From an optimization exercise on the open Yosys and OpenROAD flow, aimed at small area; shortcuts taken in it are not production practice. RTL that was checked went through simulation tests only; none was proved equivalent to the original. The series may have gaps, and a smaller design here may also do less where the tests do not look. No functional check of the RTL was part of runs 2 and 3.

**Run 1: the clock tree on the layout**

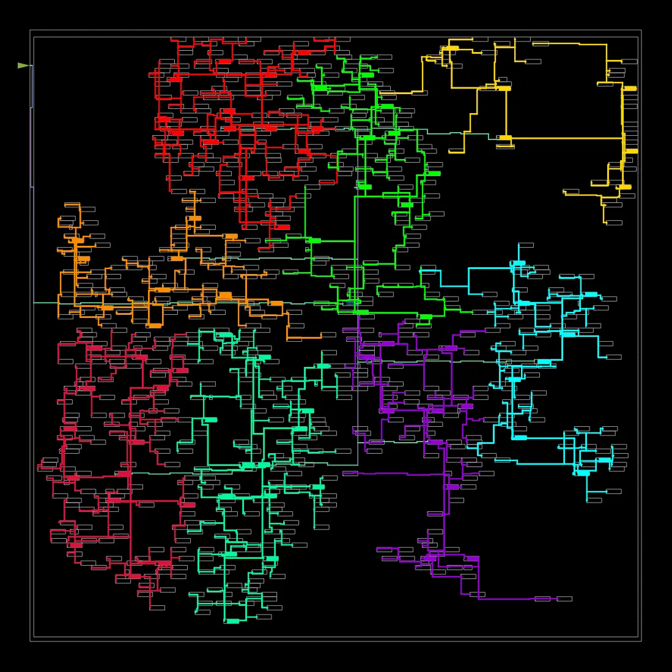
**Run 1: met3 routing**

Bar = 100 µm.
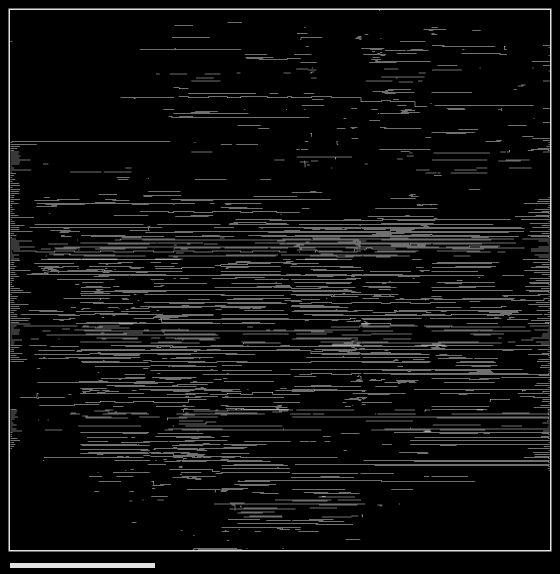
**Run 1: wires at chosen ports, followed through buffers**

Bar = 100 µm.
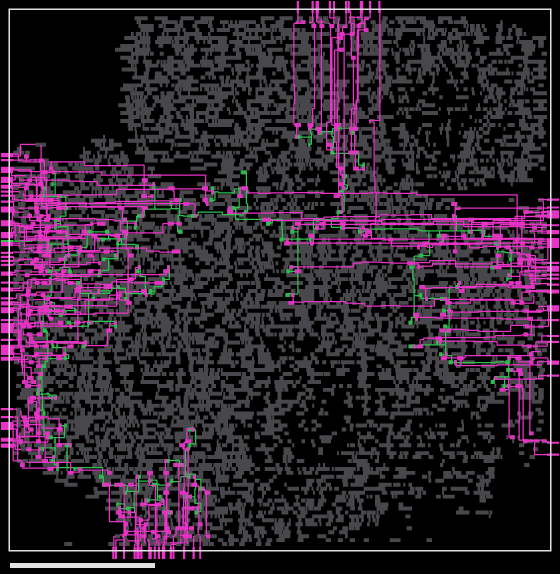
**Run 1: routed clock nets over the placement**

Bar = 100 µm.
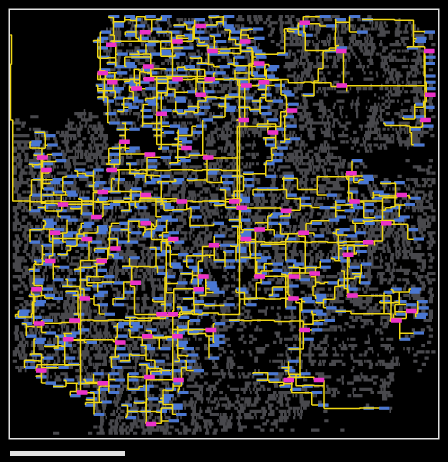
File: config.mk
export PLATFORM = sky130hd
export DESIGN_NAME = AES_Composite_enc
export DESIGN_NICKNAME = AES_Composite_enc
export VERILOG_FILES = /design/flow/design.v
export SDC_FILE = /design/flow/constraint.sdc
export NUM_CORES = 4
export LEC_CHECK = 0
export CAP_MARGIN = 20
export CORE_MARGIN = 2
export CORE_UTILIZATION = 40
export SLEW_MARGIN = 20
File: constraint.sdc
create_clock -name core_clock -period 14.0 [get_ports {CLK}]
set_input_delay 2.8000 -clock core_clock [delete_from_list [all_inputs] [get_ports {CLK}]]
set_output_delay 2.8000 -clock core_clock [all_outputs]
set_load 0.01 [all_outputs]
File: design.v
`timescale 1ns / 1ps
module AES_Composite_enc(Kin, Din, Dout, Krdy, Drdy, Kvld, Dvld, EN, BSY, CLK, RSTn, cc_out);  
   input  [127:0] Kin;   
   input [127:0]  Din;   
   output [127:0] Dout;  
   input          Krdy;  
   input          Drdy;  
   output         Kvld;  
   output         Dvld;  
   input          EN;    
   output         BSY;   
   input          CLK;   
   input          RSTn;  
   reg [127:0]    dat,key, rkey;
   reg [15:0]      dat0,dat1,dat2,dat3,dat4,dat5,dat6,dat7;   
   wire [127:0]   dat_next,rkey_next;
   wire [15:0] dat_next0;
   reg [79:0]      rnd;  
   reg [7:0]      rcon; 
   reg            sel;   
   reg            Dvld, Kvld, BSY;
   wire           rst;
	reg [79:0]      store;
   reg            m;
   reg [1:0]      n;
   reg [2:0]      k;
   reg [3:0]      l;
   reg [3:0] d;
   reg [7:0] i;  
   (* keep = "true" *) (* s = "true" *) output reg [31:0] cc_out;
   reg [31:0] R;
   wire [31:0] r;
   wire [31:0] b;
	reg [3:0] j;
	reg on;
assign rst = ~RSTn;
aes_core dut1(sel,i,dat,dat0,dat1,dat2,dat3,dat4,dat5,dat6,rkey_next,dat_next,dat_next0); 
KeyExpantion keyexpantion (.kin(rkey), .kout(rkey_next), .rcon(rcon));
always @(posedge CLK or posedge rst) begin
      if (rst)     Dvld <= 0;
      else if (EN) Dvld <= sel;
   end
   always @(posedge CLK or posedge rst) begin
      if (rst) Kvld <= 0;
      else if (EN) Kvld <= Krdy;
   end
   always @(posedge CLK or posedge rst) begin
      if (rst) BSY <= 0;
      else if (EN) BSY <= Drdy || (rnd[79:1] | sel);
   end  
 always@(posedge CLK or posedge rst)
 begin
  if(rst) i<=8'd0; 
  else if (EN) begin
       if(i[7])         i<=8'd1;
       else if(Drdy)    i<=8'd1;
       else if(~rnd[0]) i<={i[6:0],i[7]};
 end
 end
 always @(posedge CLK or posedge rst) begin
      if (rst)     sel <= 0;
      else if (EN) sel <= rnd[79];
   end
 always @(posedge CLK or posedge rst) begin
      if (rst)
      begin
              dat <= 128'h0;
              dat7<=16'h0;
      end
      else if (EN) begin
         if (Drdy)   
         begin             
         dat <= Din ^ Kin;
         end
         else if ((i[7]) && (~rnd[0]|sel)) 
            begin
            dat <= dat_next;   
            dat7<=dat_next0;   
            end
      end
   end
 always @(posedge CLK or posedge rst) begin
      if (rst)                 dat0 <= 16'h0;
      else if (EN) begin
          if ((i[0]) && (~rnd[0]|sel))  dat0 <= dat_next0;   
      end
   end
 always @(posedge CLK or posedge rst) begin
      if (rst)                 dat1 <= 16'h0;
      else if (EN) begin
          if ((i[1]) && (~rnd[0]|sel))  dat1 <= dat_next0; 
      end
   end
 always @(posedge CLK or posedge rst) begin
      if (rst)                 dat2 <= 16'h0;
      else if (EN) begin
          if ((i[2]) && (~rnd[0]|sel))  dat2 <= dat_next0; 
      end
   end
  always @(posedge CLK or posedge rst) begin
      if (rst)                 dat3 <= 16'h0;
      else if (EN) begin
          if ((i[3]) && (~rnd[0]|sel))  dat3<= dat_next0; 
      end
   end
always @(posedge CLK or posedge rst) begin
      if (rst)                 dat4 <= 16'h0;
      else if (EN) begin
          if ((i[4]) && (~rnd[0]|sel))  dat4<= dat_next0; 
      end
   end
always @(posedge CLK or posedge rst) begin
      if (rst)                 dat5 <= 16'h0;
      else if (EN) begin
          if ((i[5]) && (~rnd[0]|sel))  dat5<= dat_next0; 
      end
   end
always @(posedge CLK or posedge rst) begin
      if (rst)                 dat6 <= 16'h0;
      else if (EN) begin
          if ((i[6]) && (~rnd[0]|sel))  dat6<= dat_next0; 
      end
   end
 assign Dout = dat; 
 always @(posedge CLK or posedge rst) begin
      if (rst)     key <= 128'h0;
      else if (EN)
        if (Krdy)  key <= Kin;
   end
   always @(posedge CLK or posedge rst) begin
      if (rst)         rkey <= 128'h0;
      else if (EN) begin
         if (Krdy)        rkey <= Kin;
         else if (rnd[0] && ~on) rkey <= key;
         else if (i[7] && (~rnd[0]|sel)) rkey <= rkey_next;
      end
   end 
 always @(posedge CLK or posedge rst) begin
     if (rst)          rcon <= 8'h01;
     else if (EN) begin
        if (Drdy)    rcon <= 8'h01;
        else if ((i[7])&& ~rnd[0]) rcon <= xtime(rcon);
     end
   end
   function [7:0] xtime;
      input [7:0] x;
      xtime = (x[7]==1'b0)? {x[6:0],1'b0} : {x[6:0],1'b0} ^ 8'h1B;
   endfunction
	always @(posedge CLK or posedge rst) begin
      if (rst)                 m <= 1'b0;
		else if (m!=1'b0)           m <= 1'b0;
      else if (EN && (~store[0]) && (rnd[8] | rnd[72]) && d[0])   m <= 1'b1;
      else m <= 1'b0;
   end
   always @(posedge CLK or posedge rst) begin
      if (rst)                 n <= 2'b00;
		else if (n!=2'd0)           n <= {1'b0,n[1]};
      else if (EN && (~store[0]) && (rnd[8] | rnd[72]) && d[1])   n <= 2'b10;
		else n <= 2'd0;
   end
   always @(posedge CLK or posedge rst) begin
      if (rst)                 k <= 3'b000;
		else if (k!=3'd0)           k <= {1'b0,k[2:1]};    
      else if (EN && (~store[0]) && (rnd[8] | rnd[72]) && d[2])   k <= 3'b100;
		else k <= 3'd0;
   end
   always @(posedge CLK or posedge rst) begin
      if (rst)                 l <= 4'b0000;
		else if (l!=4'd0)           l <= {1'b0,l[3:1]};
      else if (EN && (~store[0]) && (rnd[8] | rnd[72]) && d[2])   l <= 4'b1000;
		else l <= 4'd0;
   end
	always @ (posedge CLK or posedge rst) begin
	   if (rst) on <= 1'b0;
		else if (rnd[8] | rnd[72] && ~store[0]) on <= 1'b1;
		else if ((!m) && (!n) && (!k) && (!l)) on <= 1'b0;
	end
	wire h = (on && (!m) && (!n) && (!k) && (!l));
	always @(posedge CLK or posedge rst) begin
      if (rst)    begin    rnd <= 80'd1;  store <= 80'd1; end
      else if (EN) begin
         if (Drdy)  begin       rnd <= {rnd[78:0], rnd[79]};  store <= 80'd0; end
         else if ((rnd[8] | rnd[72] && ~store[0]) || h)  begin 
                 if(store==80'd0) begin store <= {rnd[78:0], rnd[79]}; rnd <= 80'd1;  end
                 else if ((!m) && (!n) && (!k) && (!l)) begin rnd <= store; store <= 80'd0; end    
         end
			else if(~rnd[0])  rnd <= {rnd[78:0],rnd[79]};
      end
   end
   assign r = R;
   assign b = cc_out;
   always @ (posedge CLK or posedge rst) begin
   if (rst) R <= 32'hffffffff;
	else R <= cc_out;
   end
    always @ (posedge CLK or posedge rst) begin
      if (rst) j <= 4'd0;
		else if (sel) j <= 4'd0;
      else if (i[7]) j <= j + 4'd1;
      else j <= j;
    end
	wire g = ((|rnd[8:0]) || (j == 4'd9)) && BSY;
	always @ (*) begin
     if (rst) cc_out <= R;
     else if (g) begin  
		 case (dat_next0[1:0]%4)
         2'd0: cc_out[31:0] <= (r[0]==0)?(r[31:0]>>1):(r[31:0]<<1)+r[31:0]+32'd1;
         2'd1: cc_out[31:0] <= (r[0]==0)?(r[31:0]>>1):(r[31:0]<<2)+32'd1;
         2'd2: cc_out[31:0] <= (r[0]==0)?(r[31:0]>>1):(r[31:0]<<2)+r[31:0]+32'd1;
         2'd3: cc_out[31:0] <= (r[0]==0)?(r[31:0]>>1):(r[31:0]<<2)+(r[31:0]<<1)+32'd1;
         default: cc_out <= R;
       endcase
     end
     else cc_out <= R;
    end
	 wire [1:0]  p;
    assign p=cc_out%4;
    always@(*) begin
     case(p)
     0: begin d=4'b0001; end
     1: begin d=4'b0010; end
     2: begin d=4'b0100; end
     3: begin d=4'b1000; end
     endcase
	 end
endmodule
module aes_core(sel,i,dat,din0,din1,din2,din3,din4,din5,din6,k,datout,dout);
input sel;
input [7:0]i;
input [15:0] din0,din1,din2,din3,din4,din5,din6;
output reg[15:0] dout;
input [127:0] dat,k;
output [127:0] datout;
reg [15:0] a;
wire [15:0]b;  
wire [127:0]data,data1,data2;
wire [127:0] rx;  
wire [127:0] rs;  
wire [31:0] mx0,mx1,mx2,mx3;  
wire [31:0] my0,my1,my2,my3;  
masoleh f(a,b);
always@(*)begin 
    case(i)
    8'd1: begin
        a<=dat[127:112];
        dout<=b;
    end
    8'd2: begin
        a<=dat[111:96];
        dout<=b;
    end
    8'd4: begin
        a<=dat[95:80];
        dout<=b;
    end
    8'd8: begin
        a<=dat[79:64];
        dout<=b;
    end
    8'd16: begin
        a<=dat[63:48];
        dout<=b;
    end
    8'd32: begin
        a<=dat[47:32];
        dout<=b;
    end
    8'd64: begin
        a<=dat[31:16];
        dout<=b;
    end
    8'd128: begin
        a<=dat[15:0];
        dout<=b;
    end
	 default: begin
	     a<=dat[15:0];
        dout<=b;
	 end
    endcase
end
row_shift f17(rx,rs);
MixColumns f18(mx0,my0);
MixColumns f19(mx1,my1);
MixColumns f20(mx2,my2);
MixColumns f21(mx3,my3);
 assign data={din0,din1,din2,din3,din4,din5,din6,b};
 assign rx=data;
 assign data1=rs;
 assign {mx0,mx1,mx2,mx3}=data1;
 assign data2={my0,my1,my2,my3};
 assign datout=(sel)?data1^k:data2^k;
endmodule
module MixColumns(x, y);
   input  [31:0]  x;
   output [31:0]  y;
   wire [7:0]    a0, a1, a2, a3;
   wire [7:0]    b0, b1, b2, b3;
   assign a0 = x[31:24];
   assign a1 = x[23:16];
   assign a2 = x[15: 8];
   assign a3 = x[ 7: 0];
   assign b0 = xtime(a0);
   assign b1 = xtime(a1);
   assign b2 = xtime(a2);
   assign b3 = xtime(a3);
   assign y[31:24] =    b0 ^ a1^b1 ^ a2    ^ a3;
   assign y[23:16] = a0        ^b1 ^ a2^b2 ^ a3;
   assign y[15: 8] = a0    ^ a1        ^b2 ^ a3^b3;
   assign y[ 7: 0] = a0^b0 ^ a1    ^ a2        ^b3;
   function [7:0] xtime;
      input [7:0] x;
      xtime = (x[7]==1'b0)? {x[6:0],1'b0} : {x[6:0],1'b0} ^ 8'h1B;
   endfunction
endmodule  
module KeyExpantion (kin, kout, rcon);
   input [127:0]  kin;
   output [127:0] kout;
   input [7:0] 	  rcon;
   wire [31:0]   ws,wr, w0, w1, w2, w3;
   wire [15:0] ws1,ws2;
   masoleh max1({kin[23:16],kin[15:8]},ws1);
   masoleh max2({kin[7:0],kin[31:24]},ws2);
   assign ws={ws1,ws2};
   assign wr = {(ws[31:24] ^ rcon), ws[23:0]};
   assign w0 = wr ^ kin[127:96];
   assign w1 = w0 ^ kin[95:64];
   assign w2 = w1 ^ kin[63:32];
   assign w3 = w2 ^ kin[31:0];
   assign kout = {w0, w1, w2, w3};
endmodule  
module masoleh(x,y);  
input [15:0] x;
output [15:0] y;
wire [7:0] byte_in1, byte_in2;
wire [7:0] byte_out1, byte_out2;
assign byte_in1 = x[15:8];
assign byte_in2 = x[7:0];
Newlight_sbox cm1(byte_in1, byte_out1);
Newlight_sbox cm2(byte_in2, byte_out2);
assign y = {byte_out1, byte_out2};
endmodule
module Newlight_sbox( input [7:0] g,
                      output [7:0] s
    );
wire y1,y2,y3,y4,y5,y6,y7,y8,y9,y10,y11,y12,y13,y14,y15,y16,y17,y18;
wire l1,l2,l3,l4;
wire x1,x2,x3,x4;
wire r1,r2,r3,r4,r5,r6,r7,r8,r9,r10,r11,r12;
In_tf m1 (.g(g),.a0(y1),.a1(y2),.a2(y3),.a3(y4),.b0(y5),.b1(y6),.b2(y7),.b3(y8),
          .a01(y9),.a02(y10),.a13(y11),.a23(y12),.ap(y13),.b01(y14),.b02(y15),.b13(y16),.b23(y17),.bp(y18)   );
expo_comp m2 (.a0(y1) ,.a1(y2),.a2(y3),.a3(y4),.b0(y5),.b1(y6),.b2(y7),.b3(y8),
           .a01(y9),.a02(y10),.a13(y11),.a23(y12),.ap(y13),.b01(y14),.b02(y15),.b13(y16),.b23(y17),.bp(y18),.d0(l1),.d1(l2),.d2(l3),.d3(l4));
Inv_4 m3 (   .d0(l1),.d1(l2),.d2(l3),.d3(l4),.e0(x1),.e1(x2),.e2(x3),.e3(x4)  );
mul_out m4 ( .e0(x1),.e1(x2),.e2(x3),.e3(x4),.a0(y1),.a1(y2),.a2(y3),.a3(y4),.b0(y5),.b1(y6),.b2(y7),.b3(y8),
             .a01(y9),.a02(y10),.a13(y11),.a23(y12),.ap(y13),.b01(y14),.b02(y15),.b13(y16),.b23(y17),.bp(y18),
             .w0(r1),.w1(r2),.w2(r3),.w3(r4),.w4(r5),.w5(r6),.z0(r7),.z1(r8),.z2(r9),.z3(r10),.z4(r11),.z5(r12) );
out_tf m5 (  .w0(r1),.w1(r2),.w2(r3),.w3(r4),.w4(r5),.w5(r6),.z0(r7),.z1(r8),.z2(r9),.z3(r10),.z4(r11),.z5(r12),.s(s));            
endmodule
module In_tf(input [7:0] g,
             output a0,a1,a2,a3,b0,b1,b2,b3,
             output a01,a02,a13,a23,ap,b01,b02,b13,b23,bp
             );
             wire t0,t1;
assign a0 = b3^g[4];
assign a1 = a13^a3;
assign a2 = b3^g[7];
assign a3 = b3^g[1];
assign b0 = g[0];
assign b1 = b01^g[0];
assign b2 = b0^b02;
assign b3 = b23^b2;
assign a01 = a23^ap;
assign a02 = g[7]^g[4];
assign a13 = g[7]^g[2];
assign a23 = g[7]^g[1];
assign ap = g[4]^g[2];
assign b01 = t0^a01;
assign b02 = t1^g[6];
assign b13 = b02^bp;
assign b23 = t1^g[5];
assign bp = b23^b01;
assign t0 = g[3]^g[2];
assign t1 = t0^g[1]; 
endmodule
module expo_comp( input a0,a1,a2,a3,b0,b1,b2,b3,a01,a02,a13,a23,ap,b01,b02,b13,b23,bp,
                  output d0,d1,d2,d3  );
assign d0 = ~(a01&b01)^(~(a02&b02))^(~(a0&b0))^(~(a13|b13));
assign d1 = ~(a01&b01)^(~(a02|b02))^(~(a1&b1))^(~(ap&bp));
assign d2 = ~(a2|b2)^(~(a13&b13))^(~(a23&b23))^(~(a02&b02));
assign d3 = ~(a3&b3)^(~(ap&bp))^(~(a23|b23))^(~(a02&b02));                 
endmodule
module Inv_4( input d0,d1,d2,d3,
              output e0,e1,e2,e3 );
   assign e0 = d3&(d0^d1) | d2&((~d0)|d3);
   assign e1 = (~d2)&d3&(d0^~d1) | d2&(d1|(~d3));           
   assign e2 = d1&(d2^d3) | d0&((~d2)|d1);   
   assign e3 = (~d0)&d1&(d2^~d3) | d0&(d3 | (~d1));       
endmodule
module mul_out( input a0,a1,a2,a3,b0,b1,b2,b3,a01,a02,a13,a23,ap,b01,b02,b13,b23,bp,
                      e0,e1,e2,e3,
                output w0,w1,w2,w3,w4,w5,
                output z0,z1,z2,z3,z4,z5      
    );
  wire e02,e13;
assign  e02 = e0^e2;
assign  e13 = e1^e3;
assign w0 = ~(b1&e0)^(~(b01&e1)); 
assign w1 = ~(b0&e1)^(~(b01&e0));
assign w2 = ~(b3&e2)^(~(b23&e3));
assign w3 = ~(b2&e3)^(~(b23&e2));
assign w4 = ~(b13&e13)^(~(b02&e02));
assign w5 = ~(bp&e13)^(~(b13&e02));
assign z0 = ~(a1&e0)^(~(a01&e1));
assign z1 = ~(a0&e1)^(~(a01&e0));
assign z2 = ~(a3&e2)^(~(a23&e3));
assign z3 = ~(a2&e3)^(~(a23&e2));
assign z4 = ~(a13&e13)^(~(a02&e02));
assign z5 = ~(ap&e13)^(~(a13&e02));   
endmodule
module out_tf( input w0,w1,w2,w3,w4,w5,
               input z0,z1,z2,z3,z4,z5,
               output [7:0] s
                                         );
 wire t2,t3,t4,t5,t6;                                        
 assign t2 = w3^z1^z5;                                        
 assign t3 = w0^w2;
 assign t4 = w3^w5;
 assign t5 = w0^w4;  
 assign t6 = t5^z2;
 assign s[7] = t2^w5;
 assign s[6] = t4^~s[4];
 assign s[5] = t6^~z4;
 assign s[4] = t2^w1;
 assign s[3] = t3^s[4];
 assign s[2] = t6^z0^s[7];
 assign s[1] = t5^t4^s[0];
 assign s[0] = ~(t3^z3^z5);
endmodule
module row_shift(sb,rs);
input [127:0] sb;
output reg [127:0] rs;
always@(sb)
begin
       rs[127:120] = sb[127:120];  
       rs[119:112] = sb[87:80];  
       rs[111:104] = sb[47:40];  
       rs[103:96]  = sb[7:0];    
       rs[95:88]   = sb[95:88];  
       rs[87:80]   = sb[55:48];  
       rs[79:72]   = sb[15:8];   
       rs[71:64]   = sb[103:96]; 
       rs[63:56]   = sb[63:56];  
       rs[55:48]   = sb[23:16];  
       rs[47:40]   = sb[111:104]; 
       rs[39:32]   = sb[71:64];  
       rs[31:24]   = sb[31:24];  
       rs[23:16]   = sb[119:112];  
       rs[15:8]    = sb[79:72];  
       rs[7:0]     = sb[39:32];  
end                 
endmodule
File: run.sh
#!/bin/bash
# synth_recipe.tcl (not shown) runs the flow's synth.tcl, then flattens the netlist and writes it again
# the make line also repeats each setting of config.mk as NAME=value (left out here)
make -C /OpenROAD-flow-scripts/flow DESIGN_CONFIG=/design/flow/config.mk WORK_HOME=/design/flow/orfs CLKGATE_MAP_FILE= SYNTH_SCRIPT=/design/flow/synth_recipe.tcl finish
==> flow_summary.yaml, run 1 <==
run_status:
  status: "complete, no violations"
grt:
  antenna_found_initial: 34
  grt-ovfl-total: 0
  grtUsageMet2: 0.460
placement:
  place_area_um2: 59700
  post-place-cells: 8282
  place_congestion: 0.992
route:
  met1_length_um: 102000
  top_layer: "met5"
yosys:
  ys_warn_count: 4
  ys_types: 112
  synth_fp_nets: 6822
  yosys-top-cells-count: "932 x nand2_1, 860 x xnor2_1, 708 x o21ai_0"
  yosysSeqAreaShare: 0.336
  synth_top_area_frac: 0.319
  synth.ff_latch_count: 723
cells_and_area:
  post-route-util: 0.471
  drive_above_1_share: 0.0886
  design_area_um2: 63000
  largest_registers: "dat (128), key (128), rkey (128)"
  synthToLayoutAreaGrowth_pct: 16.7
clock_tree:
  cts_resized: 2
  path_clk_slew_ns: 0.06
min_path:
  hp-class: "flop to flop"
die:
  num_rows: 134
timing:
  whs_ns: 0.384
  clock.fmax_ghz: 0.0749
  hold_viol: 0
setup_path:
  crit_fanout: 15
  cp-end-kind: "output port"
  cp_top_family: "simple AND/OR/NAND/NOR gates"
  cpMostUsedCell: "xnor2_1"
Notes on 'the clock tree on the layout' above:
layout sequential cell count: 723
CTS H-tree depth: 3
root buffer cell: clkbuf_16
CTS buffer count: 89
TritonCTS Sinks: 723

Notes on 'met3 routing' above:
- share of all routed wire: 12%
- wire length on this layer: 27.0 mm
total wire length: 232000 µm
met3 usage: 0.0979
vias: 49600

Notes on 'wires at chosen ports, followed through buffers' above:
- magenta: Kin (bits 128; direction input; edge 64 west, 34 east, 18 south, 12 north; end cells 384; wire 11500 µm)
- green: Krdy (bits 1; direction input; edge west; end cells 240; wire 2380 µm)
# IOs: 424
port bufs: 423

Notes on 'routed clock nets over the placement' above:
- blue: flip-flops (count 723)
- yellow: clock wires (length 11800 µm)
- magenta: clock-net drivers (count 89)
- flops lie: spread over the die
- routed clock nets: 90

[run 1: final timing paths]
path / startpoint / slack, ns / depth (start not counted) / to
worst max-delay path: i[4]$_DFFE_PN0P_ / 0.66 / 39 / cc_out[16]
max in group asynchronous: RSTn / 7.42 / 6 / store[71]$_DFFE_PN0P_
worst min register to register: l[1]$_DFF_PN0_ / 0.38 / 0 / l[0]$_DFF_PN0_
worst max register to register: rkey[15]$_DFFE_PN0P_ / 3.28 / 22 / dat[23]$_DFFE_PN0P_
min in group asynchronous: RSTn / 1.98 / 1 / key[40]$_DFFE_PN0P_
worst min-delay path: l[1]$_DFF_PN0_ / 0.38 / 0 / l[0]$_DFF_PN0_
[run 1: final cells by class]
cell class                 count  area, µm²  share of cell area
multi-input combinational   5156      33800               0.537
clock inverter                34        528             0.00838
tap                         1768       2210              0.0351
clock buffer                 131       2680              0.0424
sequential                   723      18100               0.288
antenna                       10       25.0            0.000397
inverter                      76        285             0.00453
timing repair buffer         561       5340              0.0847
[run 1: kinds of logic after synthesis]
group,synth area share
mux,0.0405
compound gates,0.195
buf+inv,0.0420
xor+xnor,0.215
flops,0.336
simple gates,0.150
fa+ha+maj,0.0223
[run 1: layout by cell type, fill, tap and decap left out, types with 18 or more instances in the layout]
cell / instances
nand2_1: 930
xnor2_1: 850
o21ai_0: 707
dfrtp_1: 684
a21oi_1: 503
nor2_1: 445
clkdlybuf4s50_1: 419
xor2_1: 327
mux2_2: 145
buf_4: 133
a22oi_1: 105
a211oi_1: 101
ha_1: 92
clkbuf_16: 89
inv_1: 72
nor3_1: 61
nor4_1: 54
mux2i_1: 53
and3_1: 47
nand3_1: 47
o21ai_1: 44
nand3b_1: 43
a21o_1: 40
dfstp_2: 35
nand4_1: 35
xnor3_1: 32
clkbuf_8: 31
nand2b_1: 27
or3_1: 26
nor2b_1: 25
o21bai_1: 23
and2_1: 21
o22ai_1: 21
xnor2_2: 20
o211ai_1: 18
**Run 1: cell classes on the final placement**

Bar = 100 µm.
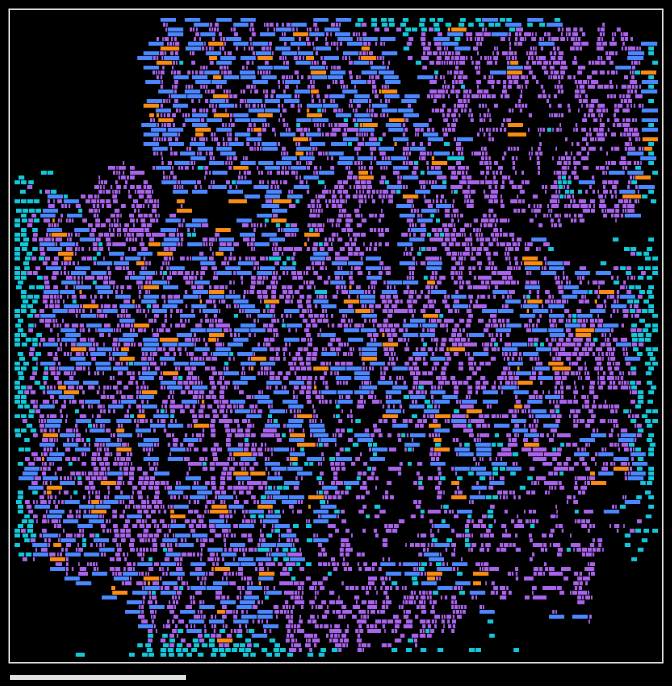

--- run 2 (changed files replaced; the others as in run 1) ---
removed: run.sh
==> design.v <==
`timescale 1ns / 1ps
module AES_Composite_enc(Kin, Din, Dout, Krdy, Drdy, Kvld, Dvld, EN, BSY, CLK, RSTn, cc_out);
   input  [127:0] Kin;   
   input  [127:0] Din;   
   output [127:0] Dout;  
   input          Krdy;  
   input          Drdy;  
   output         Kvld;  
   output         Dvld;  
   input          EN;    
   output         BSY;   
   input          CLK;   
   input          RSTn;  
   output reg [31:0] cc_out;
   wire rst = ~RSTn;
   reg [127:0] dat, key, rkey;
   reg [111:0] sh;           
   reg         Dvld, Kvld, BSY, sel;
   reg [7:0]   i;            
   reg [6:0]   p;            
   reg         sv;           
   reg [6:0]   sq;           
   reg [7:0]   rcon;
   reg         m;
   reg [1:0]   n;
   reg [2:0]   k;
   reg [3:0]   l;
   reg         on;
   reg [3:0]   j;
   reg [31:0]  R;
   wire p0  = (p == 7'd0);
   wire p8  = (p == 7'd8);
   wire p72 = (p == 7'd72);
   wire p79 = (p == 7'd79);
   wire [6:0] pinc = p79 ? 7'd0 : p + 7'd1;
   wire st0 = sv & (sq == 7'd0);            
   wire idle = (m == 1'b0) && (n == 2'd0) && (k == 3'd0) && (l == 4'd0);
   wire h = on & idle;
   wire ev = p8 | (p72 & ~st0);
   wire act = ~p0 | sel;                    
   wire i7 = i[7];
   reg  [15:0] a;
   always @(*) begin
      case (1'b1)
        i[0]: a = dat[127:112];
        i[1]: a = dat[111:96];
        i[2]: a = dat[95:80];
        i[3]: a = dat[79:64];
        i[4]: a = dat[63:48];
        i[5]: a = dat[47:32];
        i[6]: a = dat[31:16];
        default: a = dat[15:0];
      endcase
   end
   wire [15:0] sb;
   masoleh sbd (a, sb);
   wire [127:0] kd = Krdy ? Kin : key;
   wire         rsel = EN & (Krdy | (p0 & ~on));
   wire [127:0] rkd = rsel ? kd : rkey;
   wire [15:0]  ks;
   reg  [15:0]  kc;
   masoleh sbk (i7 ? {rkey[7:0], rkey[31:24]} : rkd[23:8], ks);
   always @(posedge CLK) if (!i7) kc <= ks;
   wire [31:0] wr = {kc[15:8] ^ rcon, kc[7:0], ks};
   wire [31:0] w0 = wr ^ rkey[127:96];
   wire [31:0] w1 = w0 ^ rkey[95:64];
   wire [31:0] w2 = w1 ^ rkey[63:32];
   wire [31:0] w3 = w2 ^ rkey[31:0];
   wire [127:0] rkey_next = {w0, w1, w2, w3};
   wire [127:0] sub = {sh, sb};
   wire [127:0] rs = {sub[127:120], sub[87:80],  sub[47:40],  sub[7:0],
                      sub[95:88],   sub[55:48],  sub[15:8],   sub[103:96],
                      sub[63:56],   sub[23:16],  sub[111:104],sub[71:64],
                      sub[31:24],   sub[119:112],sub[79:72],  sub[39:32]};
   wire [127:0] dl;
   MixDelta mc0 (rs[127:96], dl[127:96]);
   MixDelta mc1 (rs[95:64],  dl[95:64]);
   MixDelta mc2 (rs[63:32],  dl[63:32]);
   MixDelta mc3 (rs[31:0],   dl[31:0]);
   wire [127:0] dat_next = rs ^ (dl & {128{~sel}}) ^ rkey_next;
   assign Dout = dat;
   always @(posedge CLK) begin
      if (EN) begin
         if (Drdy) dat <= Din ^ Kin;
         else if (i7 && act) dat <= dat_next;
      end
   end
   always @(posedge CLK) begin
      if (EN && !Drdy && !i7 && !p0 && (|i[6:0])) sh <= {sh[95:0], sb};
   end
   always @(posedge CLK or posedge rst) begin
      if (rst) key <= 128'h0;
      else if (EN) key <= kd;
   end
   always @(posedge CLK) begin
      if (EN && i7 && act && !rsel) rkey <= rkey_next;
      else rkey <= rkd;
   end
   always @(posedge CLK or posedge rst) begin
      if (rst) begin
         Dvld <= 1'b0; Kvld <= 1'b0; BSY <= 1'b0; sel <= 1'b0;
      end else if (EN) begin
         Dvld <= sel;
         Kvld <= Krdy;
         BSY  <= Drdy | ~p0 | sel;
         sel  <= p79;
      end
   end
   always @(posedge CLK or posedge rst) begin
      if (rst) i <= 8'd0;
      else if (EN) begin
         if (i7 || Drdy) i <= 8'd1;
         else if (!p0) i <= {i[6:0], i[7]};
      end
   end
   always @(posedge CLK or posedge rst) begin
      if (rst) rcon <= 8'h01;
      else if (EN) begin
         if (Drdy) rcon <= 8'h01;
         else if (i7 && !p0) rcon <= {rcon[6:0], 1'b0} ^ (rcon[7] ? 8'h1b : 8'h00);
      end
   end
   wire trig = EN & ~st0 & (p8 | p72);
   wire [3:0] d = 4'b0001 << cc_out[1:0];
   always @(posedge CLK or posedge rst) begin
      if (rst) begin
         m <= 1'b0; n <= 2'd0; k <= 3'd0; l <= 4'd0;
      end else begin
         m <= ~m & trig & d[0];
         if (n != 2'd0) n <= {1'b0, n[1]};
         else n <= {trig & d[1], 1'b0};
         if (k != 3'd0) k <= {1'b0, k[2:1]};
         else k <= {trig & d[2], 2'b0};
         if (l != 4'd0) l <= {1'b0, l[3:1]};
         else l <= {trig & d[2], 3'b0};
      end
   end
   always @(posedge CLK or posedge rst) begin
      if (rst) on <= 1'b0;
      else if (ev) on <= 1'b1;
      else if (idle) on <= 1'b0;
   end
   always @(posedge CLK or posedge rst) begin
      if (rst) begin
         p <= 7'd0; sv <= 1'b1; sq <= 7'd0;
      end else if (EN) begin
         if (Drdy) begin
            p <= pinc; sv <= 1'b0;
         end else if (ev || h) begin
            if (!sv) begin
               sv <= 1'b1; sq <= pinc; p <= 7'd0;
            end else if (idle) begin
               p <= sq; sv <= 1'b0;
            end
         end else if (!p0) p <= pinc;
      end
   end
   always @(posedge CLK or posedge rst) begin
      if (rst) j <= 4'd0;
      else if (sel) j <= 4'd0;
      else if (i7) j <= j + 4'd1;
   end
   always @(posedge CLK or posedge rst) begin
      if (rst) R <= 32'hffffffff;
      else R <= cc_out;
   end
   wire g = ((p <= 7'd8) || (j == 4'd9)) && BSY;
   wire [1:0] s = sb[1:0];
   wire [31:0] ca = (s == 2'd0) ? {R[30:0], 1'b0} : {R[29:0], 2'b0};
   wire [31:0] cb = (s == 2'd1) ? 32'd0 : (s == 2'd3) ? {R[30:0], 1'b0} : R;
   wire [31:0] csum = ca + cb + 32'd1;
   always @(*) begin
      if (g && !rst) cc_out = R[0] ? csum : {1'b0, R[31:1]};
      else cc_out = R;
   end
endmodule
module MixDelta(x, y);
   input  [31:0] x;
   output [31:0] y;
   wire [7:0] a0 = x[31:24], a1 = x[23:16], a2 = x[15:8], a3 = x[7:0];
   wire [7:0] s01 = a0 ^ a1, s12 = a1 ^ a2, s23 = a2 ^ a3, s30 = a3 ^ a0;
   wire [7:0] t = s01 ^ s23;
   assign y[31:24] = xtime(s01) ^ t;
   assign y[23:16] = xtime(s12) ^ t;
   assign y[15: 8] = xtime(s23) ^ t;
   assign y[ 7: 0] = xtime(s30) ^ t;
   function [7:0] xtime;
      input [7:0] v;
      xtime = {v[6:0], 1'b0} ^ (v[7] ? 8'h1b : 8'h00);
   endfunction
endmodule
module masoleh(x,y);  
input [15:0] x;
output [15:0] y;
wire [7:0] byte_in1, byte_in2;
wire [7:0] byte_out1, byte_out2;
assign byte_in1 = x[15:8];
assign byte_in2 = x[7:0];
Newlight_sbox cm1(byte_in1, byte_out1);
Newlight_sbox cm2(byte_in2, byte_out2);
assign y = {byte_out1, byte_out2};
endmodule
module Newlight_sbox( input [7:0] g,
                      output [7:0] s
    );
wire y1,y2,y3,y4,y5,y6,y7,y8,y9,y10,y11,y12,y13,y14,y15,y16,y17,y18;
wire l1,l2,l3,l4;
wire x1,x2,x3,x4;
wire r1,r2,r3,r4,r5,r6,r7,r8,r9,r10,r11,r12;
In_tf m1 (.g(g),.a0(y1),.a1(y2),.a2(y3),.a3(y4),.b0(y5),.b1(y6),.b2(y7),.b3(y8),
          .a01(y9),.a02(y10),.a13(y11),.a23(y12),.ap(y13),.b01(y14),.b02(y15),.b13(y16),.b23(y17),.bp(y18)   );
expo_comp m2 (.a0(y1) ,.a1(y2),.a2(y3),.a3(y4),.b0(y5),.b1(y6),.b2(y7),.b3(y8),
           .a01(y9),.a02(y10),.a13(y11),.a23(y12),.ap(y13),.b01(y14),.b02(y15),.b13(y16),.b23(y17),.bp(y18),.d0(l1),.d1(l2),.d2(l3),.d3(l4));
Inv_4 m3 (   .d0(l1),.d1(l2),.d2(l3),.d3(l4),.e0(x1),.e1(x2),.e2(x3),.e3(x4)  );
mul_out m4 ( .e0(x1),.e1(x2),.e2(x3),.e3(x4),.a0(y1),.a1(y2),.a2(y3),.a3(y4),.b0(y5),.b1(y6),.b2(y7),.b3(y8),
             .a01(y9),.a02(y10),.a13(y11),.a23(y12),.ap(y13),.b01(y14),.b02(y15),.b13(y16),.b23(y17),.bp(y18),
             .w0(r1),.w1(r2),.w2(r3),.w3(r4),.w4(r5),.w5(r6),.z0(r7),.z1(r8),.z2(r9),.z3(r10),.z4(r11),.z5(r12) );
out_tf m5 (  .w0(r1),.w1(r2),.w2(r3),.w3(r4),.w4(r5),.w5(r6),.z0(r7),.z1(r8),.z2(r9),.z3(r10),.z4(r11),.z5(r12),.s(s));            
endmodule
module In_tf(input [7:0] g,
             output a0,a1,a2,a3,b0,b1,b2,b3,
             output a01,a02,a13,a23,ap,b01,b02,b13,b23,bp
             );
             wire t0,t1;
assign a0 = b3^g[4];
assign a1 = a13^a3;
assign a2 = b3^g[7];
assign a3 = b3^g[1];
assign b0 = g[0];
assign b1 = b01^g[0];
assign b2 = b0^b02;
assign b3 = b23^b2;
assign a01 = a23^ap;
assign a02 = g[7]^g[4];
assign a13 = g[7]^g[2];
assign a23 = g[7]^g[1];
assign ap = g[4]^g[2];
assign b01 = t0^a01;
assign b02 = t1^g[6];
assign b13 = b02^bp;
assign b23 = t1^g[5];
assign bp = b23^b01;
assign t0 = g[3]^g[2];
assign t1 = t0^g[1]; 
endmodule
module expo_comp( input a0,a1,a2,a3,b0,b1,b2,b3,a01,a02,a13,a23,ap,b01,b02,b13,b23,bp,
                  output d0,d1,d2,d3  );
assign d0 = ~(a01&b01)^(~(a02&b02))^(~(a0&b0))^(~(a13|b13));
assign d1 = ~(a01&b01)^(~(a02|b02))^(~(a1&b1))^(~(ap&bp));
assign d2 = ~(a2|b2)^(~(a13&b13))^(~(a23&b23))^(~(a02&b02));
assign d3 = ~(a3&b3)^(~(ap&bp))^(~(a23|b23))^(~(a02&b02));                 
endmodule
module Inv_4( input d0,d1,d2,d3,
              output e0,e1,e2,e3 );
   assign e0 = d3&(d0^d1) | d2&((~d0)|d3);
   assign e1 = (~d2)&d3&(d0^~d1) | d2&(d1|(~d3));           
   assign e2 = d1&(d2^d3) | d0&((~d2)|d1);   
   assign e3 = (~d0)&d1&(d2^~d3) | d0&(d3 | (~d1));       
endmodule
module mul_out( input a0,a1,a2,a3,b0,b1,b2,b3,a01,a02,a13,a23,ap,b01,b02,b13,b23,bp,
                      e0,e1,e2,e3,
                output w0,w1,w2,w3,w4,w5,
                output z0,z1,z2,z3,z4,z5      
    );
  wire e02,e13;
assign  e02 = e0^e2;
assign  e13 = e1^e3;
assign w0 = ~(b1&e0)^(~(b01&e1)); 
assign w1 = ~(b0&e1)^(~(b01&e0));
assign w2 = ~(b3&e2)^(~(b23&e3));
assign w3 = ~(b2&e3)^(~(b23&e2));
assign w4 = ~(b13&e13)^(~(b02&e02));
assign w5 = ~(bp&e13)^(~(b13&e02));
assign z0 = ~(a1&e0)^(~(a01&e1));
assign z1 = ~(a0&e1)^(~(a01&e0));
assign z2 = ~(a3&e2)^(~(a23&e3));
assign z3 = ~(a2&e3)^(~(a23&e2));
assign z4 = ~(a13&e13)^(~(a02&e02));
assign z5 = ~(ap&e13)^(~(a13&e02));   
endmodule
module out_tf( input w0,w1,w2,w3,w4,w5,
               input z0,z1,z2,z3,z4,z5,
               output [7:0] s
                                         );
 wire t2,t3,t4,t5,t6;                                        
 assign t2 = w3^z1^z5;                                        
 assign t3 = w0^w2;
 assign t4 = w3^w5;
 assign t5 = w0^w4;  
 assign t6 = t5^z2;
 assign s[7] = t2^w5;
 assign s[6] = t4^~s[4];
 assign s[5] = t6^~z4;
 assign s[4] = t2^w1;
 assign s[3] = t3^s[4];
 assign s[2] = t6^z0^s[7];
 assign s[1] = t5^t4^s[0];
 assign s[0] = ~(t3^z3^z5);
endmodule
==> flow/run.sh <==
#!/bin/bash
# Layout flow: the standard ORFS flow (standard.sh) with
#  - synthesis: the standard script, but abc maps for area (flow/abc_area.script)
#  - port buffers: buf_1 instead of the resizer's default pick
#  - CTS: clkbuf_4 buffers, no dummy loads
set -euo pipefail
W=$PWD
export MY_ABC_SCRIPT=$W/flow/abc_area.script
export FLOW_SYNTH_TCL=$W/synth_recipe.tcl
export BUFFER_PORTS_ARGS="-buffer_cell sky130_fd_sc_hd__buf_1"
export CTS_ARGS="-sink_clustering_enable -repair_clock_nets -dont_use_dummy_load -buf_list sky130_fd_sc_hd__clkbuf_4"
bash standard.sh SYNTH_SCRIPT=$W/flow/my_synth.tcl finish > $W/flow_make.log 2>&1
==> flow/abc_area.script <==
strash
dch
amap
topo
==> flow/my_synth.tcl <==
proc abc {args} {
  set i [lsearch -exact $args -script]
  if {$i >= 0} { lset args [expr {$i+1}] $::env(MY_ABC_SCRIPT) }
  puts "abc (area script): $args"
  yosys abc {*}$args
}
source $::env(FLOW_SYNTH_TCL)
==> standard.sh <==
#!/bin/bash
# synth_recipe.tcl (not shown) runs the flow's synth.tcl, then flattens the netlist and writes it again
# the make line also repeats each setting of config.mk as NAME=value (left out here)
make -C /OpenROAD-flow-scripts/flow DESIGN_CONFIG=/design/flow/config.mk WORK_HOME=/design/flow/orfs CLKGATE_MAP_FILE= SYNTH_SCRIPT=/design/flow/synth_recipe.tcl "${@:-finish}"
**Run 2: cell classes on the final placement**

Bar = 100 µm.
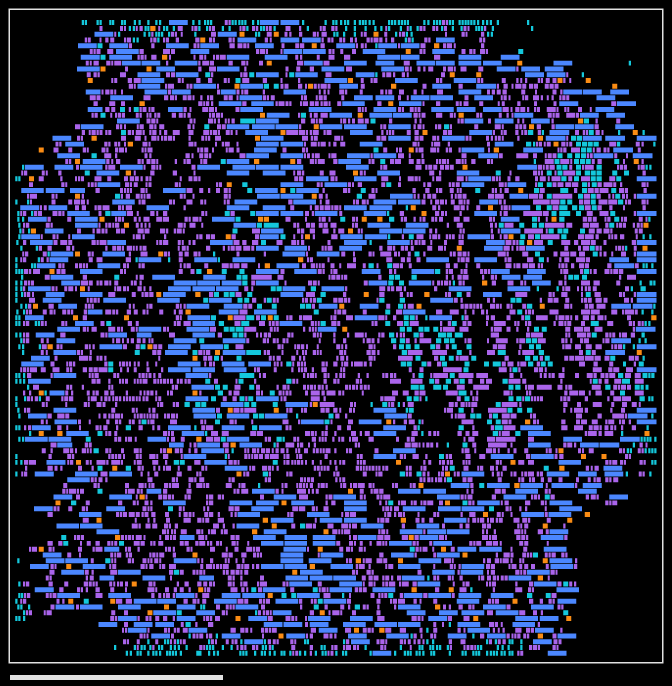
- orange: clock-net drivers (cells 175)
- cyan: remaining buffers and delay cells (cells 803)
- blue: sequential cells (cells 594)
- purple: remaining logic cells (cells 3797)

**Run 2: routed clock nets over the placement**

Bar = 100 µm.
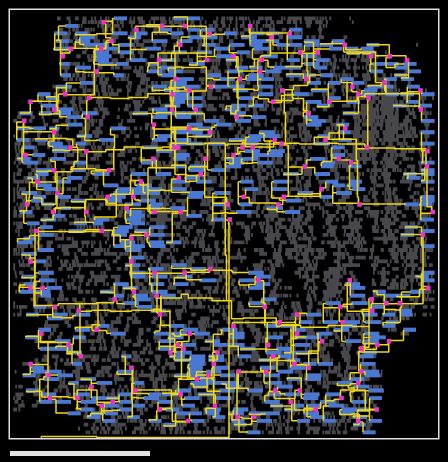
- blue: flip-flops (count 594)
- yellow: clock wires (length 9840 µm)
- magenta: clock-net drivers (count 175)
- routed clock nets: 176
- flops lie: spread over the die

==> flow_summary.yaml, run 2 <==
yosys:
  synth_top_area_frac: 0.302
  yosys-top-cells-count: "696 x nor2_1, 623 x o22ai_1, 513 x clkinv_1"
  synth.ff_latch_count: 594
  synth_fp_nets: 4712
  synth-edff-count: 368
  ys_warn_count: 2
  yosysSeqAreaShare: 0.455
  ys_types: 49
setup_path:
  cp.required_ns: 11.20
  r2r_slack_ns: 1.82
  crit_fanout: 8
  cpMostUsedCell: "buf_4"
  crit_type: "flop to output port"
  cp-end-kind: "output port"
  critPathArrivalTime_ns: 11.91
  timing.rr.end: "dat[82]$_DFFE_PP_"
  r2r-start: "i[6]$_DFFE_PN0P_"
  ff2ff_path_depth: 45
route:
  drc: 0
  route.detailed.wl_per_inst_um: 24.4
cells_and_area:
  layout_common_cells: "663 x nor2_1, 607 x o22ai_1, 482 x clkinv_1"
  largest_registers: "dat (128), key (128), rkey (128)"
  multi_input_area_um2: 18900
  seq_area_um2: 16700
  final_common_cell: "nor2_1"
  nNetsFinal: 5686
  drive_above_1_share: 0.143
  design_area_um2: 45000
  post-route-util: 0.498
  synthToLayoutAreaGrowth_pct: 22.8
clock_tree:
  path_clk_slew_ns: 0.06
  cts_tree: "built"
  htree_levels: 4
timing:
  hold_viol: 0
  final-setup-viol-count: 4
  finalWorstSetupSlack_ns: -0.706
  clock.fmax_ghz: 0.0680
placement:
  io_buffers: 423
  place_area_um2: 42100
  place_congestion: 0.990
min_path:
  min-delay-start: "k[1]$_DFF_PN0_"
  hold_end: "k[0]$_DFF_PN0_"
  hp-class: "flop to flop"
  hold_path_depth: 0
die:
  ios: 424
  num_rows: 110
  core_um2: 90300
  die_w_um: 306
grt:
  grt-ovfl-total: 0
  grtUsageMet2: 0.526
  grt-busiest-layer: "met2"
  met1_usage: 0.443
  antenna_found_initial: 7
  grt_use_met3: 0.0619
run_status:
  status: "finished with violations"
  so_faults: "setup timing"
**Run 2: the clock tree on the layout**

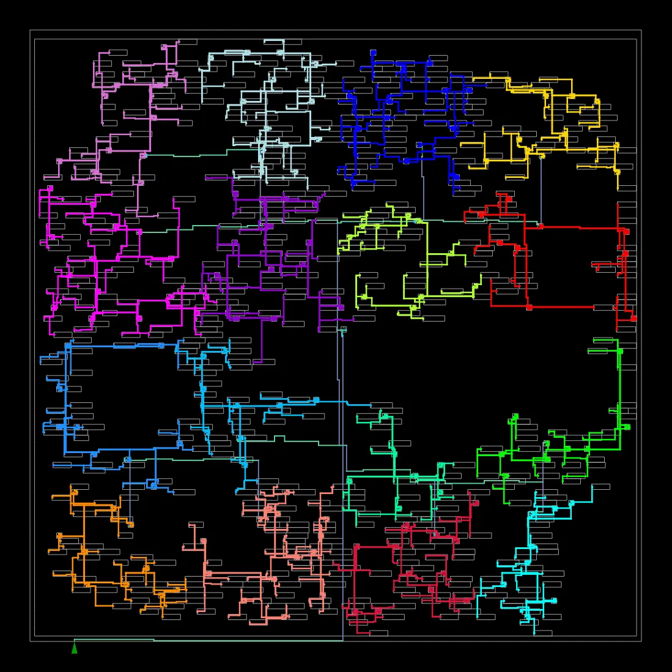
layout sequential cell count: 594
CTS buffer count: 175
TritonCTS Sinks: 594
root buffer cell: clkbuf_4

**Run 2: met3 routing**

Bar = 100 µm.
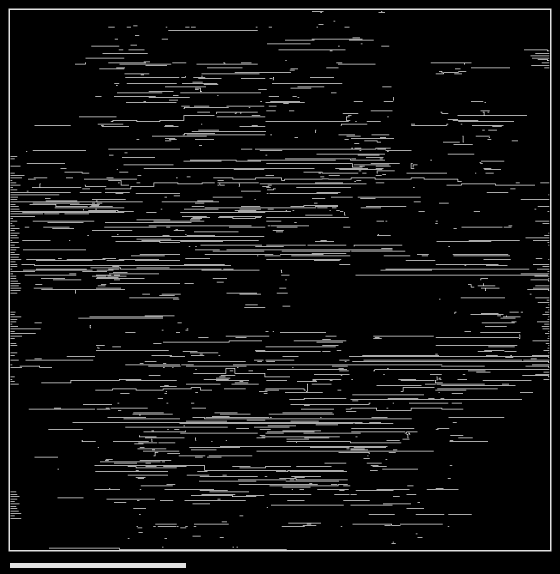
- share of all routed wire: 9.2%
- main direction: horizontal
total wire length: 160000 µm
vias: 39100

[run 2: cell type report]
| type | instances | share of cell area |
|---|---|---|
| antenna | 8 | 0.000445 |
| clock buffer | 175 | 0.0292 |
| inverter | 513 | 0.0445 |
| multi-input combinational | 3284 | 0.420 |
| sequential | 594 | 0.371 |
| tap | 1176 | 0.0327 |
| timing repair buffer | 803 | 0.102 |
[run 2: how the worst max path moves through the flow]
stage | startpoint | end | slack, ns | cells past startpoint
3_5_place_dp | i[4]$_DFFE_PN0P_ | cc_out[30] | -0.66 | 78
2_1_floorplan | i[3]$_DFFE_PN0P_ | cc_out[30] | 0.0002 | 69
3_3_place_gp | i[4]$_DFFE_PN0P_ | cc_out[30] | -0.59 | 78
6_report | i[4]$_DFFE_PN0P_ | cc_out[6] | -0.71 | 77
4_1_cts | i[5]$_DFFE_PN0P_ | cc_out[30] | -0.57 | 73
5_1_grt | i[4]$_DFFE_PN0P_ | cc_out[30] | -1.23 | 76
[run 2: repair_timing]
action,CTS,global route
endpoints found under the setup margin,18,19
pin swaps,66,55
buffers inserted,68,23
gates resized for setup,135,92
[run 2: kinds of logic (layout without fill, tap and decap cells)]
family	Yosys count	after routing	share of synthesized area
simple gates	1244	1244	0.135
flops	594	594	0.455
xor+xnor	19	19	0.00455
buf+inv	519	1491	0.0532
fa+ha+maj	54	54	0.0187
compound gates	1967	1967	0.333
other cells	0	8	0
[run 2: metal layers]
metal | routed length (µm) | vias to the layer above
li1 | - | 18700
met1 | 65300 | 18200
met2 | 72400 | 1897
met3 | 14700 | 325
met4 | 7580 | 2
met5 | 13 | -
[run 2: critical path: cells and delay by family (launching register included)]
kind | cells | cell delay [ns]
buf+inv | 42 | 5.31
simple gates | 10 | 0.71
compound gates | 22 | 3.53
flops | 1 | 0.42
fa+ha+maj | 3 | 0.76
[run 2: metrics by stage]
stage	TNS [ns]	hold WS (ns)	cells
5_1_grt	-6.16	0.373	6548
4_1_cts	-2.13	0.363	6526
2_1_floorplan	0	0.410	4397
3_3_place_gp	-0.990	0.349	6287
6_report	-1.65	0.359	6553
3_5_place_dp	-1.19	0.359	6288
**Run 2: wires at chosen ports, followed through buffers**

Bar = 100 µm.
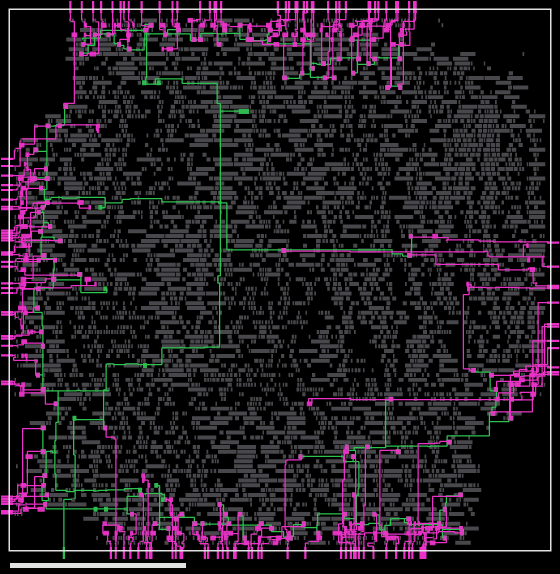

==> run 3, diff against run 2 <==
--- a/design.v
+++ b/design.v
@@ -40,22 +40,35 @@
    wire act = ~p0 | sel;                    
    wire i7 = i[7];
-   reg  [15:0] a;
+   reg  [7:0] ahi, anx;
+   reg  [7:0] alo;
    always @(*) begin
       case (1'b1)
-        i[0]: a = dat[127:112];
-        i[1]: a = dat[111:96];
-        i[2]: a = dat[95:80];
-        i[3]: a = dat[79:64];
-        i[4]: a = dat[63:48];
-        i[5]: a = dat[47:32];
-        i[6]: a = dat[31:16];
-        default: a = dat[15:0];
+        i[0]: ahi = dat[127:120];
+        i[1]: ahi = dat[111:104];
+        i[2]: ahi = dat[95:88];
+        i[3]: ahi = dat[79:72];
+        i[4]: ahi = dat[63:56];
+        i[5]: ahi = dat[47:40];
+        i[6]: ahi = dat[31:24];
+        default: ahi = dat[15:8];
       endcase
    end
+   always @(*) begin
+      case (1'b1)
+        i[0]: anx = dat[103:96];
+        i[1]: anx = dat[87:80];
+        i[2]: anx = dat[71:64];
+        i[3]: anx = dat[55:48];
+        i[4]: anx = dat[39:32];
+        i[5]: anx = dat[23:16];
+        default: anx = dat[7:0];
+      endcase
+   end
+   wire [15:0] a = {ahi, alo};
    wire [15:0] sb;
    masoleh sbd (a, sb);
-   wire [127:0] kd = Krdy ? Kin : key;
+   wire [127:0] key_d = (EN & Krdy) ? Kin : key;    
    wire         rsel = EN & (Krdy | (p0 & ~on));
-   wire [127:0] rkd = rsel ? kd : rkey;
+   wire [127:0] rkd = rsel ? key_d : rkey;
    wire [15:0]  ks;
    reg  [15:0]  kc;
@@ -87,9 +100,16 @@
    end
    always @(posedge CLK) begin
+      if (EN) begin
+         if (Drdy) alo <= Din[119:112] ^ Kin[119:112];
+         else if (i7) alo <= act ? dat_next[119:112] : dat[119:112];
+         else if (!p0) alo <= anx;
+      end
+   end
+   always @(posedge CLK) begin
       if (EN && !Drdy && !i7 && !p0 && (|i[6:0])) sh <= {sh[95:0], sb};
    end
    always @(posedge CLK or posedge rst) begin
       if (rst) key <= 128'h0;
-      else if (EN) key <= kd;
+      else key <= key_d;
    end
    always @(posedge CLK) begin
==> flow/abc_area.script (replaced) <==
strash
dch
amap -F 10 -A 10
topo
--- a/config.mk
+++ b/config.mk
@@ -8,4 +8,4 @@
 export CAP_MARGIN = 20
 export CORE_MARGIN = 2
-export CORE_UTILIZATION = 40
+export CORE_UTILIZATION = 55
 export SLEW_MARGIN = 20
**Run 3: wires at chosen ports, followed through buffers**

Bar = 100 µm.
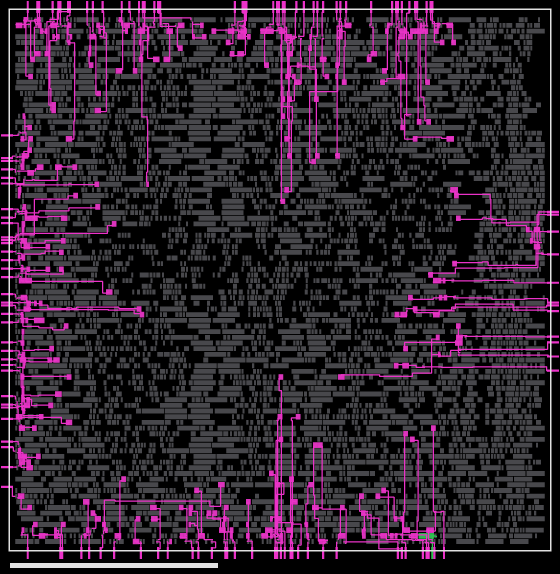

**Run 3: routed clock nets over the placement**

Bar = 100 µm.
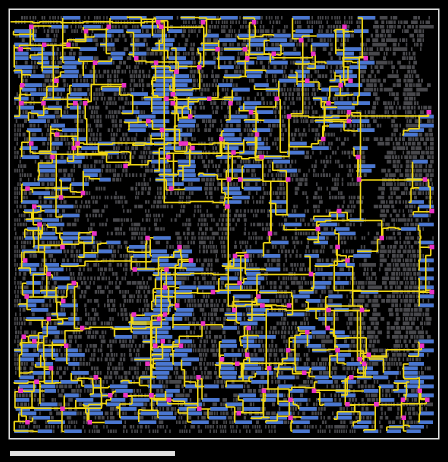
- yellow: clock wires (length 8860 µm)
- blue: flip-flops (count 602)
- magenta: clock-net drivers (count 162)
- routed clock nets: 163
Clock Skew: 0.0995 ns

==> flow_summary.yaml, run 3 <==
placement:
  io_buffers: 423
  place_area_um2: 39700
die:
  num_rows: 93
  die_w_um: 259
  core_um2: 64300
setup_path:
  cp.required_ns: 14.89
  crit_fanout: 4
  cpMostUsedCell: "buf_4"
  crit_type: "flop to flop"
timing:
  finalSetupTns_ns: -1.85
  final-setup-viol-count: 6
  clock.fmax_ghz: 0.0689
  hold_viol: 0
  whs_ns: 0.372
  finalWorstSetupSlack_ns: -0.521
yosys:
  synth_top_area_frac: 0.316
  synth-edff-count: 376
  ys_warn_count: 2
cells_and_area:
  design_area_um2: 42100
  layout_common_cells: "643 x o22ai_1, 546 x o21ai_0, 524 x clkinv_1"
  final_common_cell: "o22ai_1"
  synthToLayoutAreaGrowth_pct: 17.6
run_status:
  status: "finished with violations"
  so_faults: "setup timing"
grt:
  antenna_found_initial: 3
clock_tree:
  cts_resized: 90
  clockRootBuffer: "clkbuf_4"
route:
  vias: 37000
  drc: 0
  route.detailed.wl_per_inst_um: 22.6
min_path:
  hp-class: "flop to flop"
**Run 3: the clock tree on the layout**

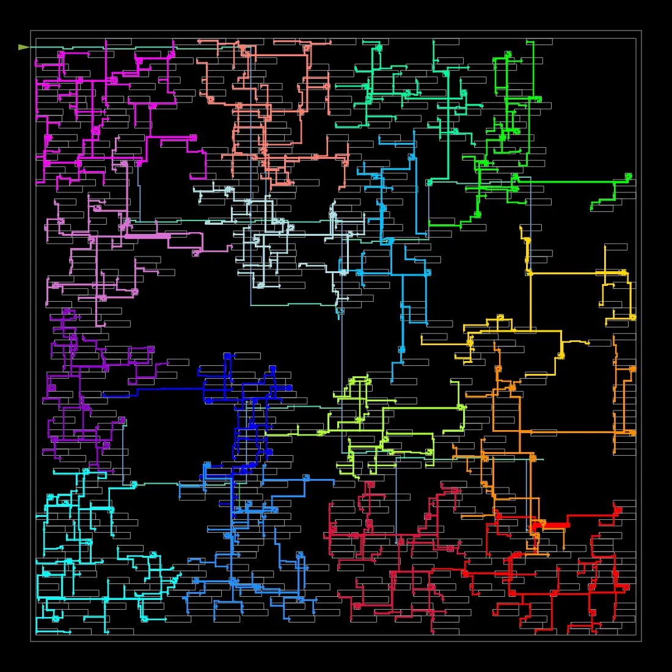
CTS H-tree depth: 4
layout sequential cell count: 602
TritonCTS Sinks: 602
CTS buffer count: 162

**Run 3: met3 routing**

Bar = 100 µm.
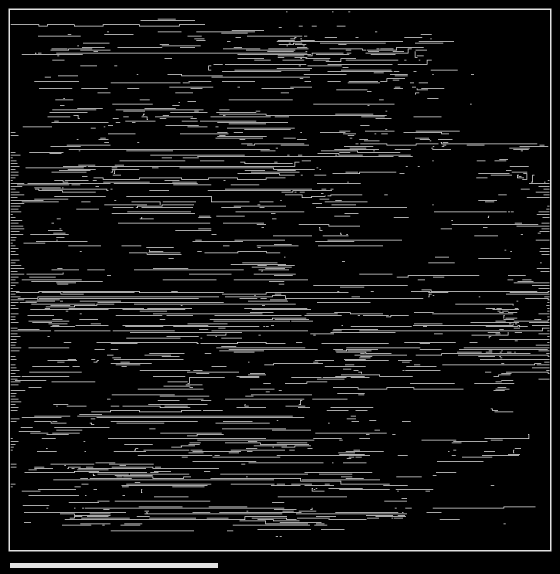
met3 usage: 0.0912
total wire length: 134000 µm

## run 3: per-stage QoR
step           std cells  utilization
5_1_grt             5941        0.654
3_5_place_dp        5690        0.616
2_1_floorplan       4271            -
3_3_place_gp        5689        0.616
4_1_cts             5922        0.648
6_report            5941        0.654
## run 3: cell families after synthesis
family                     Yosys count  share of synthesized area
buffers and inverters              547                     0.0574
and+or+nand+nor                   1021                      0.112
DFF                                602                      0.473
AOI/OAI and AO/OA                 2013                      0.331
xor gates and xnor gates            34                    0.00833
adders and majority gates           54                     0.0191
## run 3: critical path: cells and delay by family (launching register included)
kind	cells	cell delay [ns]
compound gates	32	4.70
buf+inv	42	5.19
fa+ha+maj	4	0.94
flops	1	0.42
simple gates	31	3.17
## run 3: layout make-up
cell class | count | area, µm²
Antenna cell | 2 | 5.00
Clock buffer | 162 | 1220
Fill cell | 5624 | 22300
Inverter | 541 | 2080
Multi-Input combinational cell | 3122 | 17400
Sequential cell | 602 | 16900
Tap cell | 855 | 1070
Timing Repair Buffer | 657 | 3420
## run 3: worst paths after layout
| kind | cells past startpoint | to | startpoint | slack (ns) |
|---|---|---|---|---|
| worst max-delay path | 109 | R[28]$_DFF_PN1_ | alo[2]$_DFFE_PP_ | -0.52 |
| worst min-delay path | 0 | l[2]$_DFF_PN0_ | l[3]$_DFF_PN0_ | 0.37 |
| worst max register to register | 109 | R[28]$_DFF_PN1_ | alo[2]$_DFFE_PP_ | -0.52 |
| worst min register to register | 0 | l[2]$_DFF_PN0_ | l[3]$_DFF_PN0_ | 0.37 |
| max in group asynchronous | 3 | sel$_DFFE_PN0P_ | RSTn | 10.07 |
| min in group asynchronous | 1 | key[41]$_DFF_PN0_ | RSTn | 1.76 |
## run 3: layer usage
| layer | wire [µm] | share of wire | track usage | vias up |
|---|---|---|---|---|
| met3 | 15100 | 0.11 | 0.0912 | 336 |
| met2 | 60200 | 0.45 | 0.607 | 2136 |
| met1 | 53300 | 0.40 | 0.528 | 16800 |
| li1 | - | - | - | 17700 |
| met5 | 31 | 0.00023 | 0 | - |
| met4 | 5700 | 0.042 | 0.165 | 4 |
**Run 3: cell classes on the final placement**

Bar = 100 µm.
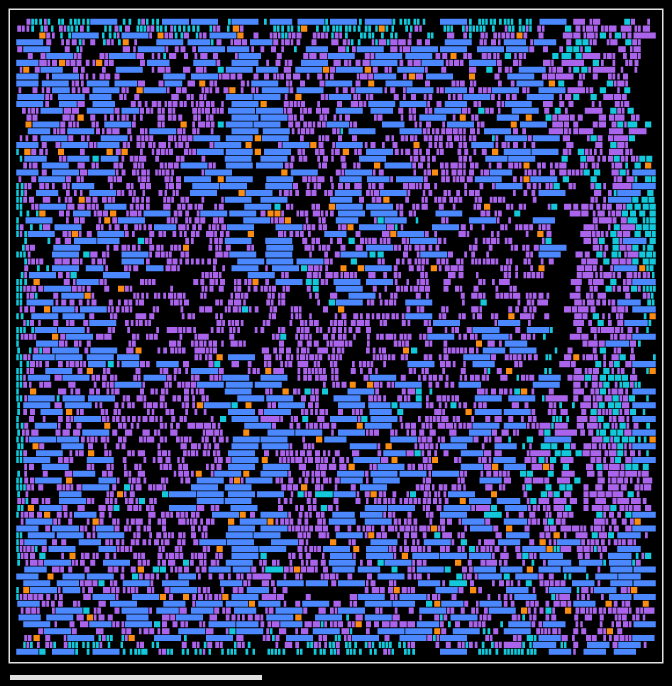

==> run 4, diff against run 3 <==
--- a/design.v
+++ b/design.v
@@ -189,5 +189,6 @@
    wire [31:0] ca = (s == 2'd0) ? {R[30:0], 1'b0} : {R[29:0], 2'b0};
    wire [31:0] cb = (s == 2'd1) ? 32'd0 : (s == 2'd3) ? {R[30:0], 1'b0} : R;
-   wire [31:0] csum = ca + cb + 32'd1;
+   wire [31:0] csum;
+   bk_add32 cadd (ca, cb, 1'b1, csum);
    always @(*) begin
       if (g && !rst) cc_out = R[0] ? csum : {1'b0, R[31:1]};
@@ -195,4 +196,48 @@
    end
 endmodule
+module bk_add32(input [31:0] a, input [31:0] b, input cin, output [31:0] sum);
+   wire [31:0] p0 = a ^ b;
+   wire [31:0] g0 = a & b;
+   wire [31:0] gi = {g0[31:1], g0[0] | (p0[0] & cin)};
+   wire [31:0] pi = p0;
+   wire [31:0] G1, P1, G2, P2, G3, P3, G4, P4, G5, P5;
+   genvar x;
+   generate for (x = 0; x < 32; x = x + 1) begin : l1
+      if (x % 2 == 1) begin
+         assign G1[x] = gi[x] | (pi[x] & gi[x-1]); assign P1[x] = pi[x] & pi[x-1];
+      end else begin assign G1[x] = gi[x]; assign P1[x] = pi[x]; end
+   end endgenerate
+   generate for (x = 0; x < 32; x = x + 1) begin : l2
+      if (x % 4 == 3) begin
+         assign G2[x] = G1[x] | (P1[x] & G1[x-2]); assign P2[x] = P1[x] & P1[x-2];
+      end else begin assign G2[x] = G1[x]; assign P2[x] = P1[x]; end
+   end endgenerate
+   generate for (x = 0; x < 32; x = x + 1) begin : l3
+      if (x % 8 == 7) begin
+         assign G3[x] = G2[x] | (P2[x] & G2[x-4]); assign P3[x] = P2[x] & P2[x-4];
+      end else begin assign G3[x] = G2[x]; assign P3[x] = P2[x]; end
+   end endgenerate
+   generate for (x = 0; x < 32; x = x + 1) begin : l4
+      if (x % 16 == 15) begin
+         assign G4[x] = G3[x] | (P3[x] & G3[x-8]); assign P4[x] = P3[x] & P3[x-8];
+      end else begin assign G4[x] = G3[x]; assign P4[x] = P3[x]; end
+   end endgenerate
+   generate for (x = 0; x < 32; x = x + 1) begin : l5
+      if (x == 31) begin
+         assign G5[x] = G4[x] | (P4[x] & G4[x-16]); assign P5[x] = P4[x] & P4[x-16];
+      end else begin assign G5[x] = G4[x]; assign P5[x] = P4[x]; end
+   end endgenerate
+   wire [31:0] C;
+   generate for (x = 0; x < 32; x = x + 1) begin : dn
+      if (x == 0) assign C[x] = G5[0];
+      else if (x == 1 || x == 3 || x == 7 || x == 15 || x == 31) assign C[x] = G5[x];
+      else if (x % 16 == 15 && x > 15) assign C[x] = G5[x];
+      else if (x % 8 == 7) assign C[x] = G3[x] | (P3[x] & C[x-8]);
+      else if (x % 4 == 3) assign C[x] = G2[x] | (P2[x] & C[x-4]);
+      else if (x % 2 == 1) assign C[x] = G1[x] | (P1[x] & C[x-2]);
+      else assign C[x] = gi[x] | (pi[x] & C[x-1]);
+   end endgenerate
+   assign sum = p0 ^ {C[30:0], cin};
+endmodule
 module MixDelta(x, y);
    input  [31:0] x;
--- a/flow/run.sh
+++ b/flow/run.sh
@@ -9,4 +9,4 @@
 export FLOW_SYNTH_TCL=$W/synth_recipe.tcl
 export BUFFER_PORTS_ARGS="-buffer_cell sky130_fd_sc_hd__buf_1"
-export CTS_ARGS="-sink_clustering_enable -repair_clock_nets -dont_use_dummy_load -buf_list sky130_fd_sc_hd__clkbuf_4"
+export CTS_ARGS="-sink_clustering_enable -repair_clock_nets -dont_use_dummy_load -buf_list sky130_fd_sc_hd__clkbuf_8 -sink_clustering_size 15 -sink_clustering_max_diameter 70"
 bash standard.sh SYNTH_SCRIPT=$W/flow/my_synth.tcl finish > $W/flow_make.log 2>&1
**Run 4: cell classes on the final placement**

Bar = 100 µm.
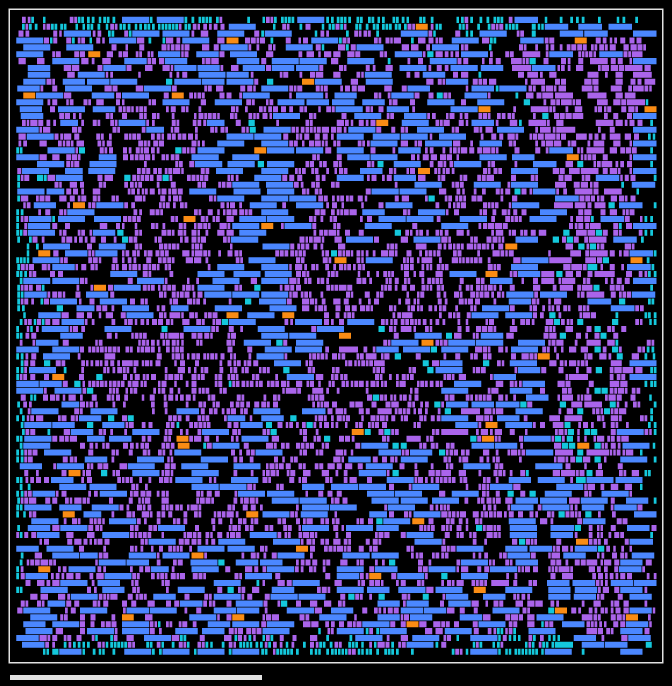
sequential cell area share: 0.420
post-route cell area: 40300 µm²
row cnt: 93

**Run 4: routed clock nets over the placement**

Bar = 100 µm.
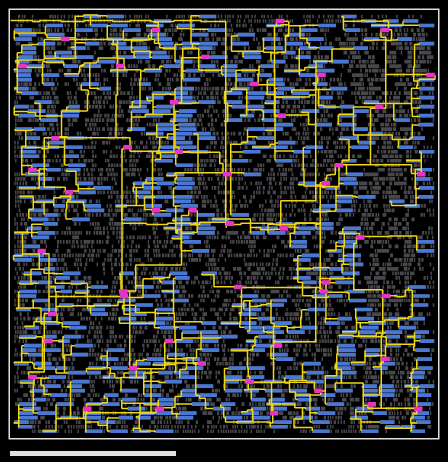
Clock Skew: 0.0793 ns
worst skew pair latency: 0.72 ns

==> flow_summary.yaml, run 4 <==
setup_path:
  cp-end-kind: "output port"
  cpMostUsedCell: "nand2_1"
  crit_type: "flop to output port"
  crit_fanout: 6
  critPathArrivalTime_ns: 10.52
  cp.required_ns: 11.20
yosys:
  ys_warn_count: 2
  netlist_instances: 4179
  synth.ff_latch_count: 602
  synth_top_area_frac: 0.318
  netlist_area_um2: 35600
  yosys-top-cells-count: "633 x o22ai_1, 538 x o21ai_0, 525 x clkinv_1"
  synth-edff-count: 376
  yosysSeqAreaShare: 0.476
  synth_fp_nets: 4507
  synthArstFlopShare: 0.349
  ys_types: 43
route:
  vias_per_cell: 6.26
  vias: 35200
  drt_iter0_drc: 4362
  route.detailed.wl_per_inst_um: 23.5
  drc: 0
  routed_wl_um: 132000
cells_and_area:
  drive_above_1_share: 0.0615
  nFillCells: 5766
  largest_registers: "dat (128), key (128), rkey (128)"
  fin_cells: 5626
  final_common_cell: "o22ai_1"
  nNetsFinal: 5098
  layout_common_cells: "627 x o22ai_1, 518 x o21ai_0, 506 x clkinv_1"
timing:
  finalSetupTns_ns: 0
  final-setup-viol-count: 0
  clock.fmax_ghz: 0.0751
  hold_viol: 0
  finalWorstSetupSlack_ns: 0.682
die:
  ios: 424
  core_um2: 64200
placement:
  io_buffers: 423
  place_congestion: 1.03
  place_area_um2: 39100
  post-place-cells: 5555
  pre_cts_ws_ns: -0.215
clock_tree:
  clk_path_buf_depth: 3
  path_clk_slew_ns: 0.10
  clock-sinks: 602
  cts_tree: "built"
min_path:
  hp-class: "flop to flop"
run_status:
  status: "complete, no violations"
grt:
  grt-ovfl-total: 0
  grt_max_degree: 111
  antenna_found_initial: 6
**Run 4: the clock tree on the layout**

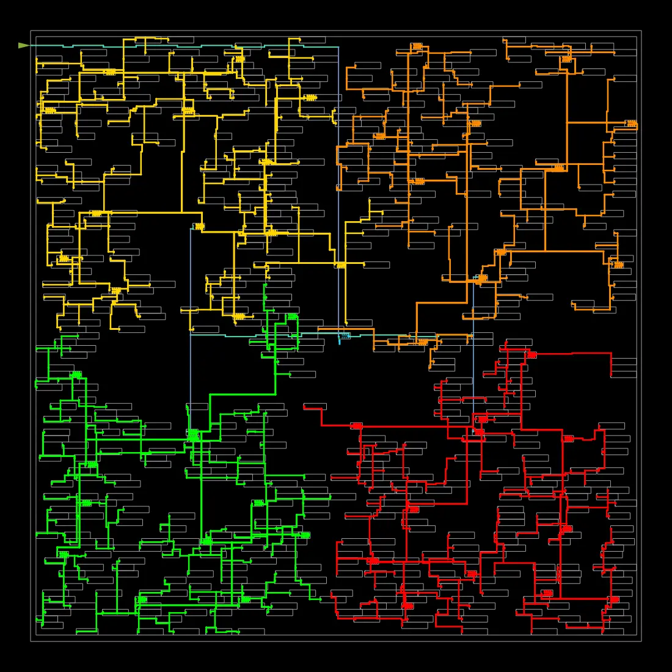
CTS H-tree depth: 2
root buffer cell: clkbuf_8
CTS buffer count: 49

**Run 4: met3 routing**

Bar = 100 µm.
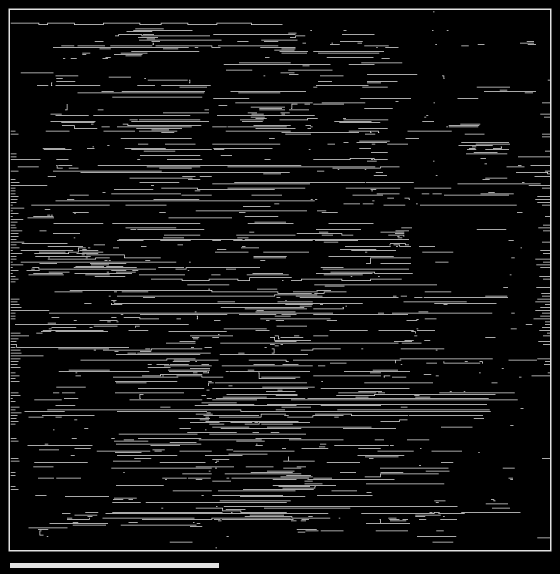
- longest straight run: 136 µm
- nets with wire on the layer: 640

## run 4: worst paths after layout
check	slack, ns	from	cells past startpoint	endpoint
setup / recovery	0.68	alo[2]$_DFFE_PP_	65	cc_out[30]
hold / removal	0.38	k[2]$_DFF_PN0_	0	k[1]$_DFF_PN0_
min in group asynchronous	2.22	RSTn	1	sq[1]$_DFFE_PN0P_
hold reg to reg	0.38	k[2]$_DFF_PN0_	0	k[1]$_DFF_PN0_
max in group asynchronous	9.95	RSTn	3	key[73]$_DFF_PN0_
setup reg to reg	1.33	i[4]$_DFFE_PN0P_	49	dat[86]$_DFFE_PP_
## run 4: critical path: cells and delay by family (launching register included)
kind / cells / cell delay [ns]
AND/OR/NAND/NOR: 19 / 1.67
adder cells (fa/ha/maj): 4 / 1.22
flip-flops: 1 / 0.45
buffers and inverters: 14 / 1.73
AO/OA/AOI/OAI: 28 / 4.74
## run 4: logic make-up after synthesis
group                      after synthesis  synth area share
xor gates and xnor gates                19           0.00468
DFF                                    602             0.476
adders and majority gates               67            0.0270
AOI/OAI and AO/OA                     1975             0.329
and+or+nand+nor                        985             0.108
buffers and inverters                  531            0.0561
## run 4: cell type report
class,count,area [µm²],area share
clock buffer,49,674,0.0167
antenna,3,7.51,0.000186
timing repair buffer,546,2540,0.0631
inverter,525,2010,0.0499
sequential,602,16900,0.420
tap,855,1070,0.0266
multi-input combinational,3046,17100,0.424
## run 4: what timing repair did
action | in CTS | in global routing
resized for setup | 33 | 71
pin swaps | 3 | 18
endpoints found under the setup margin | 6 | 26
setup buffers | 4 | 14
## run 4: routing by layer
metal	share of wire	GRT usage	vias to the layer above
li1	-	-	16900
met1	0.40	0.538	16100
met2	0.44	0.589	1872
met3	0.11	0.0782	293
met4	0.046	0.157	4
met5	0.00020	0	-
## run 4: metrics by stage
stage,hold WS (ns),util
2_1_floorplan,0.410,-
3_3_place_gp,0.351,0.609
3_5_place_dp,0.359,0.609
4_1_cts,0.380,0.622
5_1_grt,0.398,0.627
6_report,0.379,0.627
**Run 4: wires at chosen ports, followed through buffers**

Bar = 100 µm.
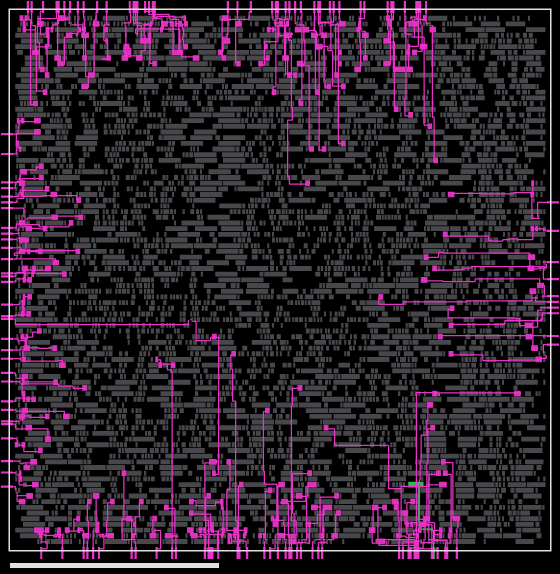

==> run 5, diff against run 4 <==
--- a/config.mk
+++ b/config.mk
@@ -9,3 +9,4 @@
 export CORE_MARGIN = 2
 export CORE_UTILIZATION = 55
+export GPL_TIMING_DRIVEN = 0
 export SLEW_MARGIN = 20
**Run 5: wires at chosen ports, followed through buffers**

Bar = 100 µm.
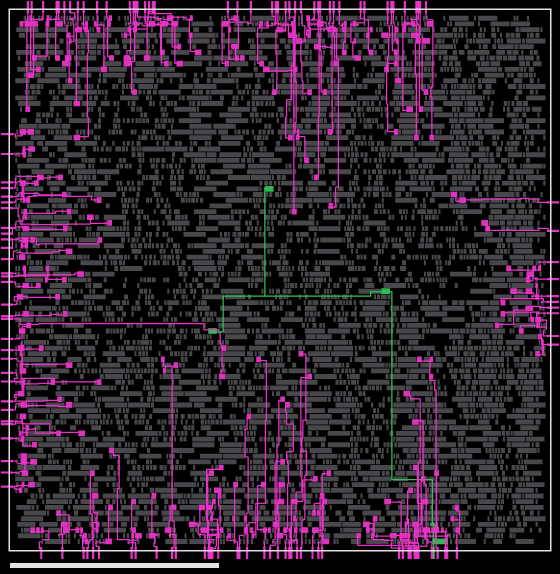
- magenta: Kin (bits 128; direction input; edge 45 north, 42 south, 31 west, 10 east; end cells 384; wire 5590 µm)
- green: Krdy (bits 1; direction input; edge south; end cells 4; wire 315 µm)

**Run 5: met3 routing**

Bar = 100 µm.
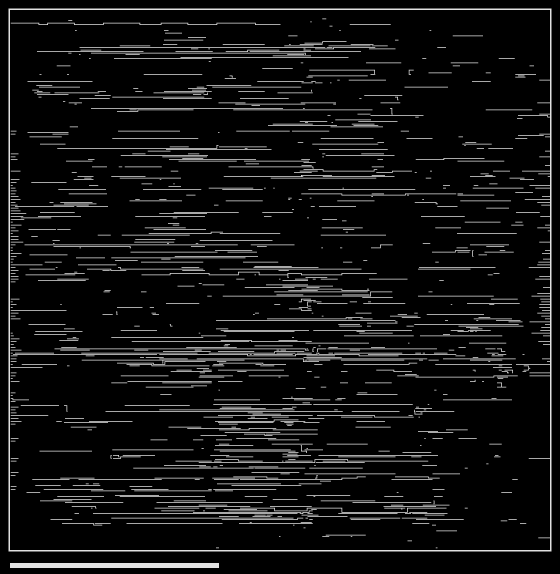
- share of all routed wire: 10%
- main direction: horizontal
- nets with wire on the layer: 619

==> flow_summary.yaml, run 5 <==
yosys:
  synth_top_area_frac: 0.318
  ys_warn_count: 2
  netlist_area_um2: 35600
  synth-edff-count: 376
  yosysSeqAreaShare: 0.476
  netlist_instances: 4179
  synthArstFlopShare: 0.349
  synth.ff_latch_count: 602
  yosys-top-cells-count: "633 x o22ai_1, 538 x o21ai_0, 525 x clkinv_1"
die:
  die_w_um: 258
  ios: 424
  core_um2: 64200
  num_rows: 93
placement:
  post-place-cells: 5498
  io_buffers: 423
setup_path:
  cpMostUsedCell: "nor2_1"
  cp_top_family: "compound AO/OA/AOI/OAI gates"
  crit_type: "flop to output port"
  r2r_slack_ns: 0.70
  crit_fanout: 5
  cp-end-kind: "output port"
  worstPathBufferInverterCount: 13
  cp.required_ns: 11.20
timing:
  clock.fmax_ghz: 0.0740
  whs_ns: 0.425
  final-setup-viol-count: 0
  hold_viol: 0
route:
  vias: 35300
  vias_per_cell: 6.29
  routed_wl_um: 131000
  drc: 0
  route.detailed.wl_per_inst_um: 23.4
clock_tree:
  path_clk_slew_ns: 0.10
  cts_tree: "built"
  htree_levels: 2
  clk_path_buf_depth: 3
  clock-sinks: 602
  clockRootBuffer: "clkbuf_8"
run_status:
  status: "complete, no violations"
cells_and_area:
  design_area_um2: 41500
  layout_common_cells: "620 x o22ai_1, 492 x clkinv_1, 490 x o21ai_0"
  largest_registers: "dat (128), key (128), rkey (128)"
  synthToLayoutAreaGrowth_pct: 16.6
  final_common_cell: "o22ai_1"
  fin_cells: 5618
  seq_area_um2: 16900
grt:
  grt_use_met3: 0.0609
  met1_usage: 0.542
  antenna_found_initial: 4
  grt-busiest-layer: "met2"
  grt_max_degree: 130
min_path:
  hp-class: "flop to flop"
**Run 5: the clock tree on the layout**

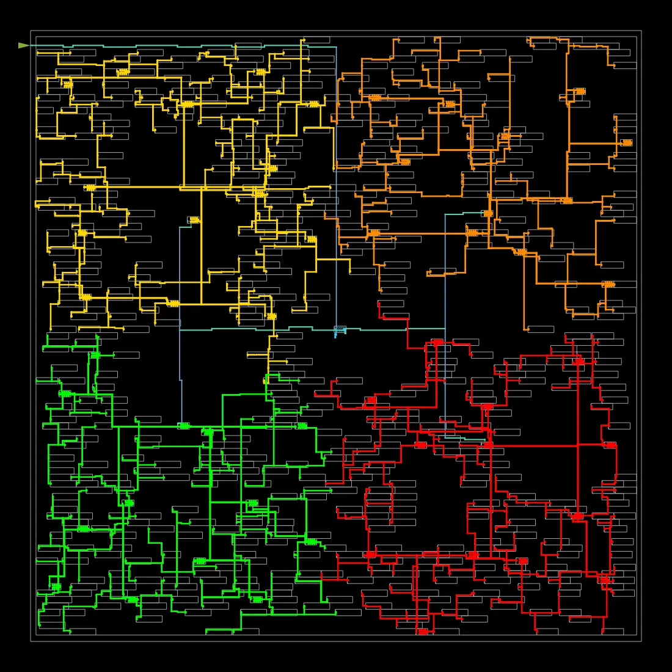
CTS buffer count: 53

**Run 5: routed clock nets over the placement**

Bar = 100 µm.
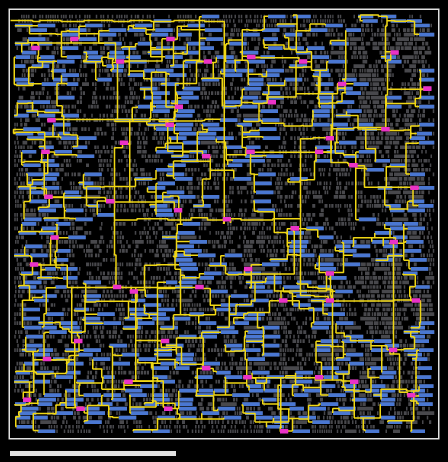
- yellow: clock wires (length 8140 µm)
- blue: flip-flops (count 602)
- magenta: clock-net drivers (count 53)
- flops lie: spread over the die
Clock Skew: 0.0984 ns
worst skew pair latency: 0.74 ns

==> run 5: cell counts after synthesis <==
Identical to the previous run, type by type.
==> run 5: worst paths after layout <==
check | start | to | cells after the start
setup / recovery | alo[2]$_DFFE_PP_ | cc_out[31] | 66
hold / removal | l[1]$_DFF_PN0_ | l[0]$_DFF_PN0_ | 1
setup reg to reg | i[6]$_DFFE_PN0P_ | dat[86]$_DFFE_PP_ | 49
hold reg to reg | l[1]$_DFF_PN0_ | l[0]$_DFF_PN0_ | 1
max in group asynchronous | RSTn | key[64]$_DFF_PN0_ | 4
min in group asynchronous | RSTn | sq[0]$_DFFE_PN0P_ | 1
==> run 5: final cells by class <==
| class | instances | area share |
|---|---|---|
| clock buffers | 53 | 0.0176 |
| well taps | 855 | 0.0258 |
| diodes | 4 | 0.000241 |
| repair buffers | 524 | 0.0747 |
| plain buffers | 6 | 0.000543 |
| inverters | 525 | 0.0500 |
| multi-input cells | 3049 | 0.423 |
| flip-flops and latches | 602 | 0.408 |
==> run 5: worst reg2reg max path: cells and delay by family, from the launching register on <==
kind            cells  cell delay (ns)
fa+ha+maj           2             0.65
compound gates     28             8.95
buf+inv             5             1.28
simple gates       14             1.47
flops               1             0.74
==> run 5: layer usage <==
layer	up-vias	wire, µm
met4	0	5540
li1	16900	-
met3	264	13300
met2	1787	58400
met1	16400	54100
met5	-	0
==> run 5: cell families after synthesis <==
group | count (synthesis) | share of synthesized area
fa+ha+maj | 67 | 0.0270
compound gates | 1975 | 0.329
buf+inv | 531 | 0.0561
flops | 602 | 0.476
xor+xnor | 19 | 0.00468
simple gates | 985 | 0.108
==> run 5: timing repair <==
item                       CTS  global route
setup endpoints to repair  115           106
buffers inserted            41            17
pin swaps                   17            22
gates cloned                 3             0
resized for setup          117           112
==> run 5: metrics by stage <==
stage | setup TNS (ns) | worst slack, ns
after floorplan | -0.0465 | -0.0465
after global placement | -3832.18 | -13.12
after detailed placement | -156.24 | -2.51
after CTS | 0 | 0.00559
after global routing | -0.299 | -0.118
final | 0 | 0.484
**Run 5: cell classes on the final placement**

Bar = 100 µm.
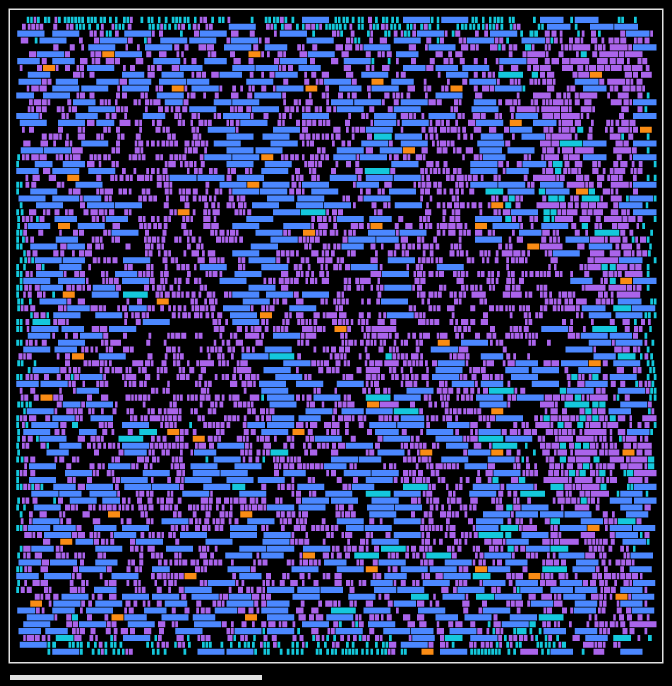

==> run 6, diff against run 5 <==
--- a/config.mk
+++ b/config.mk
@@ -8,5 +8,4 @@
 export CAP_MARGIN = 20
 export CORE_MARGIN = 2
-export CORE_UTILIZATION = 55
-export GPL_TIMING_DRIVEN = 0
+export CORE_UTILIZATION = 65
 export SLEW_MARGIN = 20
**Run 6: cell classes on the final placement**

Bar = 50 µm.
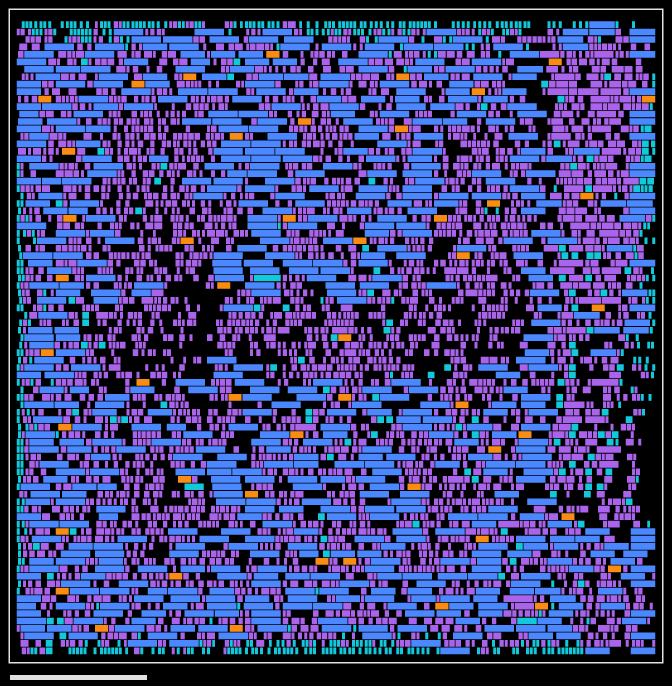
- purple: remaining logic cells (cells 3571)
- blue: sequential cells (cells 602)
- orange: clock-net drivers (cells 48)
- cyan: remaining buffers and delay cells (cells 539)

**Run 6: the clock tree on the layout**

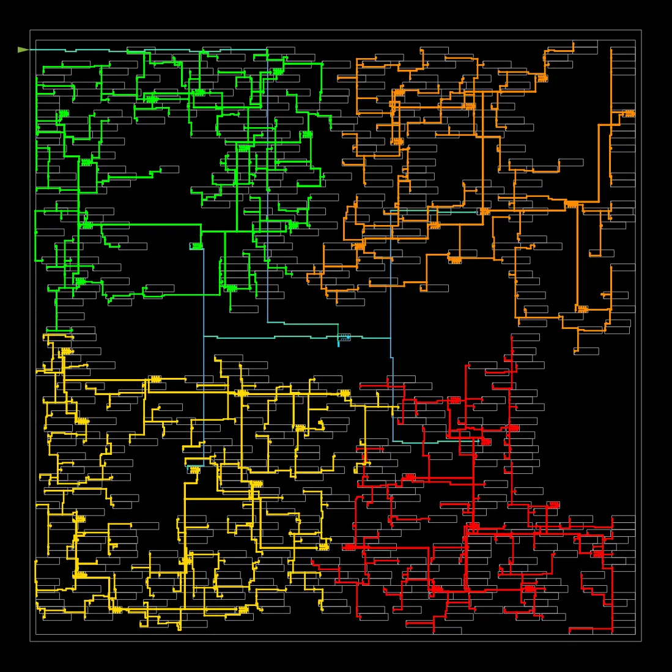
CTS buffer count: 48

**Run 6: met3 routing**

Bar = 50 µm.
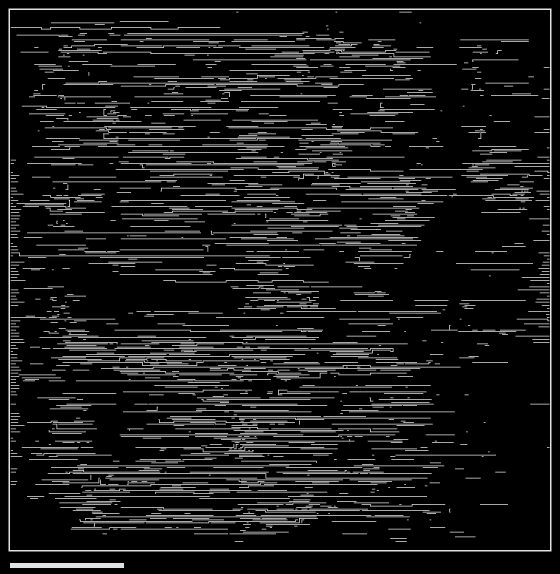
met3 usage: 0.0914
total wire length: 127000 µm
vias: 36700

**Run 6: wires at chosen ports, followed through buffers**

Bar = 50 µm.
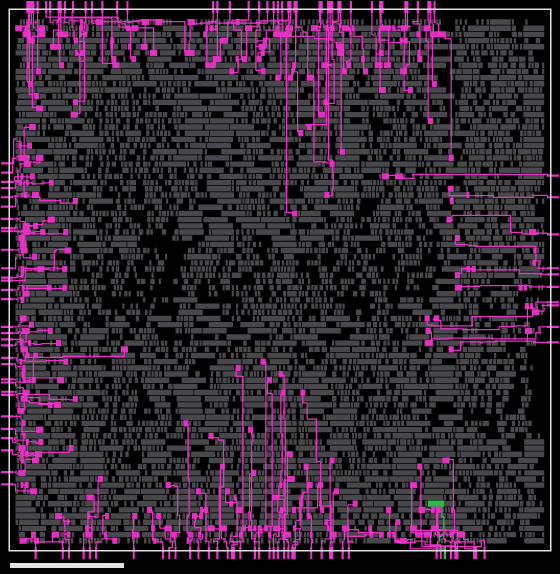
- magenta: Kin (bits 128; direction input; edge 46 north, 41 south, 31 west, 10 east; end cells 384; wire 5360 µm)
- green: Krdy (bits 1; direction input; edge south; end cells 1; wire 26.6 µm)

==> flow_summary.yaml, run 6 <==
route:
  wl_met3_um: 18200
  top_layer: "met4"
  met2_length_um: 55200
  drc: 0
yosys:
  netlist_area_um2: 35600
  synth.ff_latch_count: 602
  ys_types: 43
  synth_top_area_frac: 0.318
  netlist_instances: 4179
  synth-edff-count: 376
  yosys-top-cells-count: "633 x o22ai_1, 538 x o21ai_0, 525 x clkinv_1"
  ys_warn_count: 2
timing:
  finalSetupTns_ns: 0
  hold_viol: 0
  clock.fmax_ghz: 0.0749
  final-setup-viol-count: 0
run_status:
  status: "complete, no violations"
cells_and_area:
  post-route-util: 0.743
  drive_above_1_share: 0.0597
  layout_common_cells: "624 x o22ai_1, 521 x o21ai_0, 507 x clkinv_1"
  nFillCells: 4246
  largest_registers: "dat (128), key (128), rkey (128)"
  final_common_cell: "o22ai_1"
clock_tree:
  clockRootBuffer: "clkbuf_8"
  path_clk_slew_ns: 0.09
  post_cts_buffers: 13
  cts_tree: "built"
  cts_resized: 43
setup_path:
  r2r-start: "i[4]$_DFFE_PN0P_"
  critPathArrivalTime_ns: 10.55
  startpoint: "alo[2]$_DFFE_PP_"
  crit_type: "flop to output port"
placement:
  io_buffers: 423
  place_congestion: 1.03
die:
  core_um2: 53900
grt:
  antenna_found_initial: 4
min_path:
  min-delay-start: "n[1]$_DFF_PN0_"
-- run 6: final timing paths --
path | cells past startpoint | endpoint
worst max-delay path | 67 | cc_out[30]
max in group asynchronous | 4 | key[120]$_DFF_PN0_
min in group asynchronous | 2 | key[22]$_DFF_PN0_
worst min-delay path | 0 | n[0]$_DFF_PN0_
worst max register to register | 50 | dat[82]$_DFFE_PP_
worst min register to register | 0 | n[0]$_DFF_PN0_
-- run 6: area by class of cell --
cell class / count / share of cell area
flip-flops and latches: 602 / 0.422
well taps: 696 / 0.0217
multi-input cells: 3046 / 0.426
clock buffers: 48 / 0.0165
inverters: 525 / 0.0502
repair buffers: 539 / 0.0628
diodes: 3 / 0.000187
-- run 6: routing by layer --
layer  track usage  up-vias
met5             0        -
met4         0.218        0
met3        0.0914      445
met2         0.663     2713
met1         0.599    16600
li1              -    16900
-- run 6: cells by family after synthesis --
group | Yosys count | synth area share
xor+xnor | 19 | 0.00468
compound gates | 1975 | 0.329
fa+ha+maj | 67 | 0.0270
simple gates | 985 | 0.108
flops | 602 | 0.476
buf+inv | 531 | 0.0561
-- run 6: worst max-delay path: cells and delay by family (launching register included) --
kind / cells / cell delay (ns)
adders and majority gates: 5 / 1.44
buffers and inverters: 13 / 1.49
and+or+nand+nor: 23 / 2.27
AOI/OAI and AO/OA: 26 / 4.29
DFF: 1 / 0.42
-- run 6: per-stage QoR --
step | worst slack (ns) | instances | cell area (µm²) | hold slack (ns)
after CTS | 0.00620 | 5442 | 39700 | 0.367
final | 0.654 | 5459 | 40000 | 0.370
after global placement | 0.256 | 5381 | 38800 | 0.350
after global routing | -0.181 | 5458 | 40000 | 0.389
after detailed placement | 0.0688 | 5381 | 38800 | 0.361
after floorplan | -0.0465 | 4179 | 35600 | 0.410
**Run 6: routed clock nets over the placement**

Bar = 50 µm.
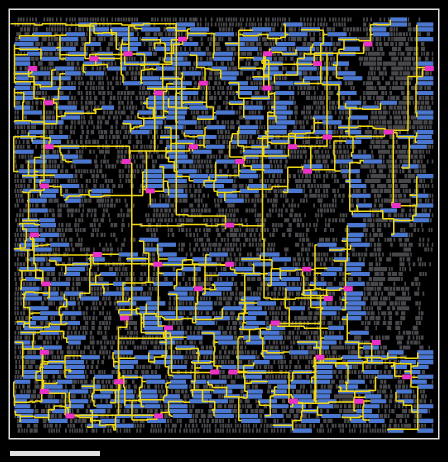

==> run 7, diff against run 6 <==
--- a/flow/run.sh
+++ b/flow/run.sh
@@ -9,4 +9,4 @@
 export FLOW_SYNTH_TCL=$W/synth_recipe.tcl
 export BUFFER_PORTS_ARGS="-buffer_cell sky130_fd_sc_hd__buf_1"
-export CTS_ARGS="-sink_clustering_enable -repair_clock_nets -dont_use_dummy_load -buf_list sky130_fd_sc_hd__clkbuf_8 -sink_clustering_size 15 -sink_clustering_max_diameter 70"
+export CTS_ARGS="-sink_clustering_enable -repair_clock_nets -dont_use_dummy_load -buf_list sky130_fd_sc_hd__clkbuf_4"
 bash standard.sh SYNTH_SCRIPT=$W/flow/my_synth.tcl finish > $W/flow_make.log 2>&1
--- a/config.mk
+++ b/config.mk
@@ -8,4 +8,4 @@
 export CAP_MARGIN = 20
 export CORE_MARGIN = 2
-export CORE_UTILIZATION = 65
+export CORE_UTILIZATION = 55
 export SLEW_MARGIN = 20
**Run 7: routed clock nets over the placement**

Bar = 100 µm.
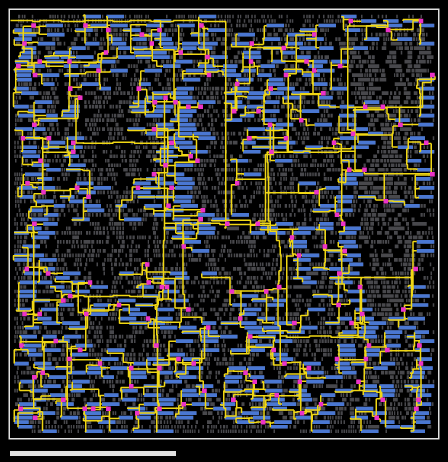
- yellow: clock wires (length 8690 µm)
- blue: flip-flops (count 602)
- magenta: clock-net drivers (count 164)
- flops lie: spread over the die
- routed clock nets: 165
Clock Skew: 0.101 ns
worst skew pair latency: 0.98 ns

**Run 7: cell classes on the final placement**

Bar = 100 µm.
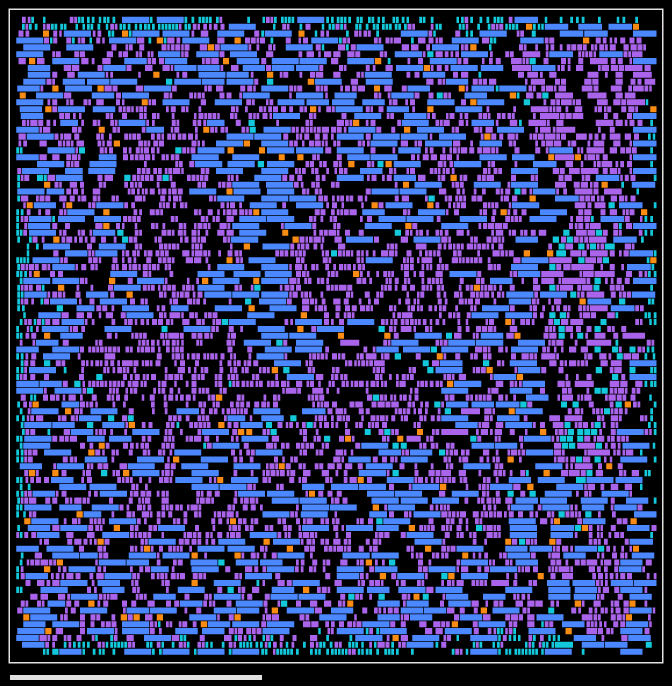
- cyan: remaining buffers and delay cells (cells 557)
- purple: remaining logic cells (cells 3571)
- orange: clock-net drivers (cells 164)
- blue: sequential cells (cells 602)

**Run 7: met3 routing**

Bar = 100 µm.
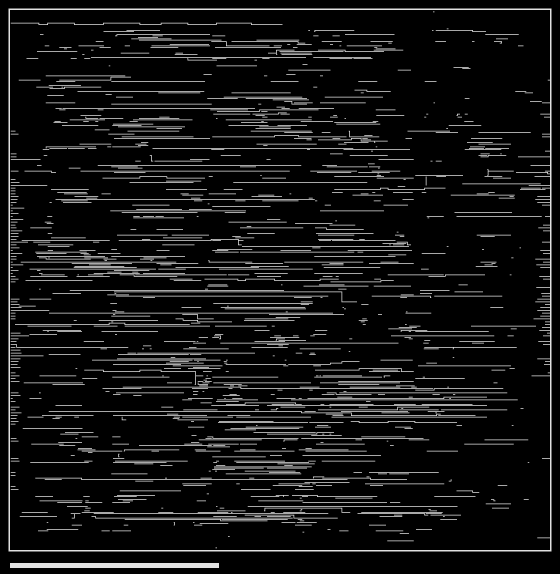
total wire length: 133000 µm
vias: 35900
met3 usage: 0.102

**Run 7: wires at chosen ports, followed through buffers**

Bar = 100 µm.
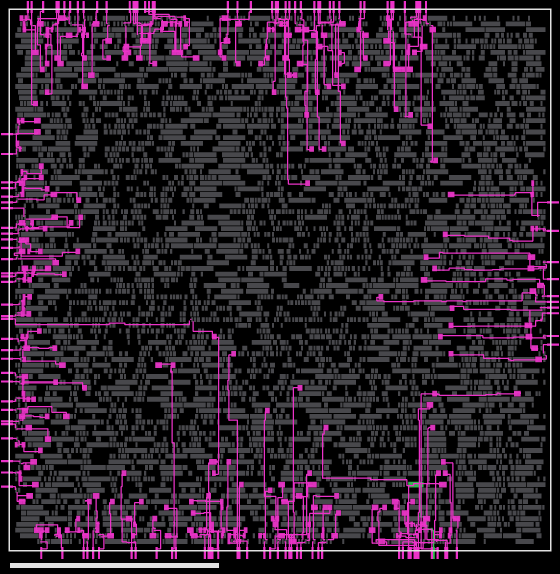

==> flow_summary.yaml, run 7 <==
min_path:
  hp-class: "flop to flop"
grt:
  grt-ovfl-total: 0
  antenna_found_initial: 5
  grt_max_degree: 111
timing:
  final-setup-viol-count: 0
  hold_viol: 0
run_status:
  status: "complete, no violations"
yosys:
  synth_compound_area_frac: 0.329
  ys_types: 43
  synth-edff-count: 376
  synth_xor_area_frac: 0.00468
  netlist_area_um2: 35600
  synth_top_family_by_area: "compound AO/OA/AOI/OAI gates"
  synth_top_area_frac: 0.318
  yosys-top-cells-count: "633 x o22ai_1, 538 x o21ai_0, 525 x clkinv_1"
  muxShareOfSynthArea: 0
  synthArstFlopShare: 0.349
cells_and_area:
  nFillCells: 5738
  nNetsFinal: 5224
  layout_common_cells: "625 x o22ai_1, 520 x o21ai_0, 503 x clkinv_1"
  drive_above_1_share: 0.0872
  synthToLayoutAreaGrowth_pct: 15.4
  final_common_cell: "o22ai_1"
  largest_registers: "dat (128), key (128), rkey (128)"
clock_tree:
  htree_levels: 4
  clock-sinks: 602
  path_clk_slew_ns: 0.05
  cts_tree: "built"
  clk_path_buf_depth: 3
  clockRootBuffer: "clkbuf_4"
setup_path:
  critPathArrivalTime_ns: 10.50
  r2r_slack_ns: 1.41
  crit_type: "flop to output port"
  cp.required_ns: 11.20
placement:
  place_congestion: 1.03
  post-place-cells: 5555
die:
  die_w_um: 258
  ios: 424
  num_rows: 93
  core_um2: 64200
run 7: cell counts after synthesis:
Identical to the previous run, type by type.
run 7: worst paths after layout:
path | endpoint | from | cells past startpoint
min in group asynchronous | sq[1]$_DFFE_PN0P_ | RSTn | 1
hold / removal | k[1]$_DFF_PN0_ | k[2]$_DFF_PN0_ | 0
hold reg to reg | k[1]$_DFF_PN0_ | k[2]$_DFF_PN0_ | 0
setup / recovery | cc_out[30] | alo[2]$_DFFE_PP_ | 63
setup reg to reg | dat[95]$_DFFE_PP_ | i[4]$_DFFE_PN0P_ | 46
max in group asynchronous | rcon[3]$_DFFE_PN0P_ | RSTn | 3
run 7: kinds of logic after synthesis:
group	Yosys count
adder cells (fa/ha/maj)	67
flip-flops	602
buffers and inverters	531
AND/OR/NAND/NOR	985
AO/OA/AOI/OAI	1975
XOR/XNOR	19
run 7: layout make-up:
type                       count  area [µm²]  share of cell area
antenna                        6        15.0            0.000366
clock buffer                 164        1230              0.0300
inverter                     525        2020              0.0492
multi-input combinational   3046       17200               0.418
sequential                   602       16900               0.412
tap                          855        1070              0.0261
timing repair buffer         557        2630              0.0640
run 7: through the flow:
step / util / area (µm²) / TNS (ns) / setup slack [ns] / hold WS [ns]
2_1_floorplan: - / 35600 / -0.0465 / -0.0465 / 0.410
3_3_place_gp: 0.609 / 39100 / 0 / 0.127 / 0.351
3_5_place_dp: 0.609 / 39100 / -0.423 / -0.215 / 0.359
4_1_cts: 0.633 / 40600 / 0 / 0.0145 / 0.370
5_1_grt: 0.639 / 41000 / -0.317 / -0.122 / 0.386
6_report: 0.639 / 41000 / 0 / 0.701 / 0.367
run 7: per-layer routing:
metal,share of wire,track usage,vias to the layer above,wire length (µm)
li1,-,-,17200,-
met1,0.40,0.530,16400,53200
met2,0.44,0.588,1972,58700
met3,0.11,0.102,333,15100
met4,0.047,0.191,2,6200
met5,0.000098,0,-,13
run 7: critical path: cells and delay by family (launching register included):
family	cells	cell delay, ns
fa+ha+maj	4	1.23
flops	1	0.41
compound gates	28	4.69
simple gates	17	1.50
buf+inv	14	1.74
run 7: what timing repair did:
action | in CTS | in global routing
resized for setup | 61 | 58
buffers inserted | 11 | 18
endpoints found under the setup margin | 8 | 11
pin swaps | 9 | 18
**Run 7: the clock tree on the layout**

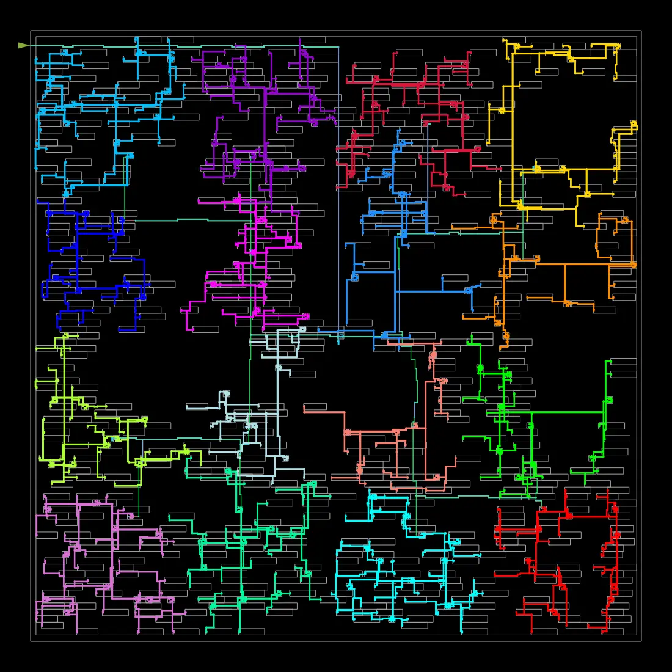

==> run 8, diff against run 7 <==
--- a/flow/run.sh
+++ b/flow/run.sh
@@ -9,4 +9,4 @@
 export FLOW_SYNTH_TCL=$W/synth_recipe.tcl
 export BUFFER_PORTS_ARGS="-buffer_cell sky130_fd_sc_hd__buf_1"
-export CTS_ARGS="-sink_clustering_enable -repair_clock_nets -dont_use_dummy_load -buf_list sky130_fd_sc_hd__clkbuf_4"
+export CTS_ARGS="-sink_clustering_enable -repair_clock_nets -dont_use_dummy_load -buf_list {sky130_fd_sc_hd__clkbuf_16 sky130_fd_sc_hd__clkbuf_8} -sink_clustering_size 28 -sink_clustering_max_diameter 90"
 bash standard.sh SYNTH_SCRIPT=$W/flow/my_synth.tcl finish > $W/flow_make.log 2>&1
**Run 8: the clock tree on the layout**

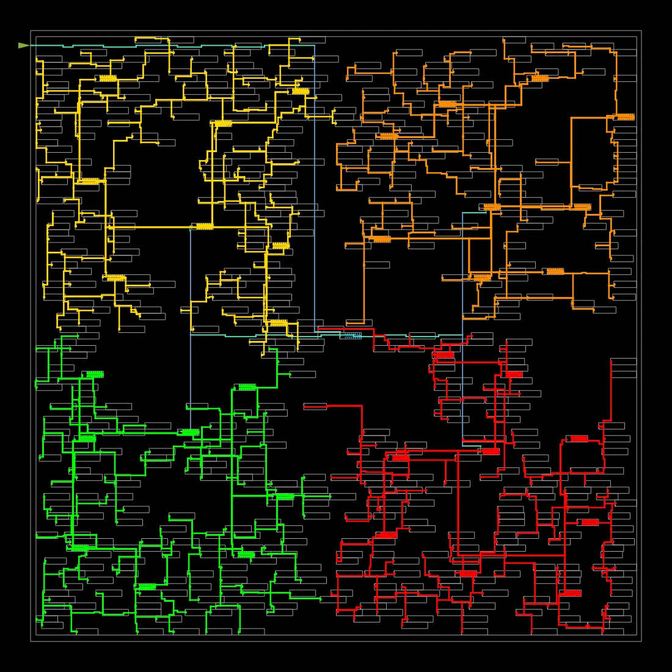
CTS buffer count: 35
root buffer cell: clkbuf_16

**Run 8: met3 routing**

Bar = 100 µm.
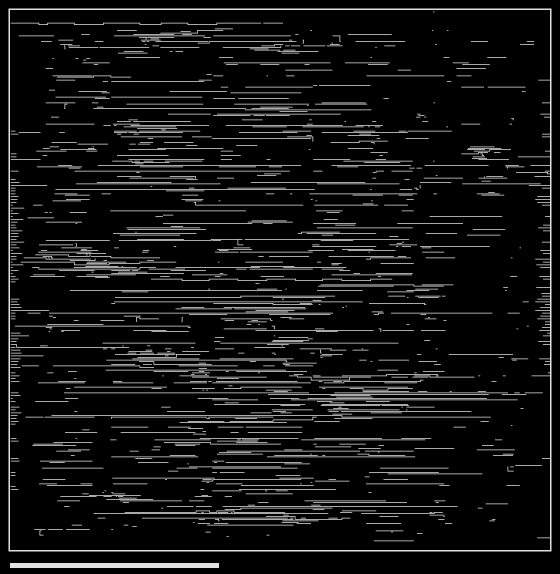
total wire length: 132000 µm
vias: 35100

**Run 8: wires at chosen ports, followed through buffers**

Bar = 100 µm.
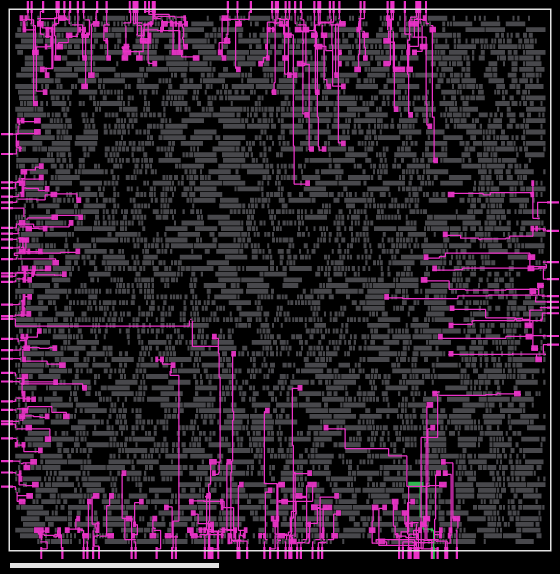
- green: Krdy (bits 1; direction input; edge south; end cells 1; wire 37.5 µm)
- magenta: Kin (bits 128; direction input; edge 45 north, 42 south, 31 west, 10 east; end cells 384; wire 5630 µm)

**Run 8: cell classes on the final placement**

Bar = 100 µm.
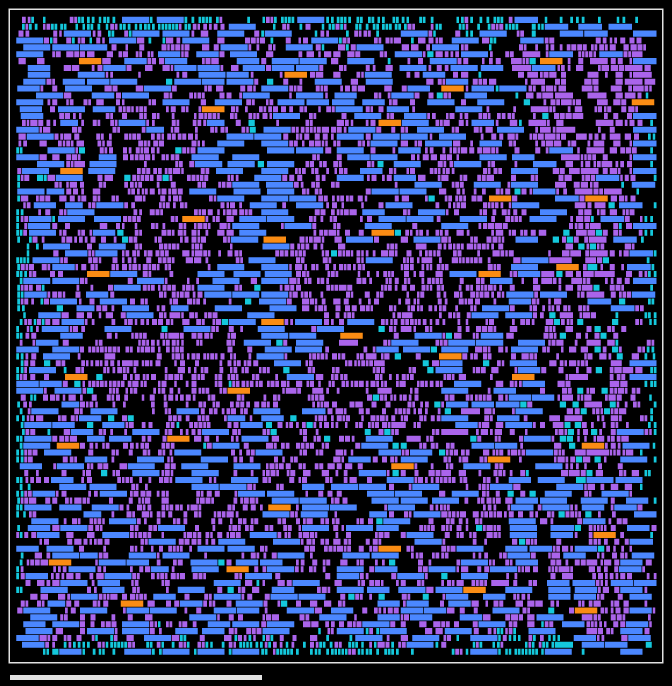
- orange: clock-net drivers (cells 35)
- purple: remaining logic cells (cells 3571)
- blue: sequential cells (cells 602)
- cyan: remaining buffers and delay cells (cells 543)
CORE AREA: 64200 µm²
post-route cell area: 40400 µm²
Core Util, Final: 0.630
sequential cell area share: 0.418

==> flow_summary.yaml, run 8 <==
yosys:
  synth-edff-count: 376
  yosys-top-cells-count: "633 x o22ai_1, 538 x o21ai_0, 525 x clkinv_1"
  synth_top_area_frac: 0.318
  ys_types: 43
  synthArstFlopShare: 0.349
  synth_fp_nets: 4507
  yosysSeqAreaShare: 0.476
  netlist_area_um2: 35600
cells_and_area:
  layout_common_cells: "626 x o22ai_1, 516 x o21ai_0, 505 x clkinv_1"
  largest_registers: "dat (128), key (128), rkey (128)"
  synthToLayoutAreaGrowth_pct: 13.8
  nNetsFinal: 5081
  final_common_cell: "o22ai_1"
timing:
  finalWorstSetupSlack_ns: 0.805
  clock.fmax_ghz: 0.0758
  hold_viol: 0
  finalCritPeriodShare: 0.943
  finClkSkew_ns: 0.0542
  finalSetupTns_ns: 0
placement:
  pre_cts_ws_ns: -0.215
  place_area_um2: 39100
  io_buffers: 423
  place_congestion: 1.03
run_status:
  status: "complete, no violations"
setup_path:
  crit_fanout: 6
  cp-end-kind: "output port"
  cp.required_ns: 11.20
  crit_type: "flop to output port"
  cpMostUsedCell: "nand2_1"
  critPathArrivalTime_ns: 10.40
clock_tree:
  path_clk_slew_ns: 0.09
  clock_latency_ns: 0.61
  cts_tree: "built"
  htree_levels: 2
  clk_path_buf_depth: 3
route:
  vias_per_cell: 6.27
  met1_length_um: 53100
  drc: 0
  route.detailed.wl_per_inst_um: 23.5
  drt_iter0_drc: 4366
  wl_met3_um: 14500
  top_layer: "met5"
grt:
  grt_max_degree: 111
  antenna_found_initial: 4
min_path:
  hp-class: "flop to flop"
die:
  num_rows: 93
  die_w_um: 258
  ios: 424
-- run 8: cell counts after synthesis --
No cell type changed its count.
-- run 8: layout make-up --
| cell class | instances | area (µm²) |
|---|---|---|
| Antenna cell | 2 | 5.00 |
| Clock buffer | 35 | 876 |
| Fill cell | 5737 | 23800 |
| Inverter | 525 | 2010 |
| Multi-Input combinational cell | 3046 | 17000 |
| Sequential cell | 602 | 16900 |
| Tap cell | 855 | 1070 |
| Timing Repair Buffer | 543 | 2520 |
-- run 8: path summary, 6_finish.rpt --
check,from,endpoint,slack [ns],cells past startpoint
worst min-delay path,k[2]$_DFF_PN0_,k[1]$_DFF_PN0_,0.38,0
worst min register to register,k[2]$_DFF_PN0_,k[1]$_DFF_PN0_,0.38,0
worst max register to register,i[4]$_DFFE_PN0P_,dat[95]$_DFFE_PP_,1.35,46
max in group asynchronous,RSTn,key[115]$_DFF_PN0_,9.84,3
min in group asynchronous,RSTn,sq[0]$_DFFE_PN0P_,2.29,1
worst max-delay path,alo[2]$_DFFE_PP_,cc_out[30],0.80,65
-- run 8: layer usage --
layer | track usage | vias to the layer above
li1 | - | 16900
met5 | 0 | -
met3 | 0.0801 | 287
met4 | 0.156 | 2
met2 | 0.592 | 1905
met1 | 0.535 | 16100
-- run 8: repair_timing --
action / in CTS / in global routing
setup endpoints to repair: 6 / 33
pin swaps: 4 / 16
resized for setup: 35 / 69
setup buffers: 2 / 13
-- run 8: metrics by stage --
stage          instances  hold slack [ns]
5_1_grt             5606            0.395
6_report            5608            0.376
4_1_cts             5592            0.381
3_5_place_dp        5555            0.359
2_1_floorplan       4179            0.410
3_3_place_gp        5555            0.351
-- run 8: logic make-up (layout without fill, tap and decap cells) --
family,Yosys count,after routing,synth area share
fa+ha+maj,67,67,0.0270
compound gates,1975,1975,0.329
other cells,0,2,0
simple gates,985,985,0.108
flops,602,602,0.476
xor+xnor,19,19,0.00468
buf+inv,531,1103,0.0561
-- run 8: critical path, delay by kind of cell, from the launching register on --
| kind | cells | cell delay, ns |
|---|---|---|
| and+or+nand+nor | 19 | 1.70 |
| buffers and inverters | 14 | 1.69 |
| DFF | 1 | 0.41 |
| adders and majority gates | 4 | 1.22 |
| AOI/OAI and AO/OA | 28 | 4.77 |
**Run 8: routed clock nets over the placement**

Bar = 100 µm.
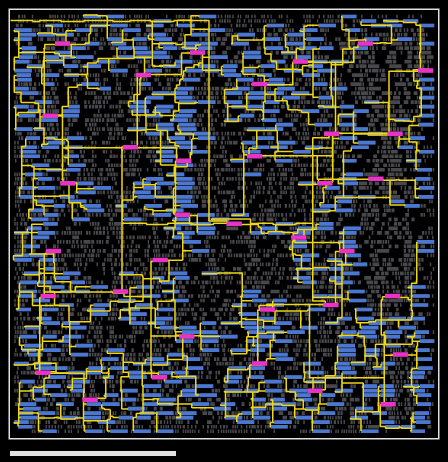

==> run 9, diff against run 8 <==
--- a/design.v
+++ b/design.v
@@ -244,10 +244,11 @@
    output [31:0] y;
    wire [7:0] a0 = x[31:24], a1 = x[23:16], a2 = x[15:8], a3 = x[7:0];
-   wire [7:0] s01 = a0 ^ a1, s12 = a1 ^ a2, s23 = a2 ^ a3, s30 = a3 ^ a0;
+   wire [7:0] s01 = a0 ^ a1, s12 = a1 ^ a2, s23 = a2 ^ a3;
    wire [7:0] t = s01 ^ s23;
+   wire [7:0] xt = xtime(t);
    assign y[31:24] = xtime(s01) ^ t;
    assign y[23:16] = xtime(s12) ^ t;
-   assign y[15: 8] = xtime(s23) ^ t;
-   assign y[ 7: 0] = xtime(s30) ^ t;
+   assign y[15: 8] = y[31:24] ^ xt;
+   assign y[ 7: 0] = y[23:16] ^ xt;
    function [7:0] xtime;
       input [7:0] v;
--- a/flow/run.sh
+++ b/flow/run.sh
@@ -9,4 +9,4 @@
 export FLOW_SYNTH_TCL=$W/synth_recipe.tcl
 export BUFFER_PORTS_ARGS="-buffer_cell sky130_fd_sc_hd__buf_1"
-export CTS_ARGS="-sink_clustering_enable -repair_clock_nets -dont_use_dummy_load -buf_list {sky130_fd_sc_hd__clkbuf_16 sky130_fd_sc_hd__clkbuf_8} -sink_clustering_size 28 -sink_clustering_max_diameter 90"
+export CTS_ARGS="-sink_clustering_enable -repair_clock_nets -dont_use_dummy_load -buf_list sky130_fd_sc_hd__clkbuf_8 -sink_clustering_size 15 -sink_clustering_max_diameter 70"
 bash standard.sh SYNTH_SCRIPT=$W/flow/my_synth.tcl finish > $W/flow_make.log 2>&1
==> flow/abc_area.script (replaced) <==
strash
dc2
dch -f
amap -F 10 -A 10
topo
--- a/config.mk
+++ b/config.mk
@@ -8,4 +8,4 @@
 export CAP_MARGIN = 20
 export CORE_MARGIN = 2
-export CORE_UTILIZATION = 55
+export CORE_UTILIZATION = 65
 export SLEW_MARGIN = 20
**Run 9: routed clock nets over the placement**

Bar = 50 µm.
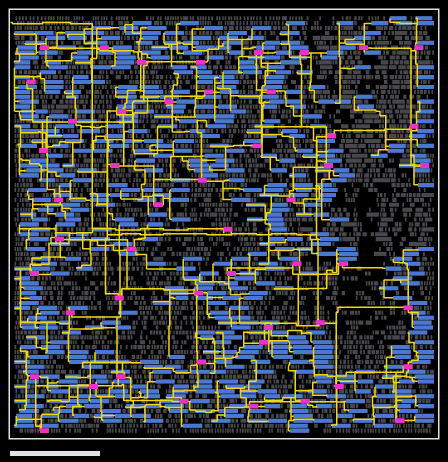
- magenta: clock-net drivers (count 50)
- blue: flip-flops (count 602)
- yellow: clock wires (length 7370 µm)
- routed clock nets: 51
- flops lie: spread over the die
Clock Skew: 0.0788 ns
worst skew pair latency: 0.75 ns

**Run 9: the clock tree on the layout**

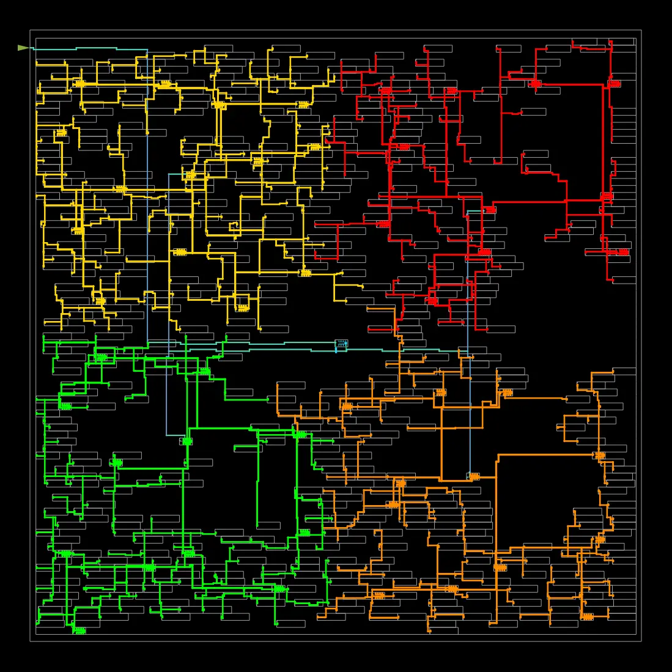
root buffer cell: clkbuf_8
CTS buffer count: 50

==> flow_summary.yaml, run 9 <==
cells_and_area:
  multi_input_area_share: 0.426
  nFillCells: 4116
  fin_cells: 5466
placement:
  pre_cts_ws_ns: -0.298
  io_buffers: 423
route:
  top_layer: "met5"
  wl_met3_um: 18800
yosys:
  synth_top_area_frac: 0.320
  synth_top_family_by_area: "compound AO/OA/AOI/OAI gates"
  synth_fp_nets: 4488
run_status:
  status: "complete, no violations"
setup_path:
  startpoint: "alo[2]$_DFFE_PP_"
clock_tree:
  cts_tree: "built"
timing:
  finalWorstSetupSlack_ns: 0.609
**Run 9: wires at chosen ports, followed through buffers**

Bar = 50 µm.
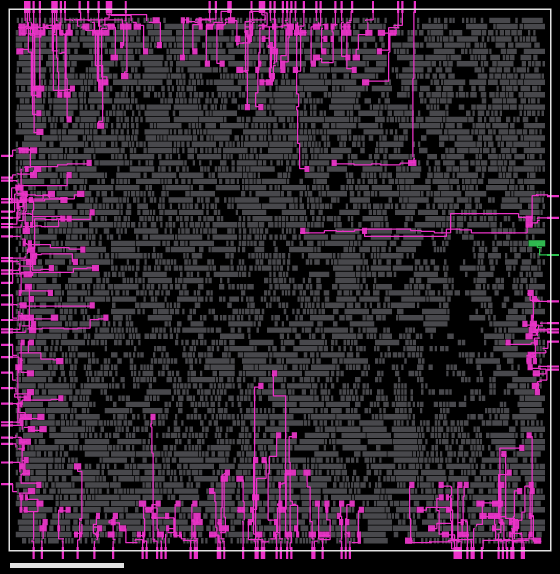

**Run 9: cell classes on the final placement**

Bar = 50 µm.
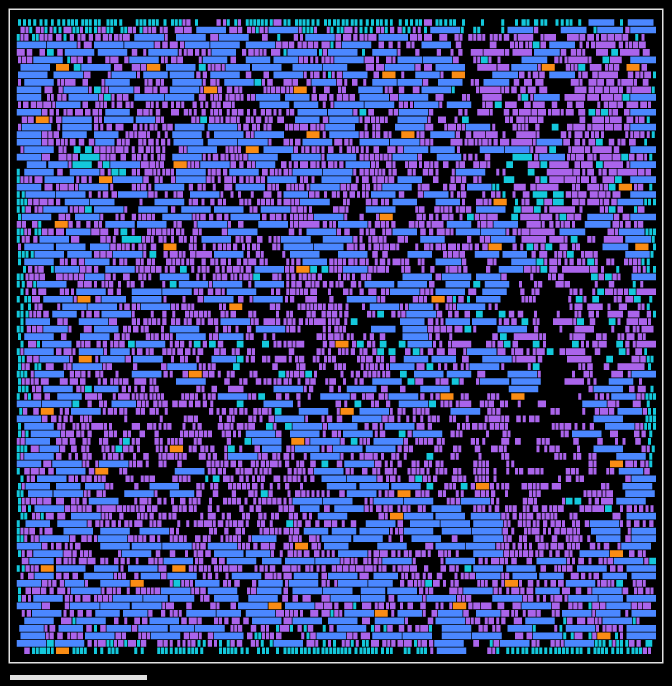
- blue: sequential cells (cells 602)
- cyan: remaining buffers and delay cells (cells 564)
- orange: clock-net drivers (cells 50)
- purple: remaining logic cells (cells 3552)

==> run 9: changes by cell type in the layout (fill, tap and decap cells not counted), sizes merged, moves of 16 or more <==
cell and change:
nand2 +66, o22a -17, clkinv -47, clkbuf +16, nor2 +55, buf +20
a21oi -73, o22ai -56
==> run 9: worst max-delay path, delay by kind of cell (launching register included) <==
family / cells / cell delay (ns)
AO/OA/AOI/OAI: 31 / 5.25
buffers and inverters: 13 / 1.66
adder cells (fa/ha/maj): 5 / 1.42
AND/OR/NAND/NOR: 12 / 1.04
flip-flops: 1 / 0.45

==> separate check: timing with driven ports <==
How much do the figures lean on ideal ports? The routed layouts below were timed once more, with nothing changed but the port constraints.
Step 1 sets driving cells, clkbuf_16 on the clock port and buf_2 on the other inputs (assumed; they add their load-dependent delay and slew).
Step 2 also shifts input and output timing later by t, the mid clock arrival at the registers, as if the neighbouring blocks saw the same clock.
Slacks: ideal / step 1 / step 2; pairs: ideal / step 1.
| run | shift t [ns] | setup WS [ns] | latest minus earliest clock arrival (ns) | worst data-port slew with drivers (ns) |
|---|---|---|---|---|
| run 1 | 0.784 | 0.656 / 0.578 / 1.362 | 0.081 / 0.081 | 0.09 |
| run 2 | 1.134 | -0.706 / -0.770 / 0.364 | 0.179 / 0.179 | 0.07 |
| run 3 | 1.027 | -0.521 / -0.521 / -0.521 | 0.110 / 0.110 | 0.10 |
| run 4 | 0.752 | 0.682 / 0.614 / 0.243 | 0.079 / 0.079 | 0.10 |
| run 5 | 0.760 | 0.484 / 0.417 / 0.089 | 0.099 / 0.099 | 0.12 |
| run 6 | 0.752 | 0.654 / 0.591 / 0.218 | 0.109 / 0.108 | 0.09 |
| run 7 | 1.002 | 0.701 / 0.634 / 0.017 | 0.103 / 0.102 | 0.11 |
| run 8 | 0.651 | 0.805 / 0.736 / 0.391 | 0.054 / 0.055 | 0.10 |
| run 9 | 0.764 | 0.609 / 0.541 / 0.760 | 0.104 / 0.104 | 0.08 |
The setup slack of run 7, which loses most, moves by -0.067 ns with the drivers and by -0.684 ns with both steps.
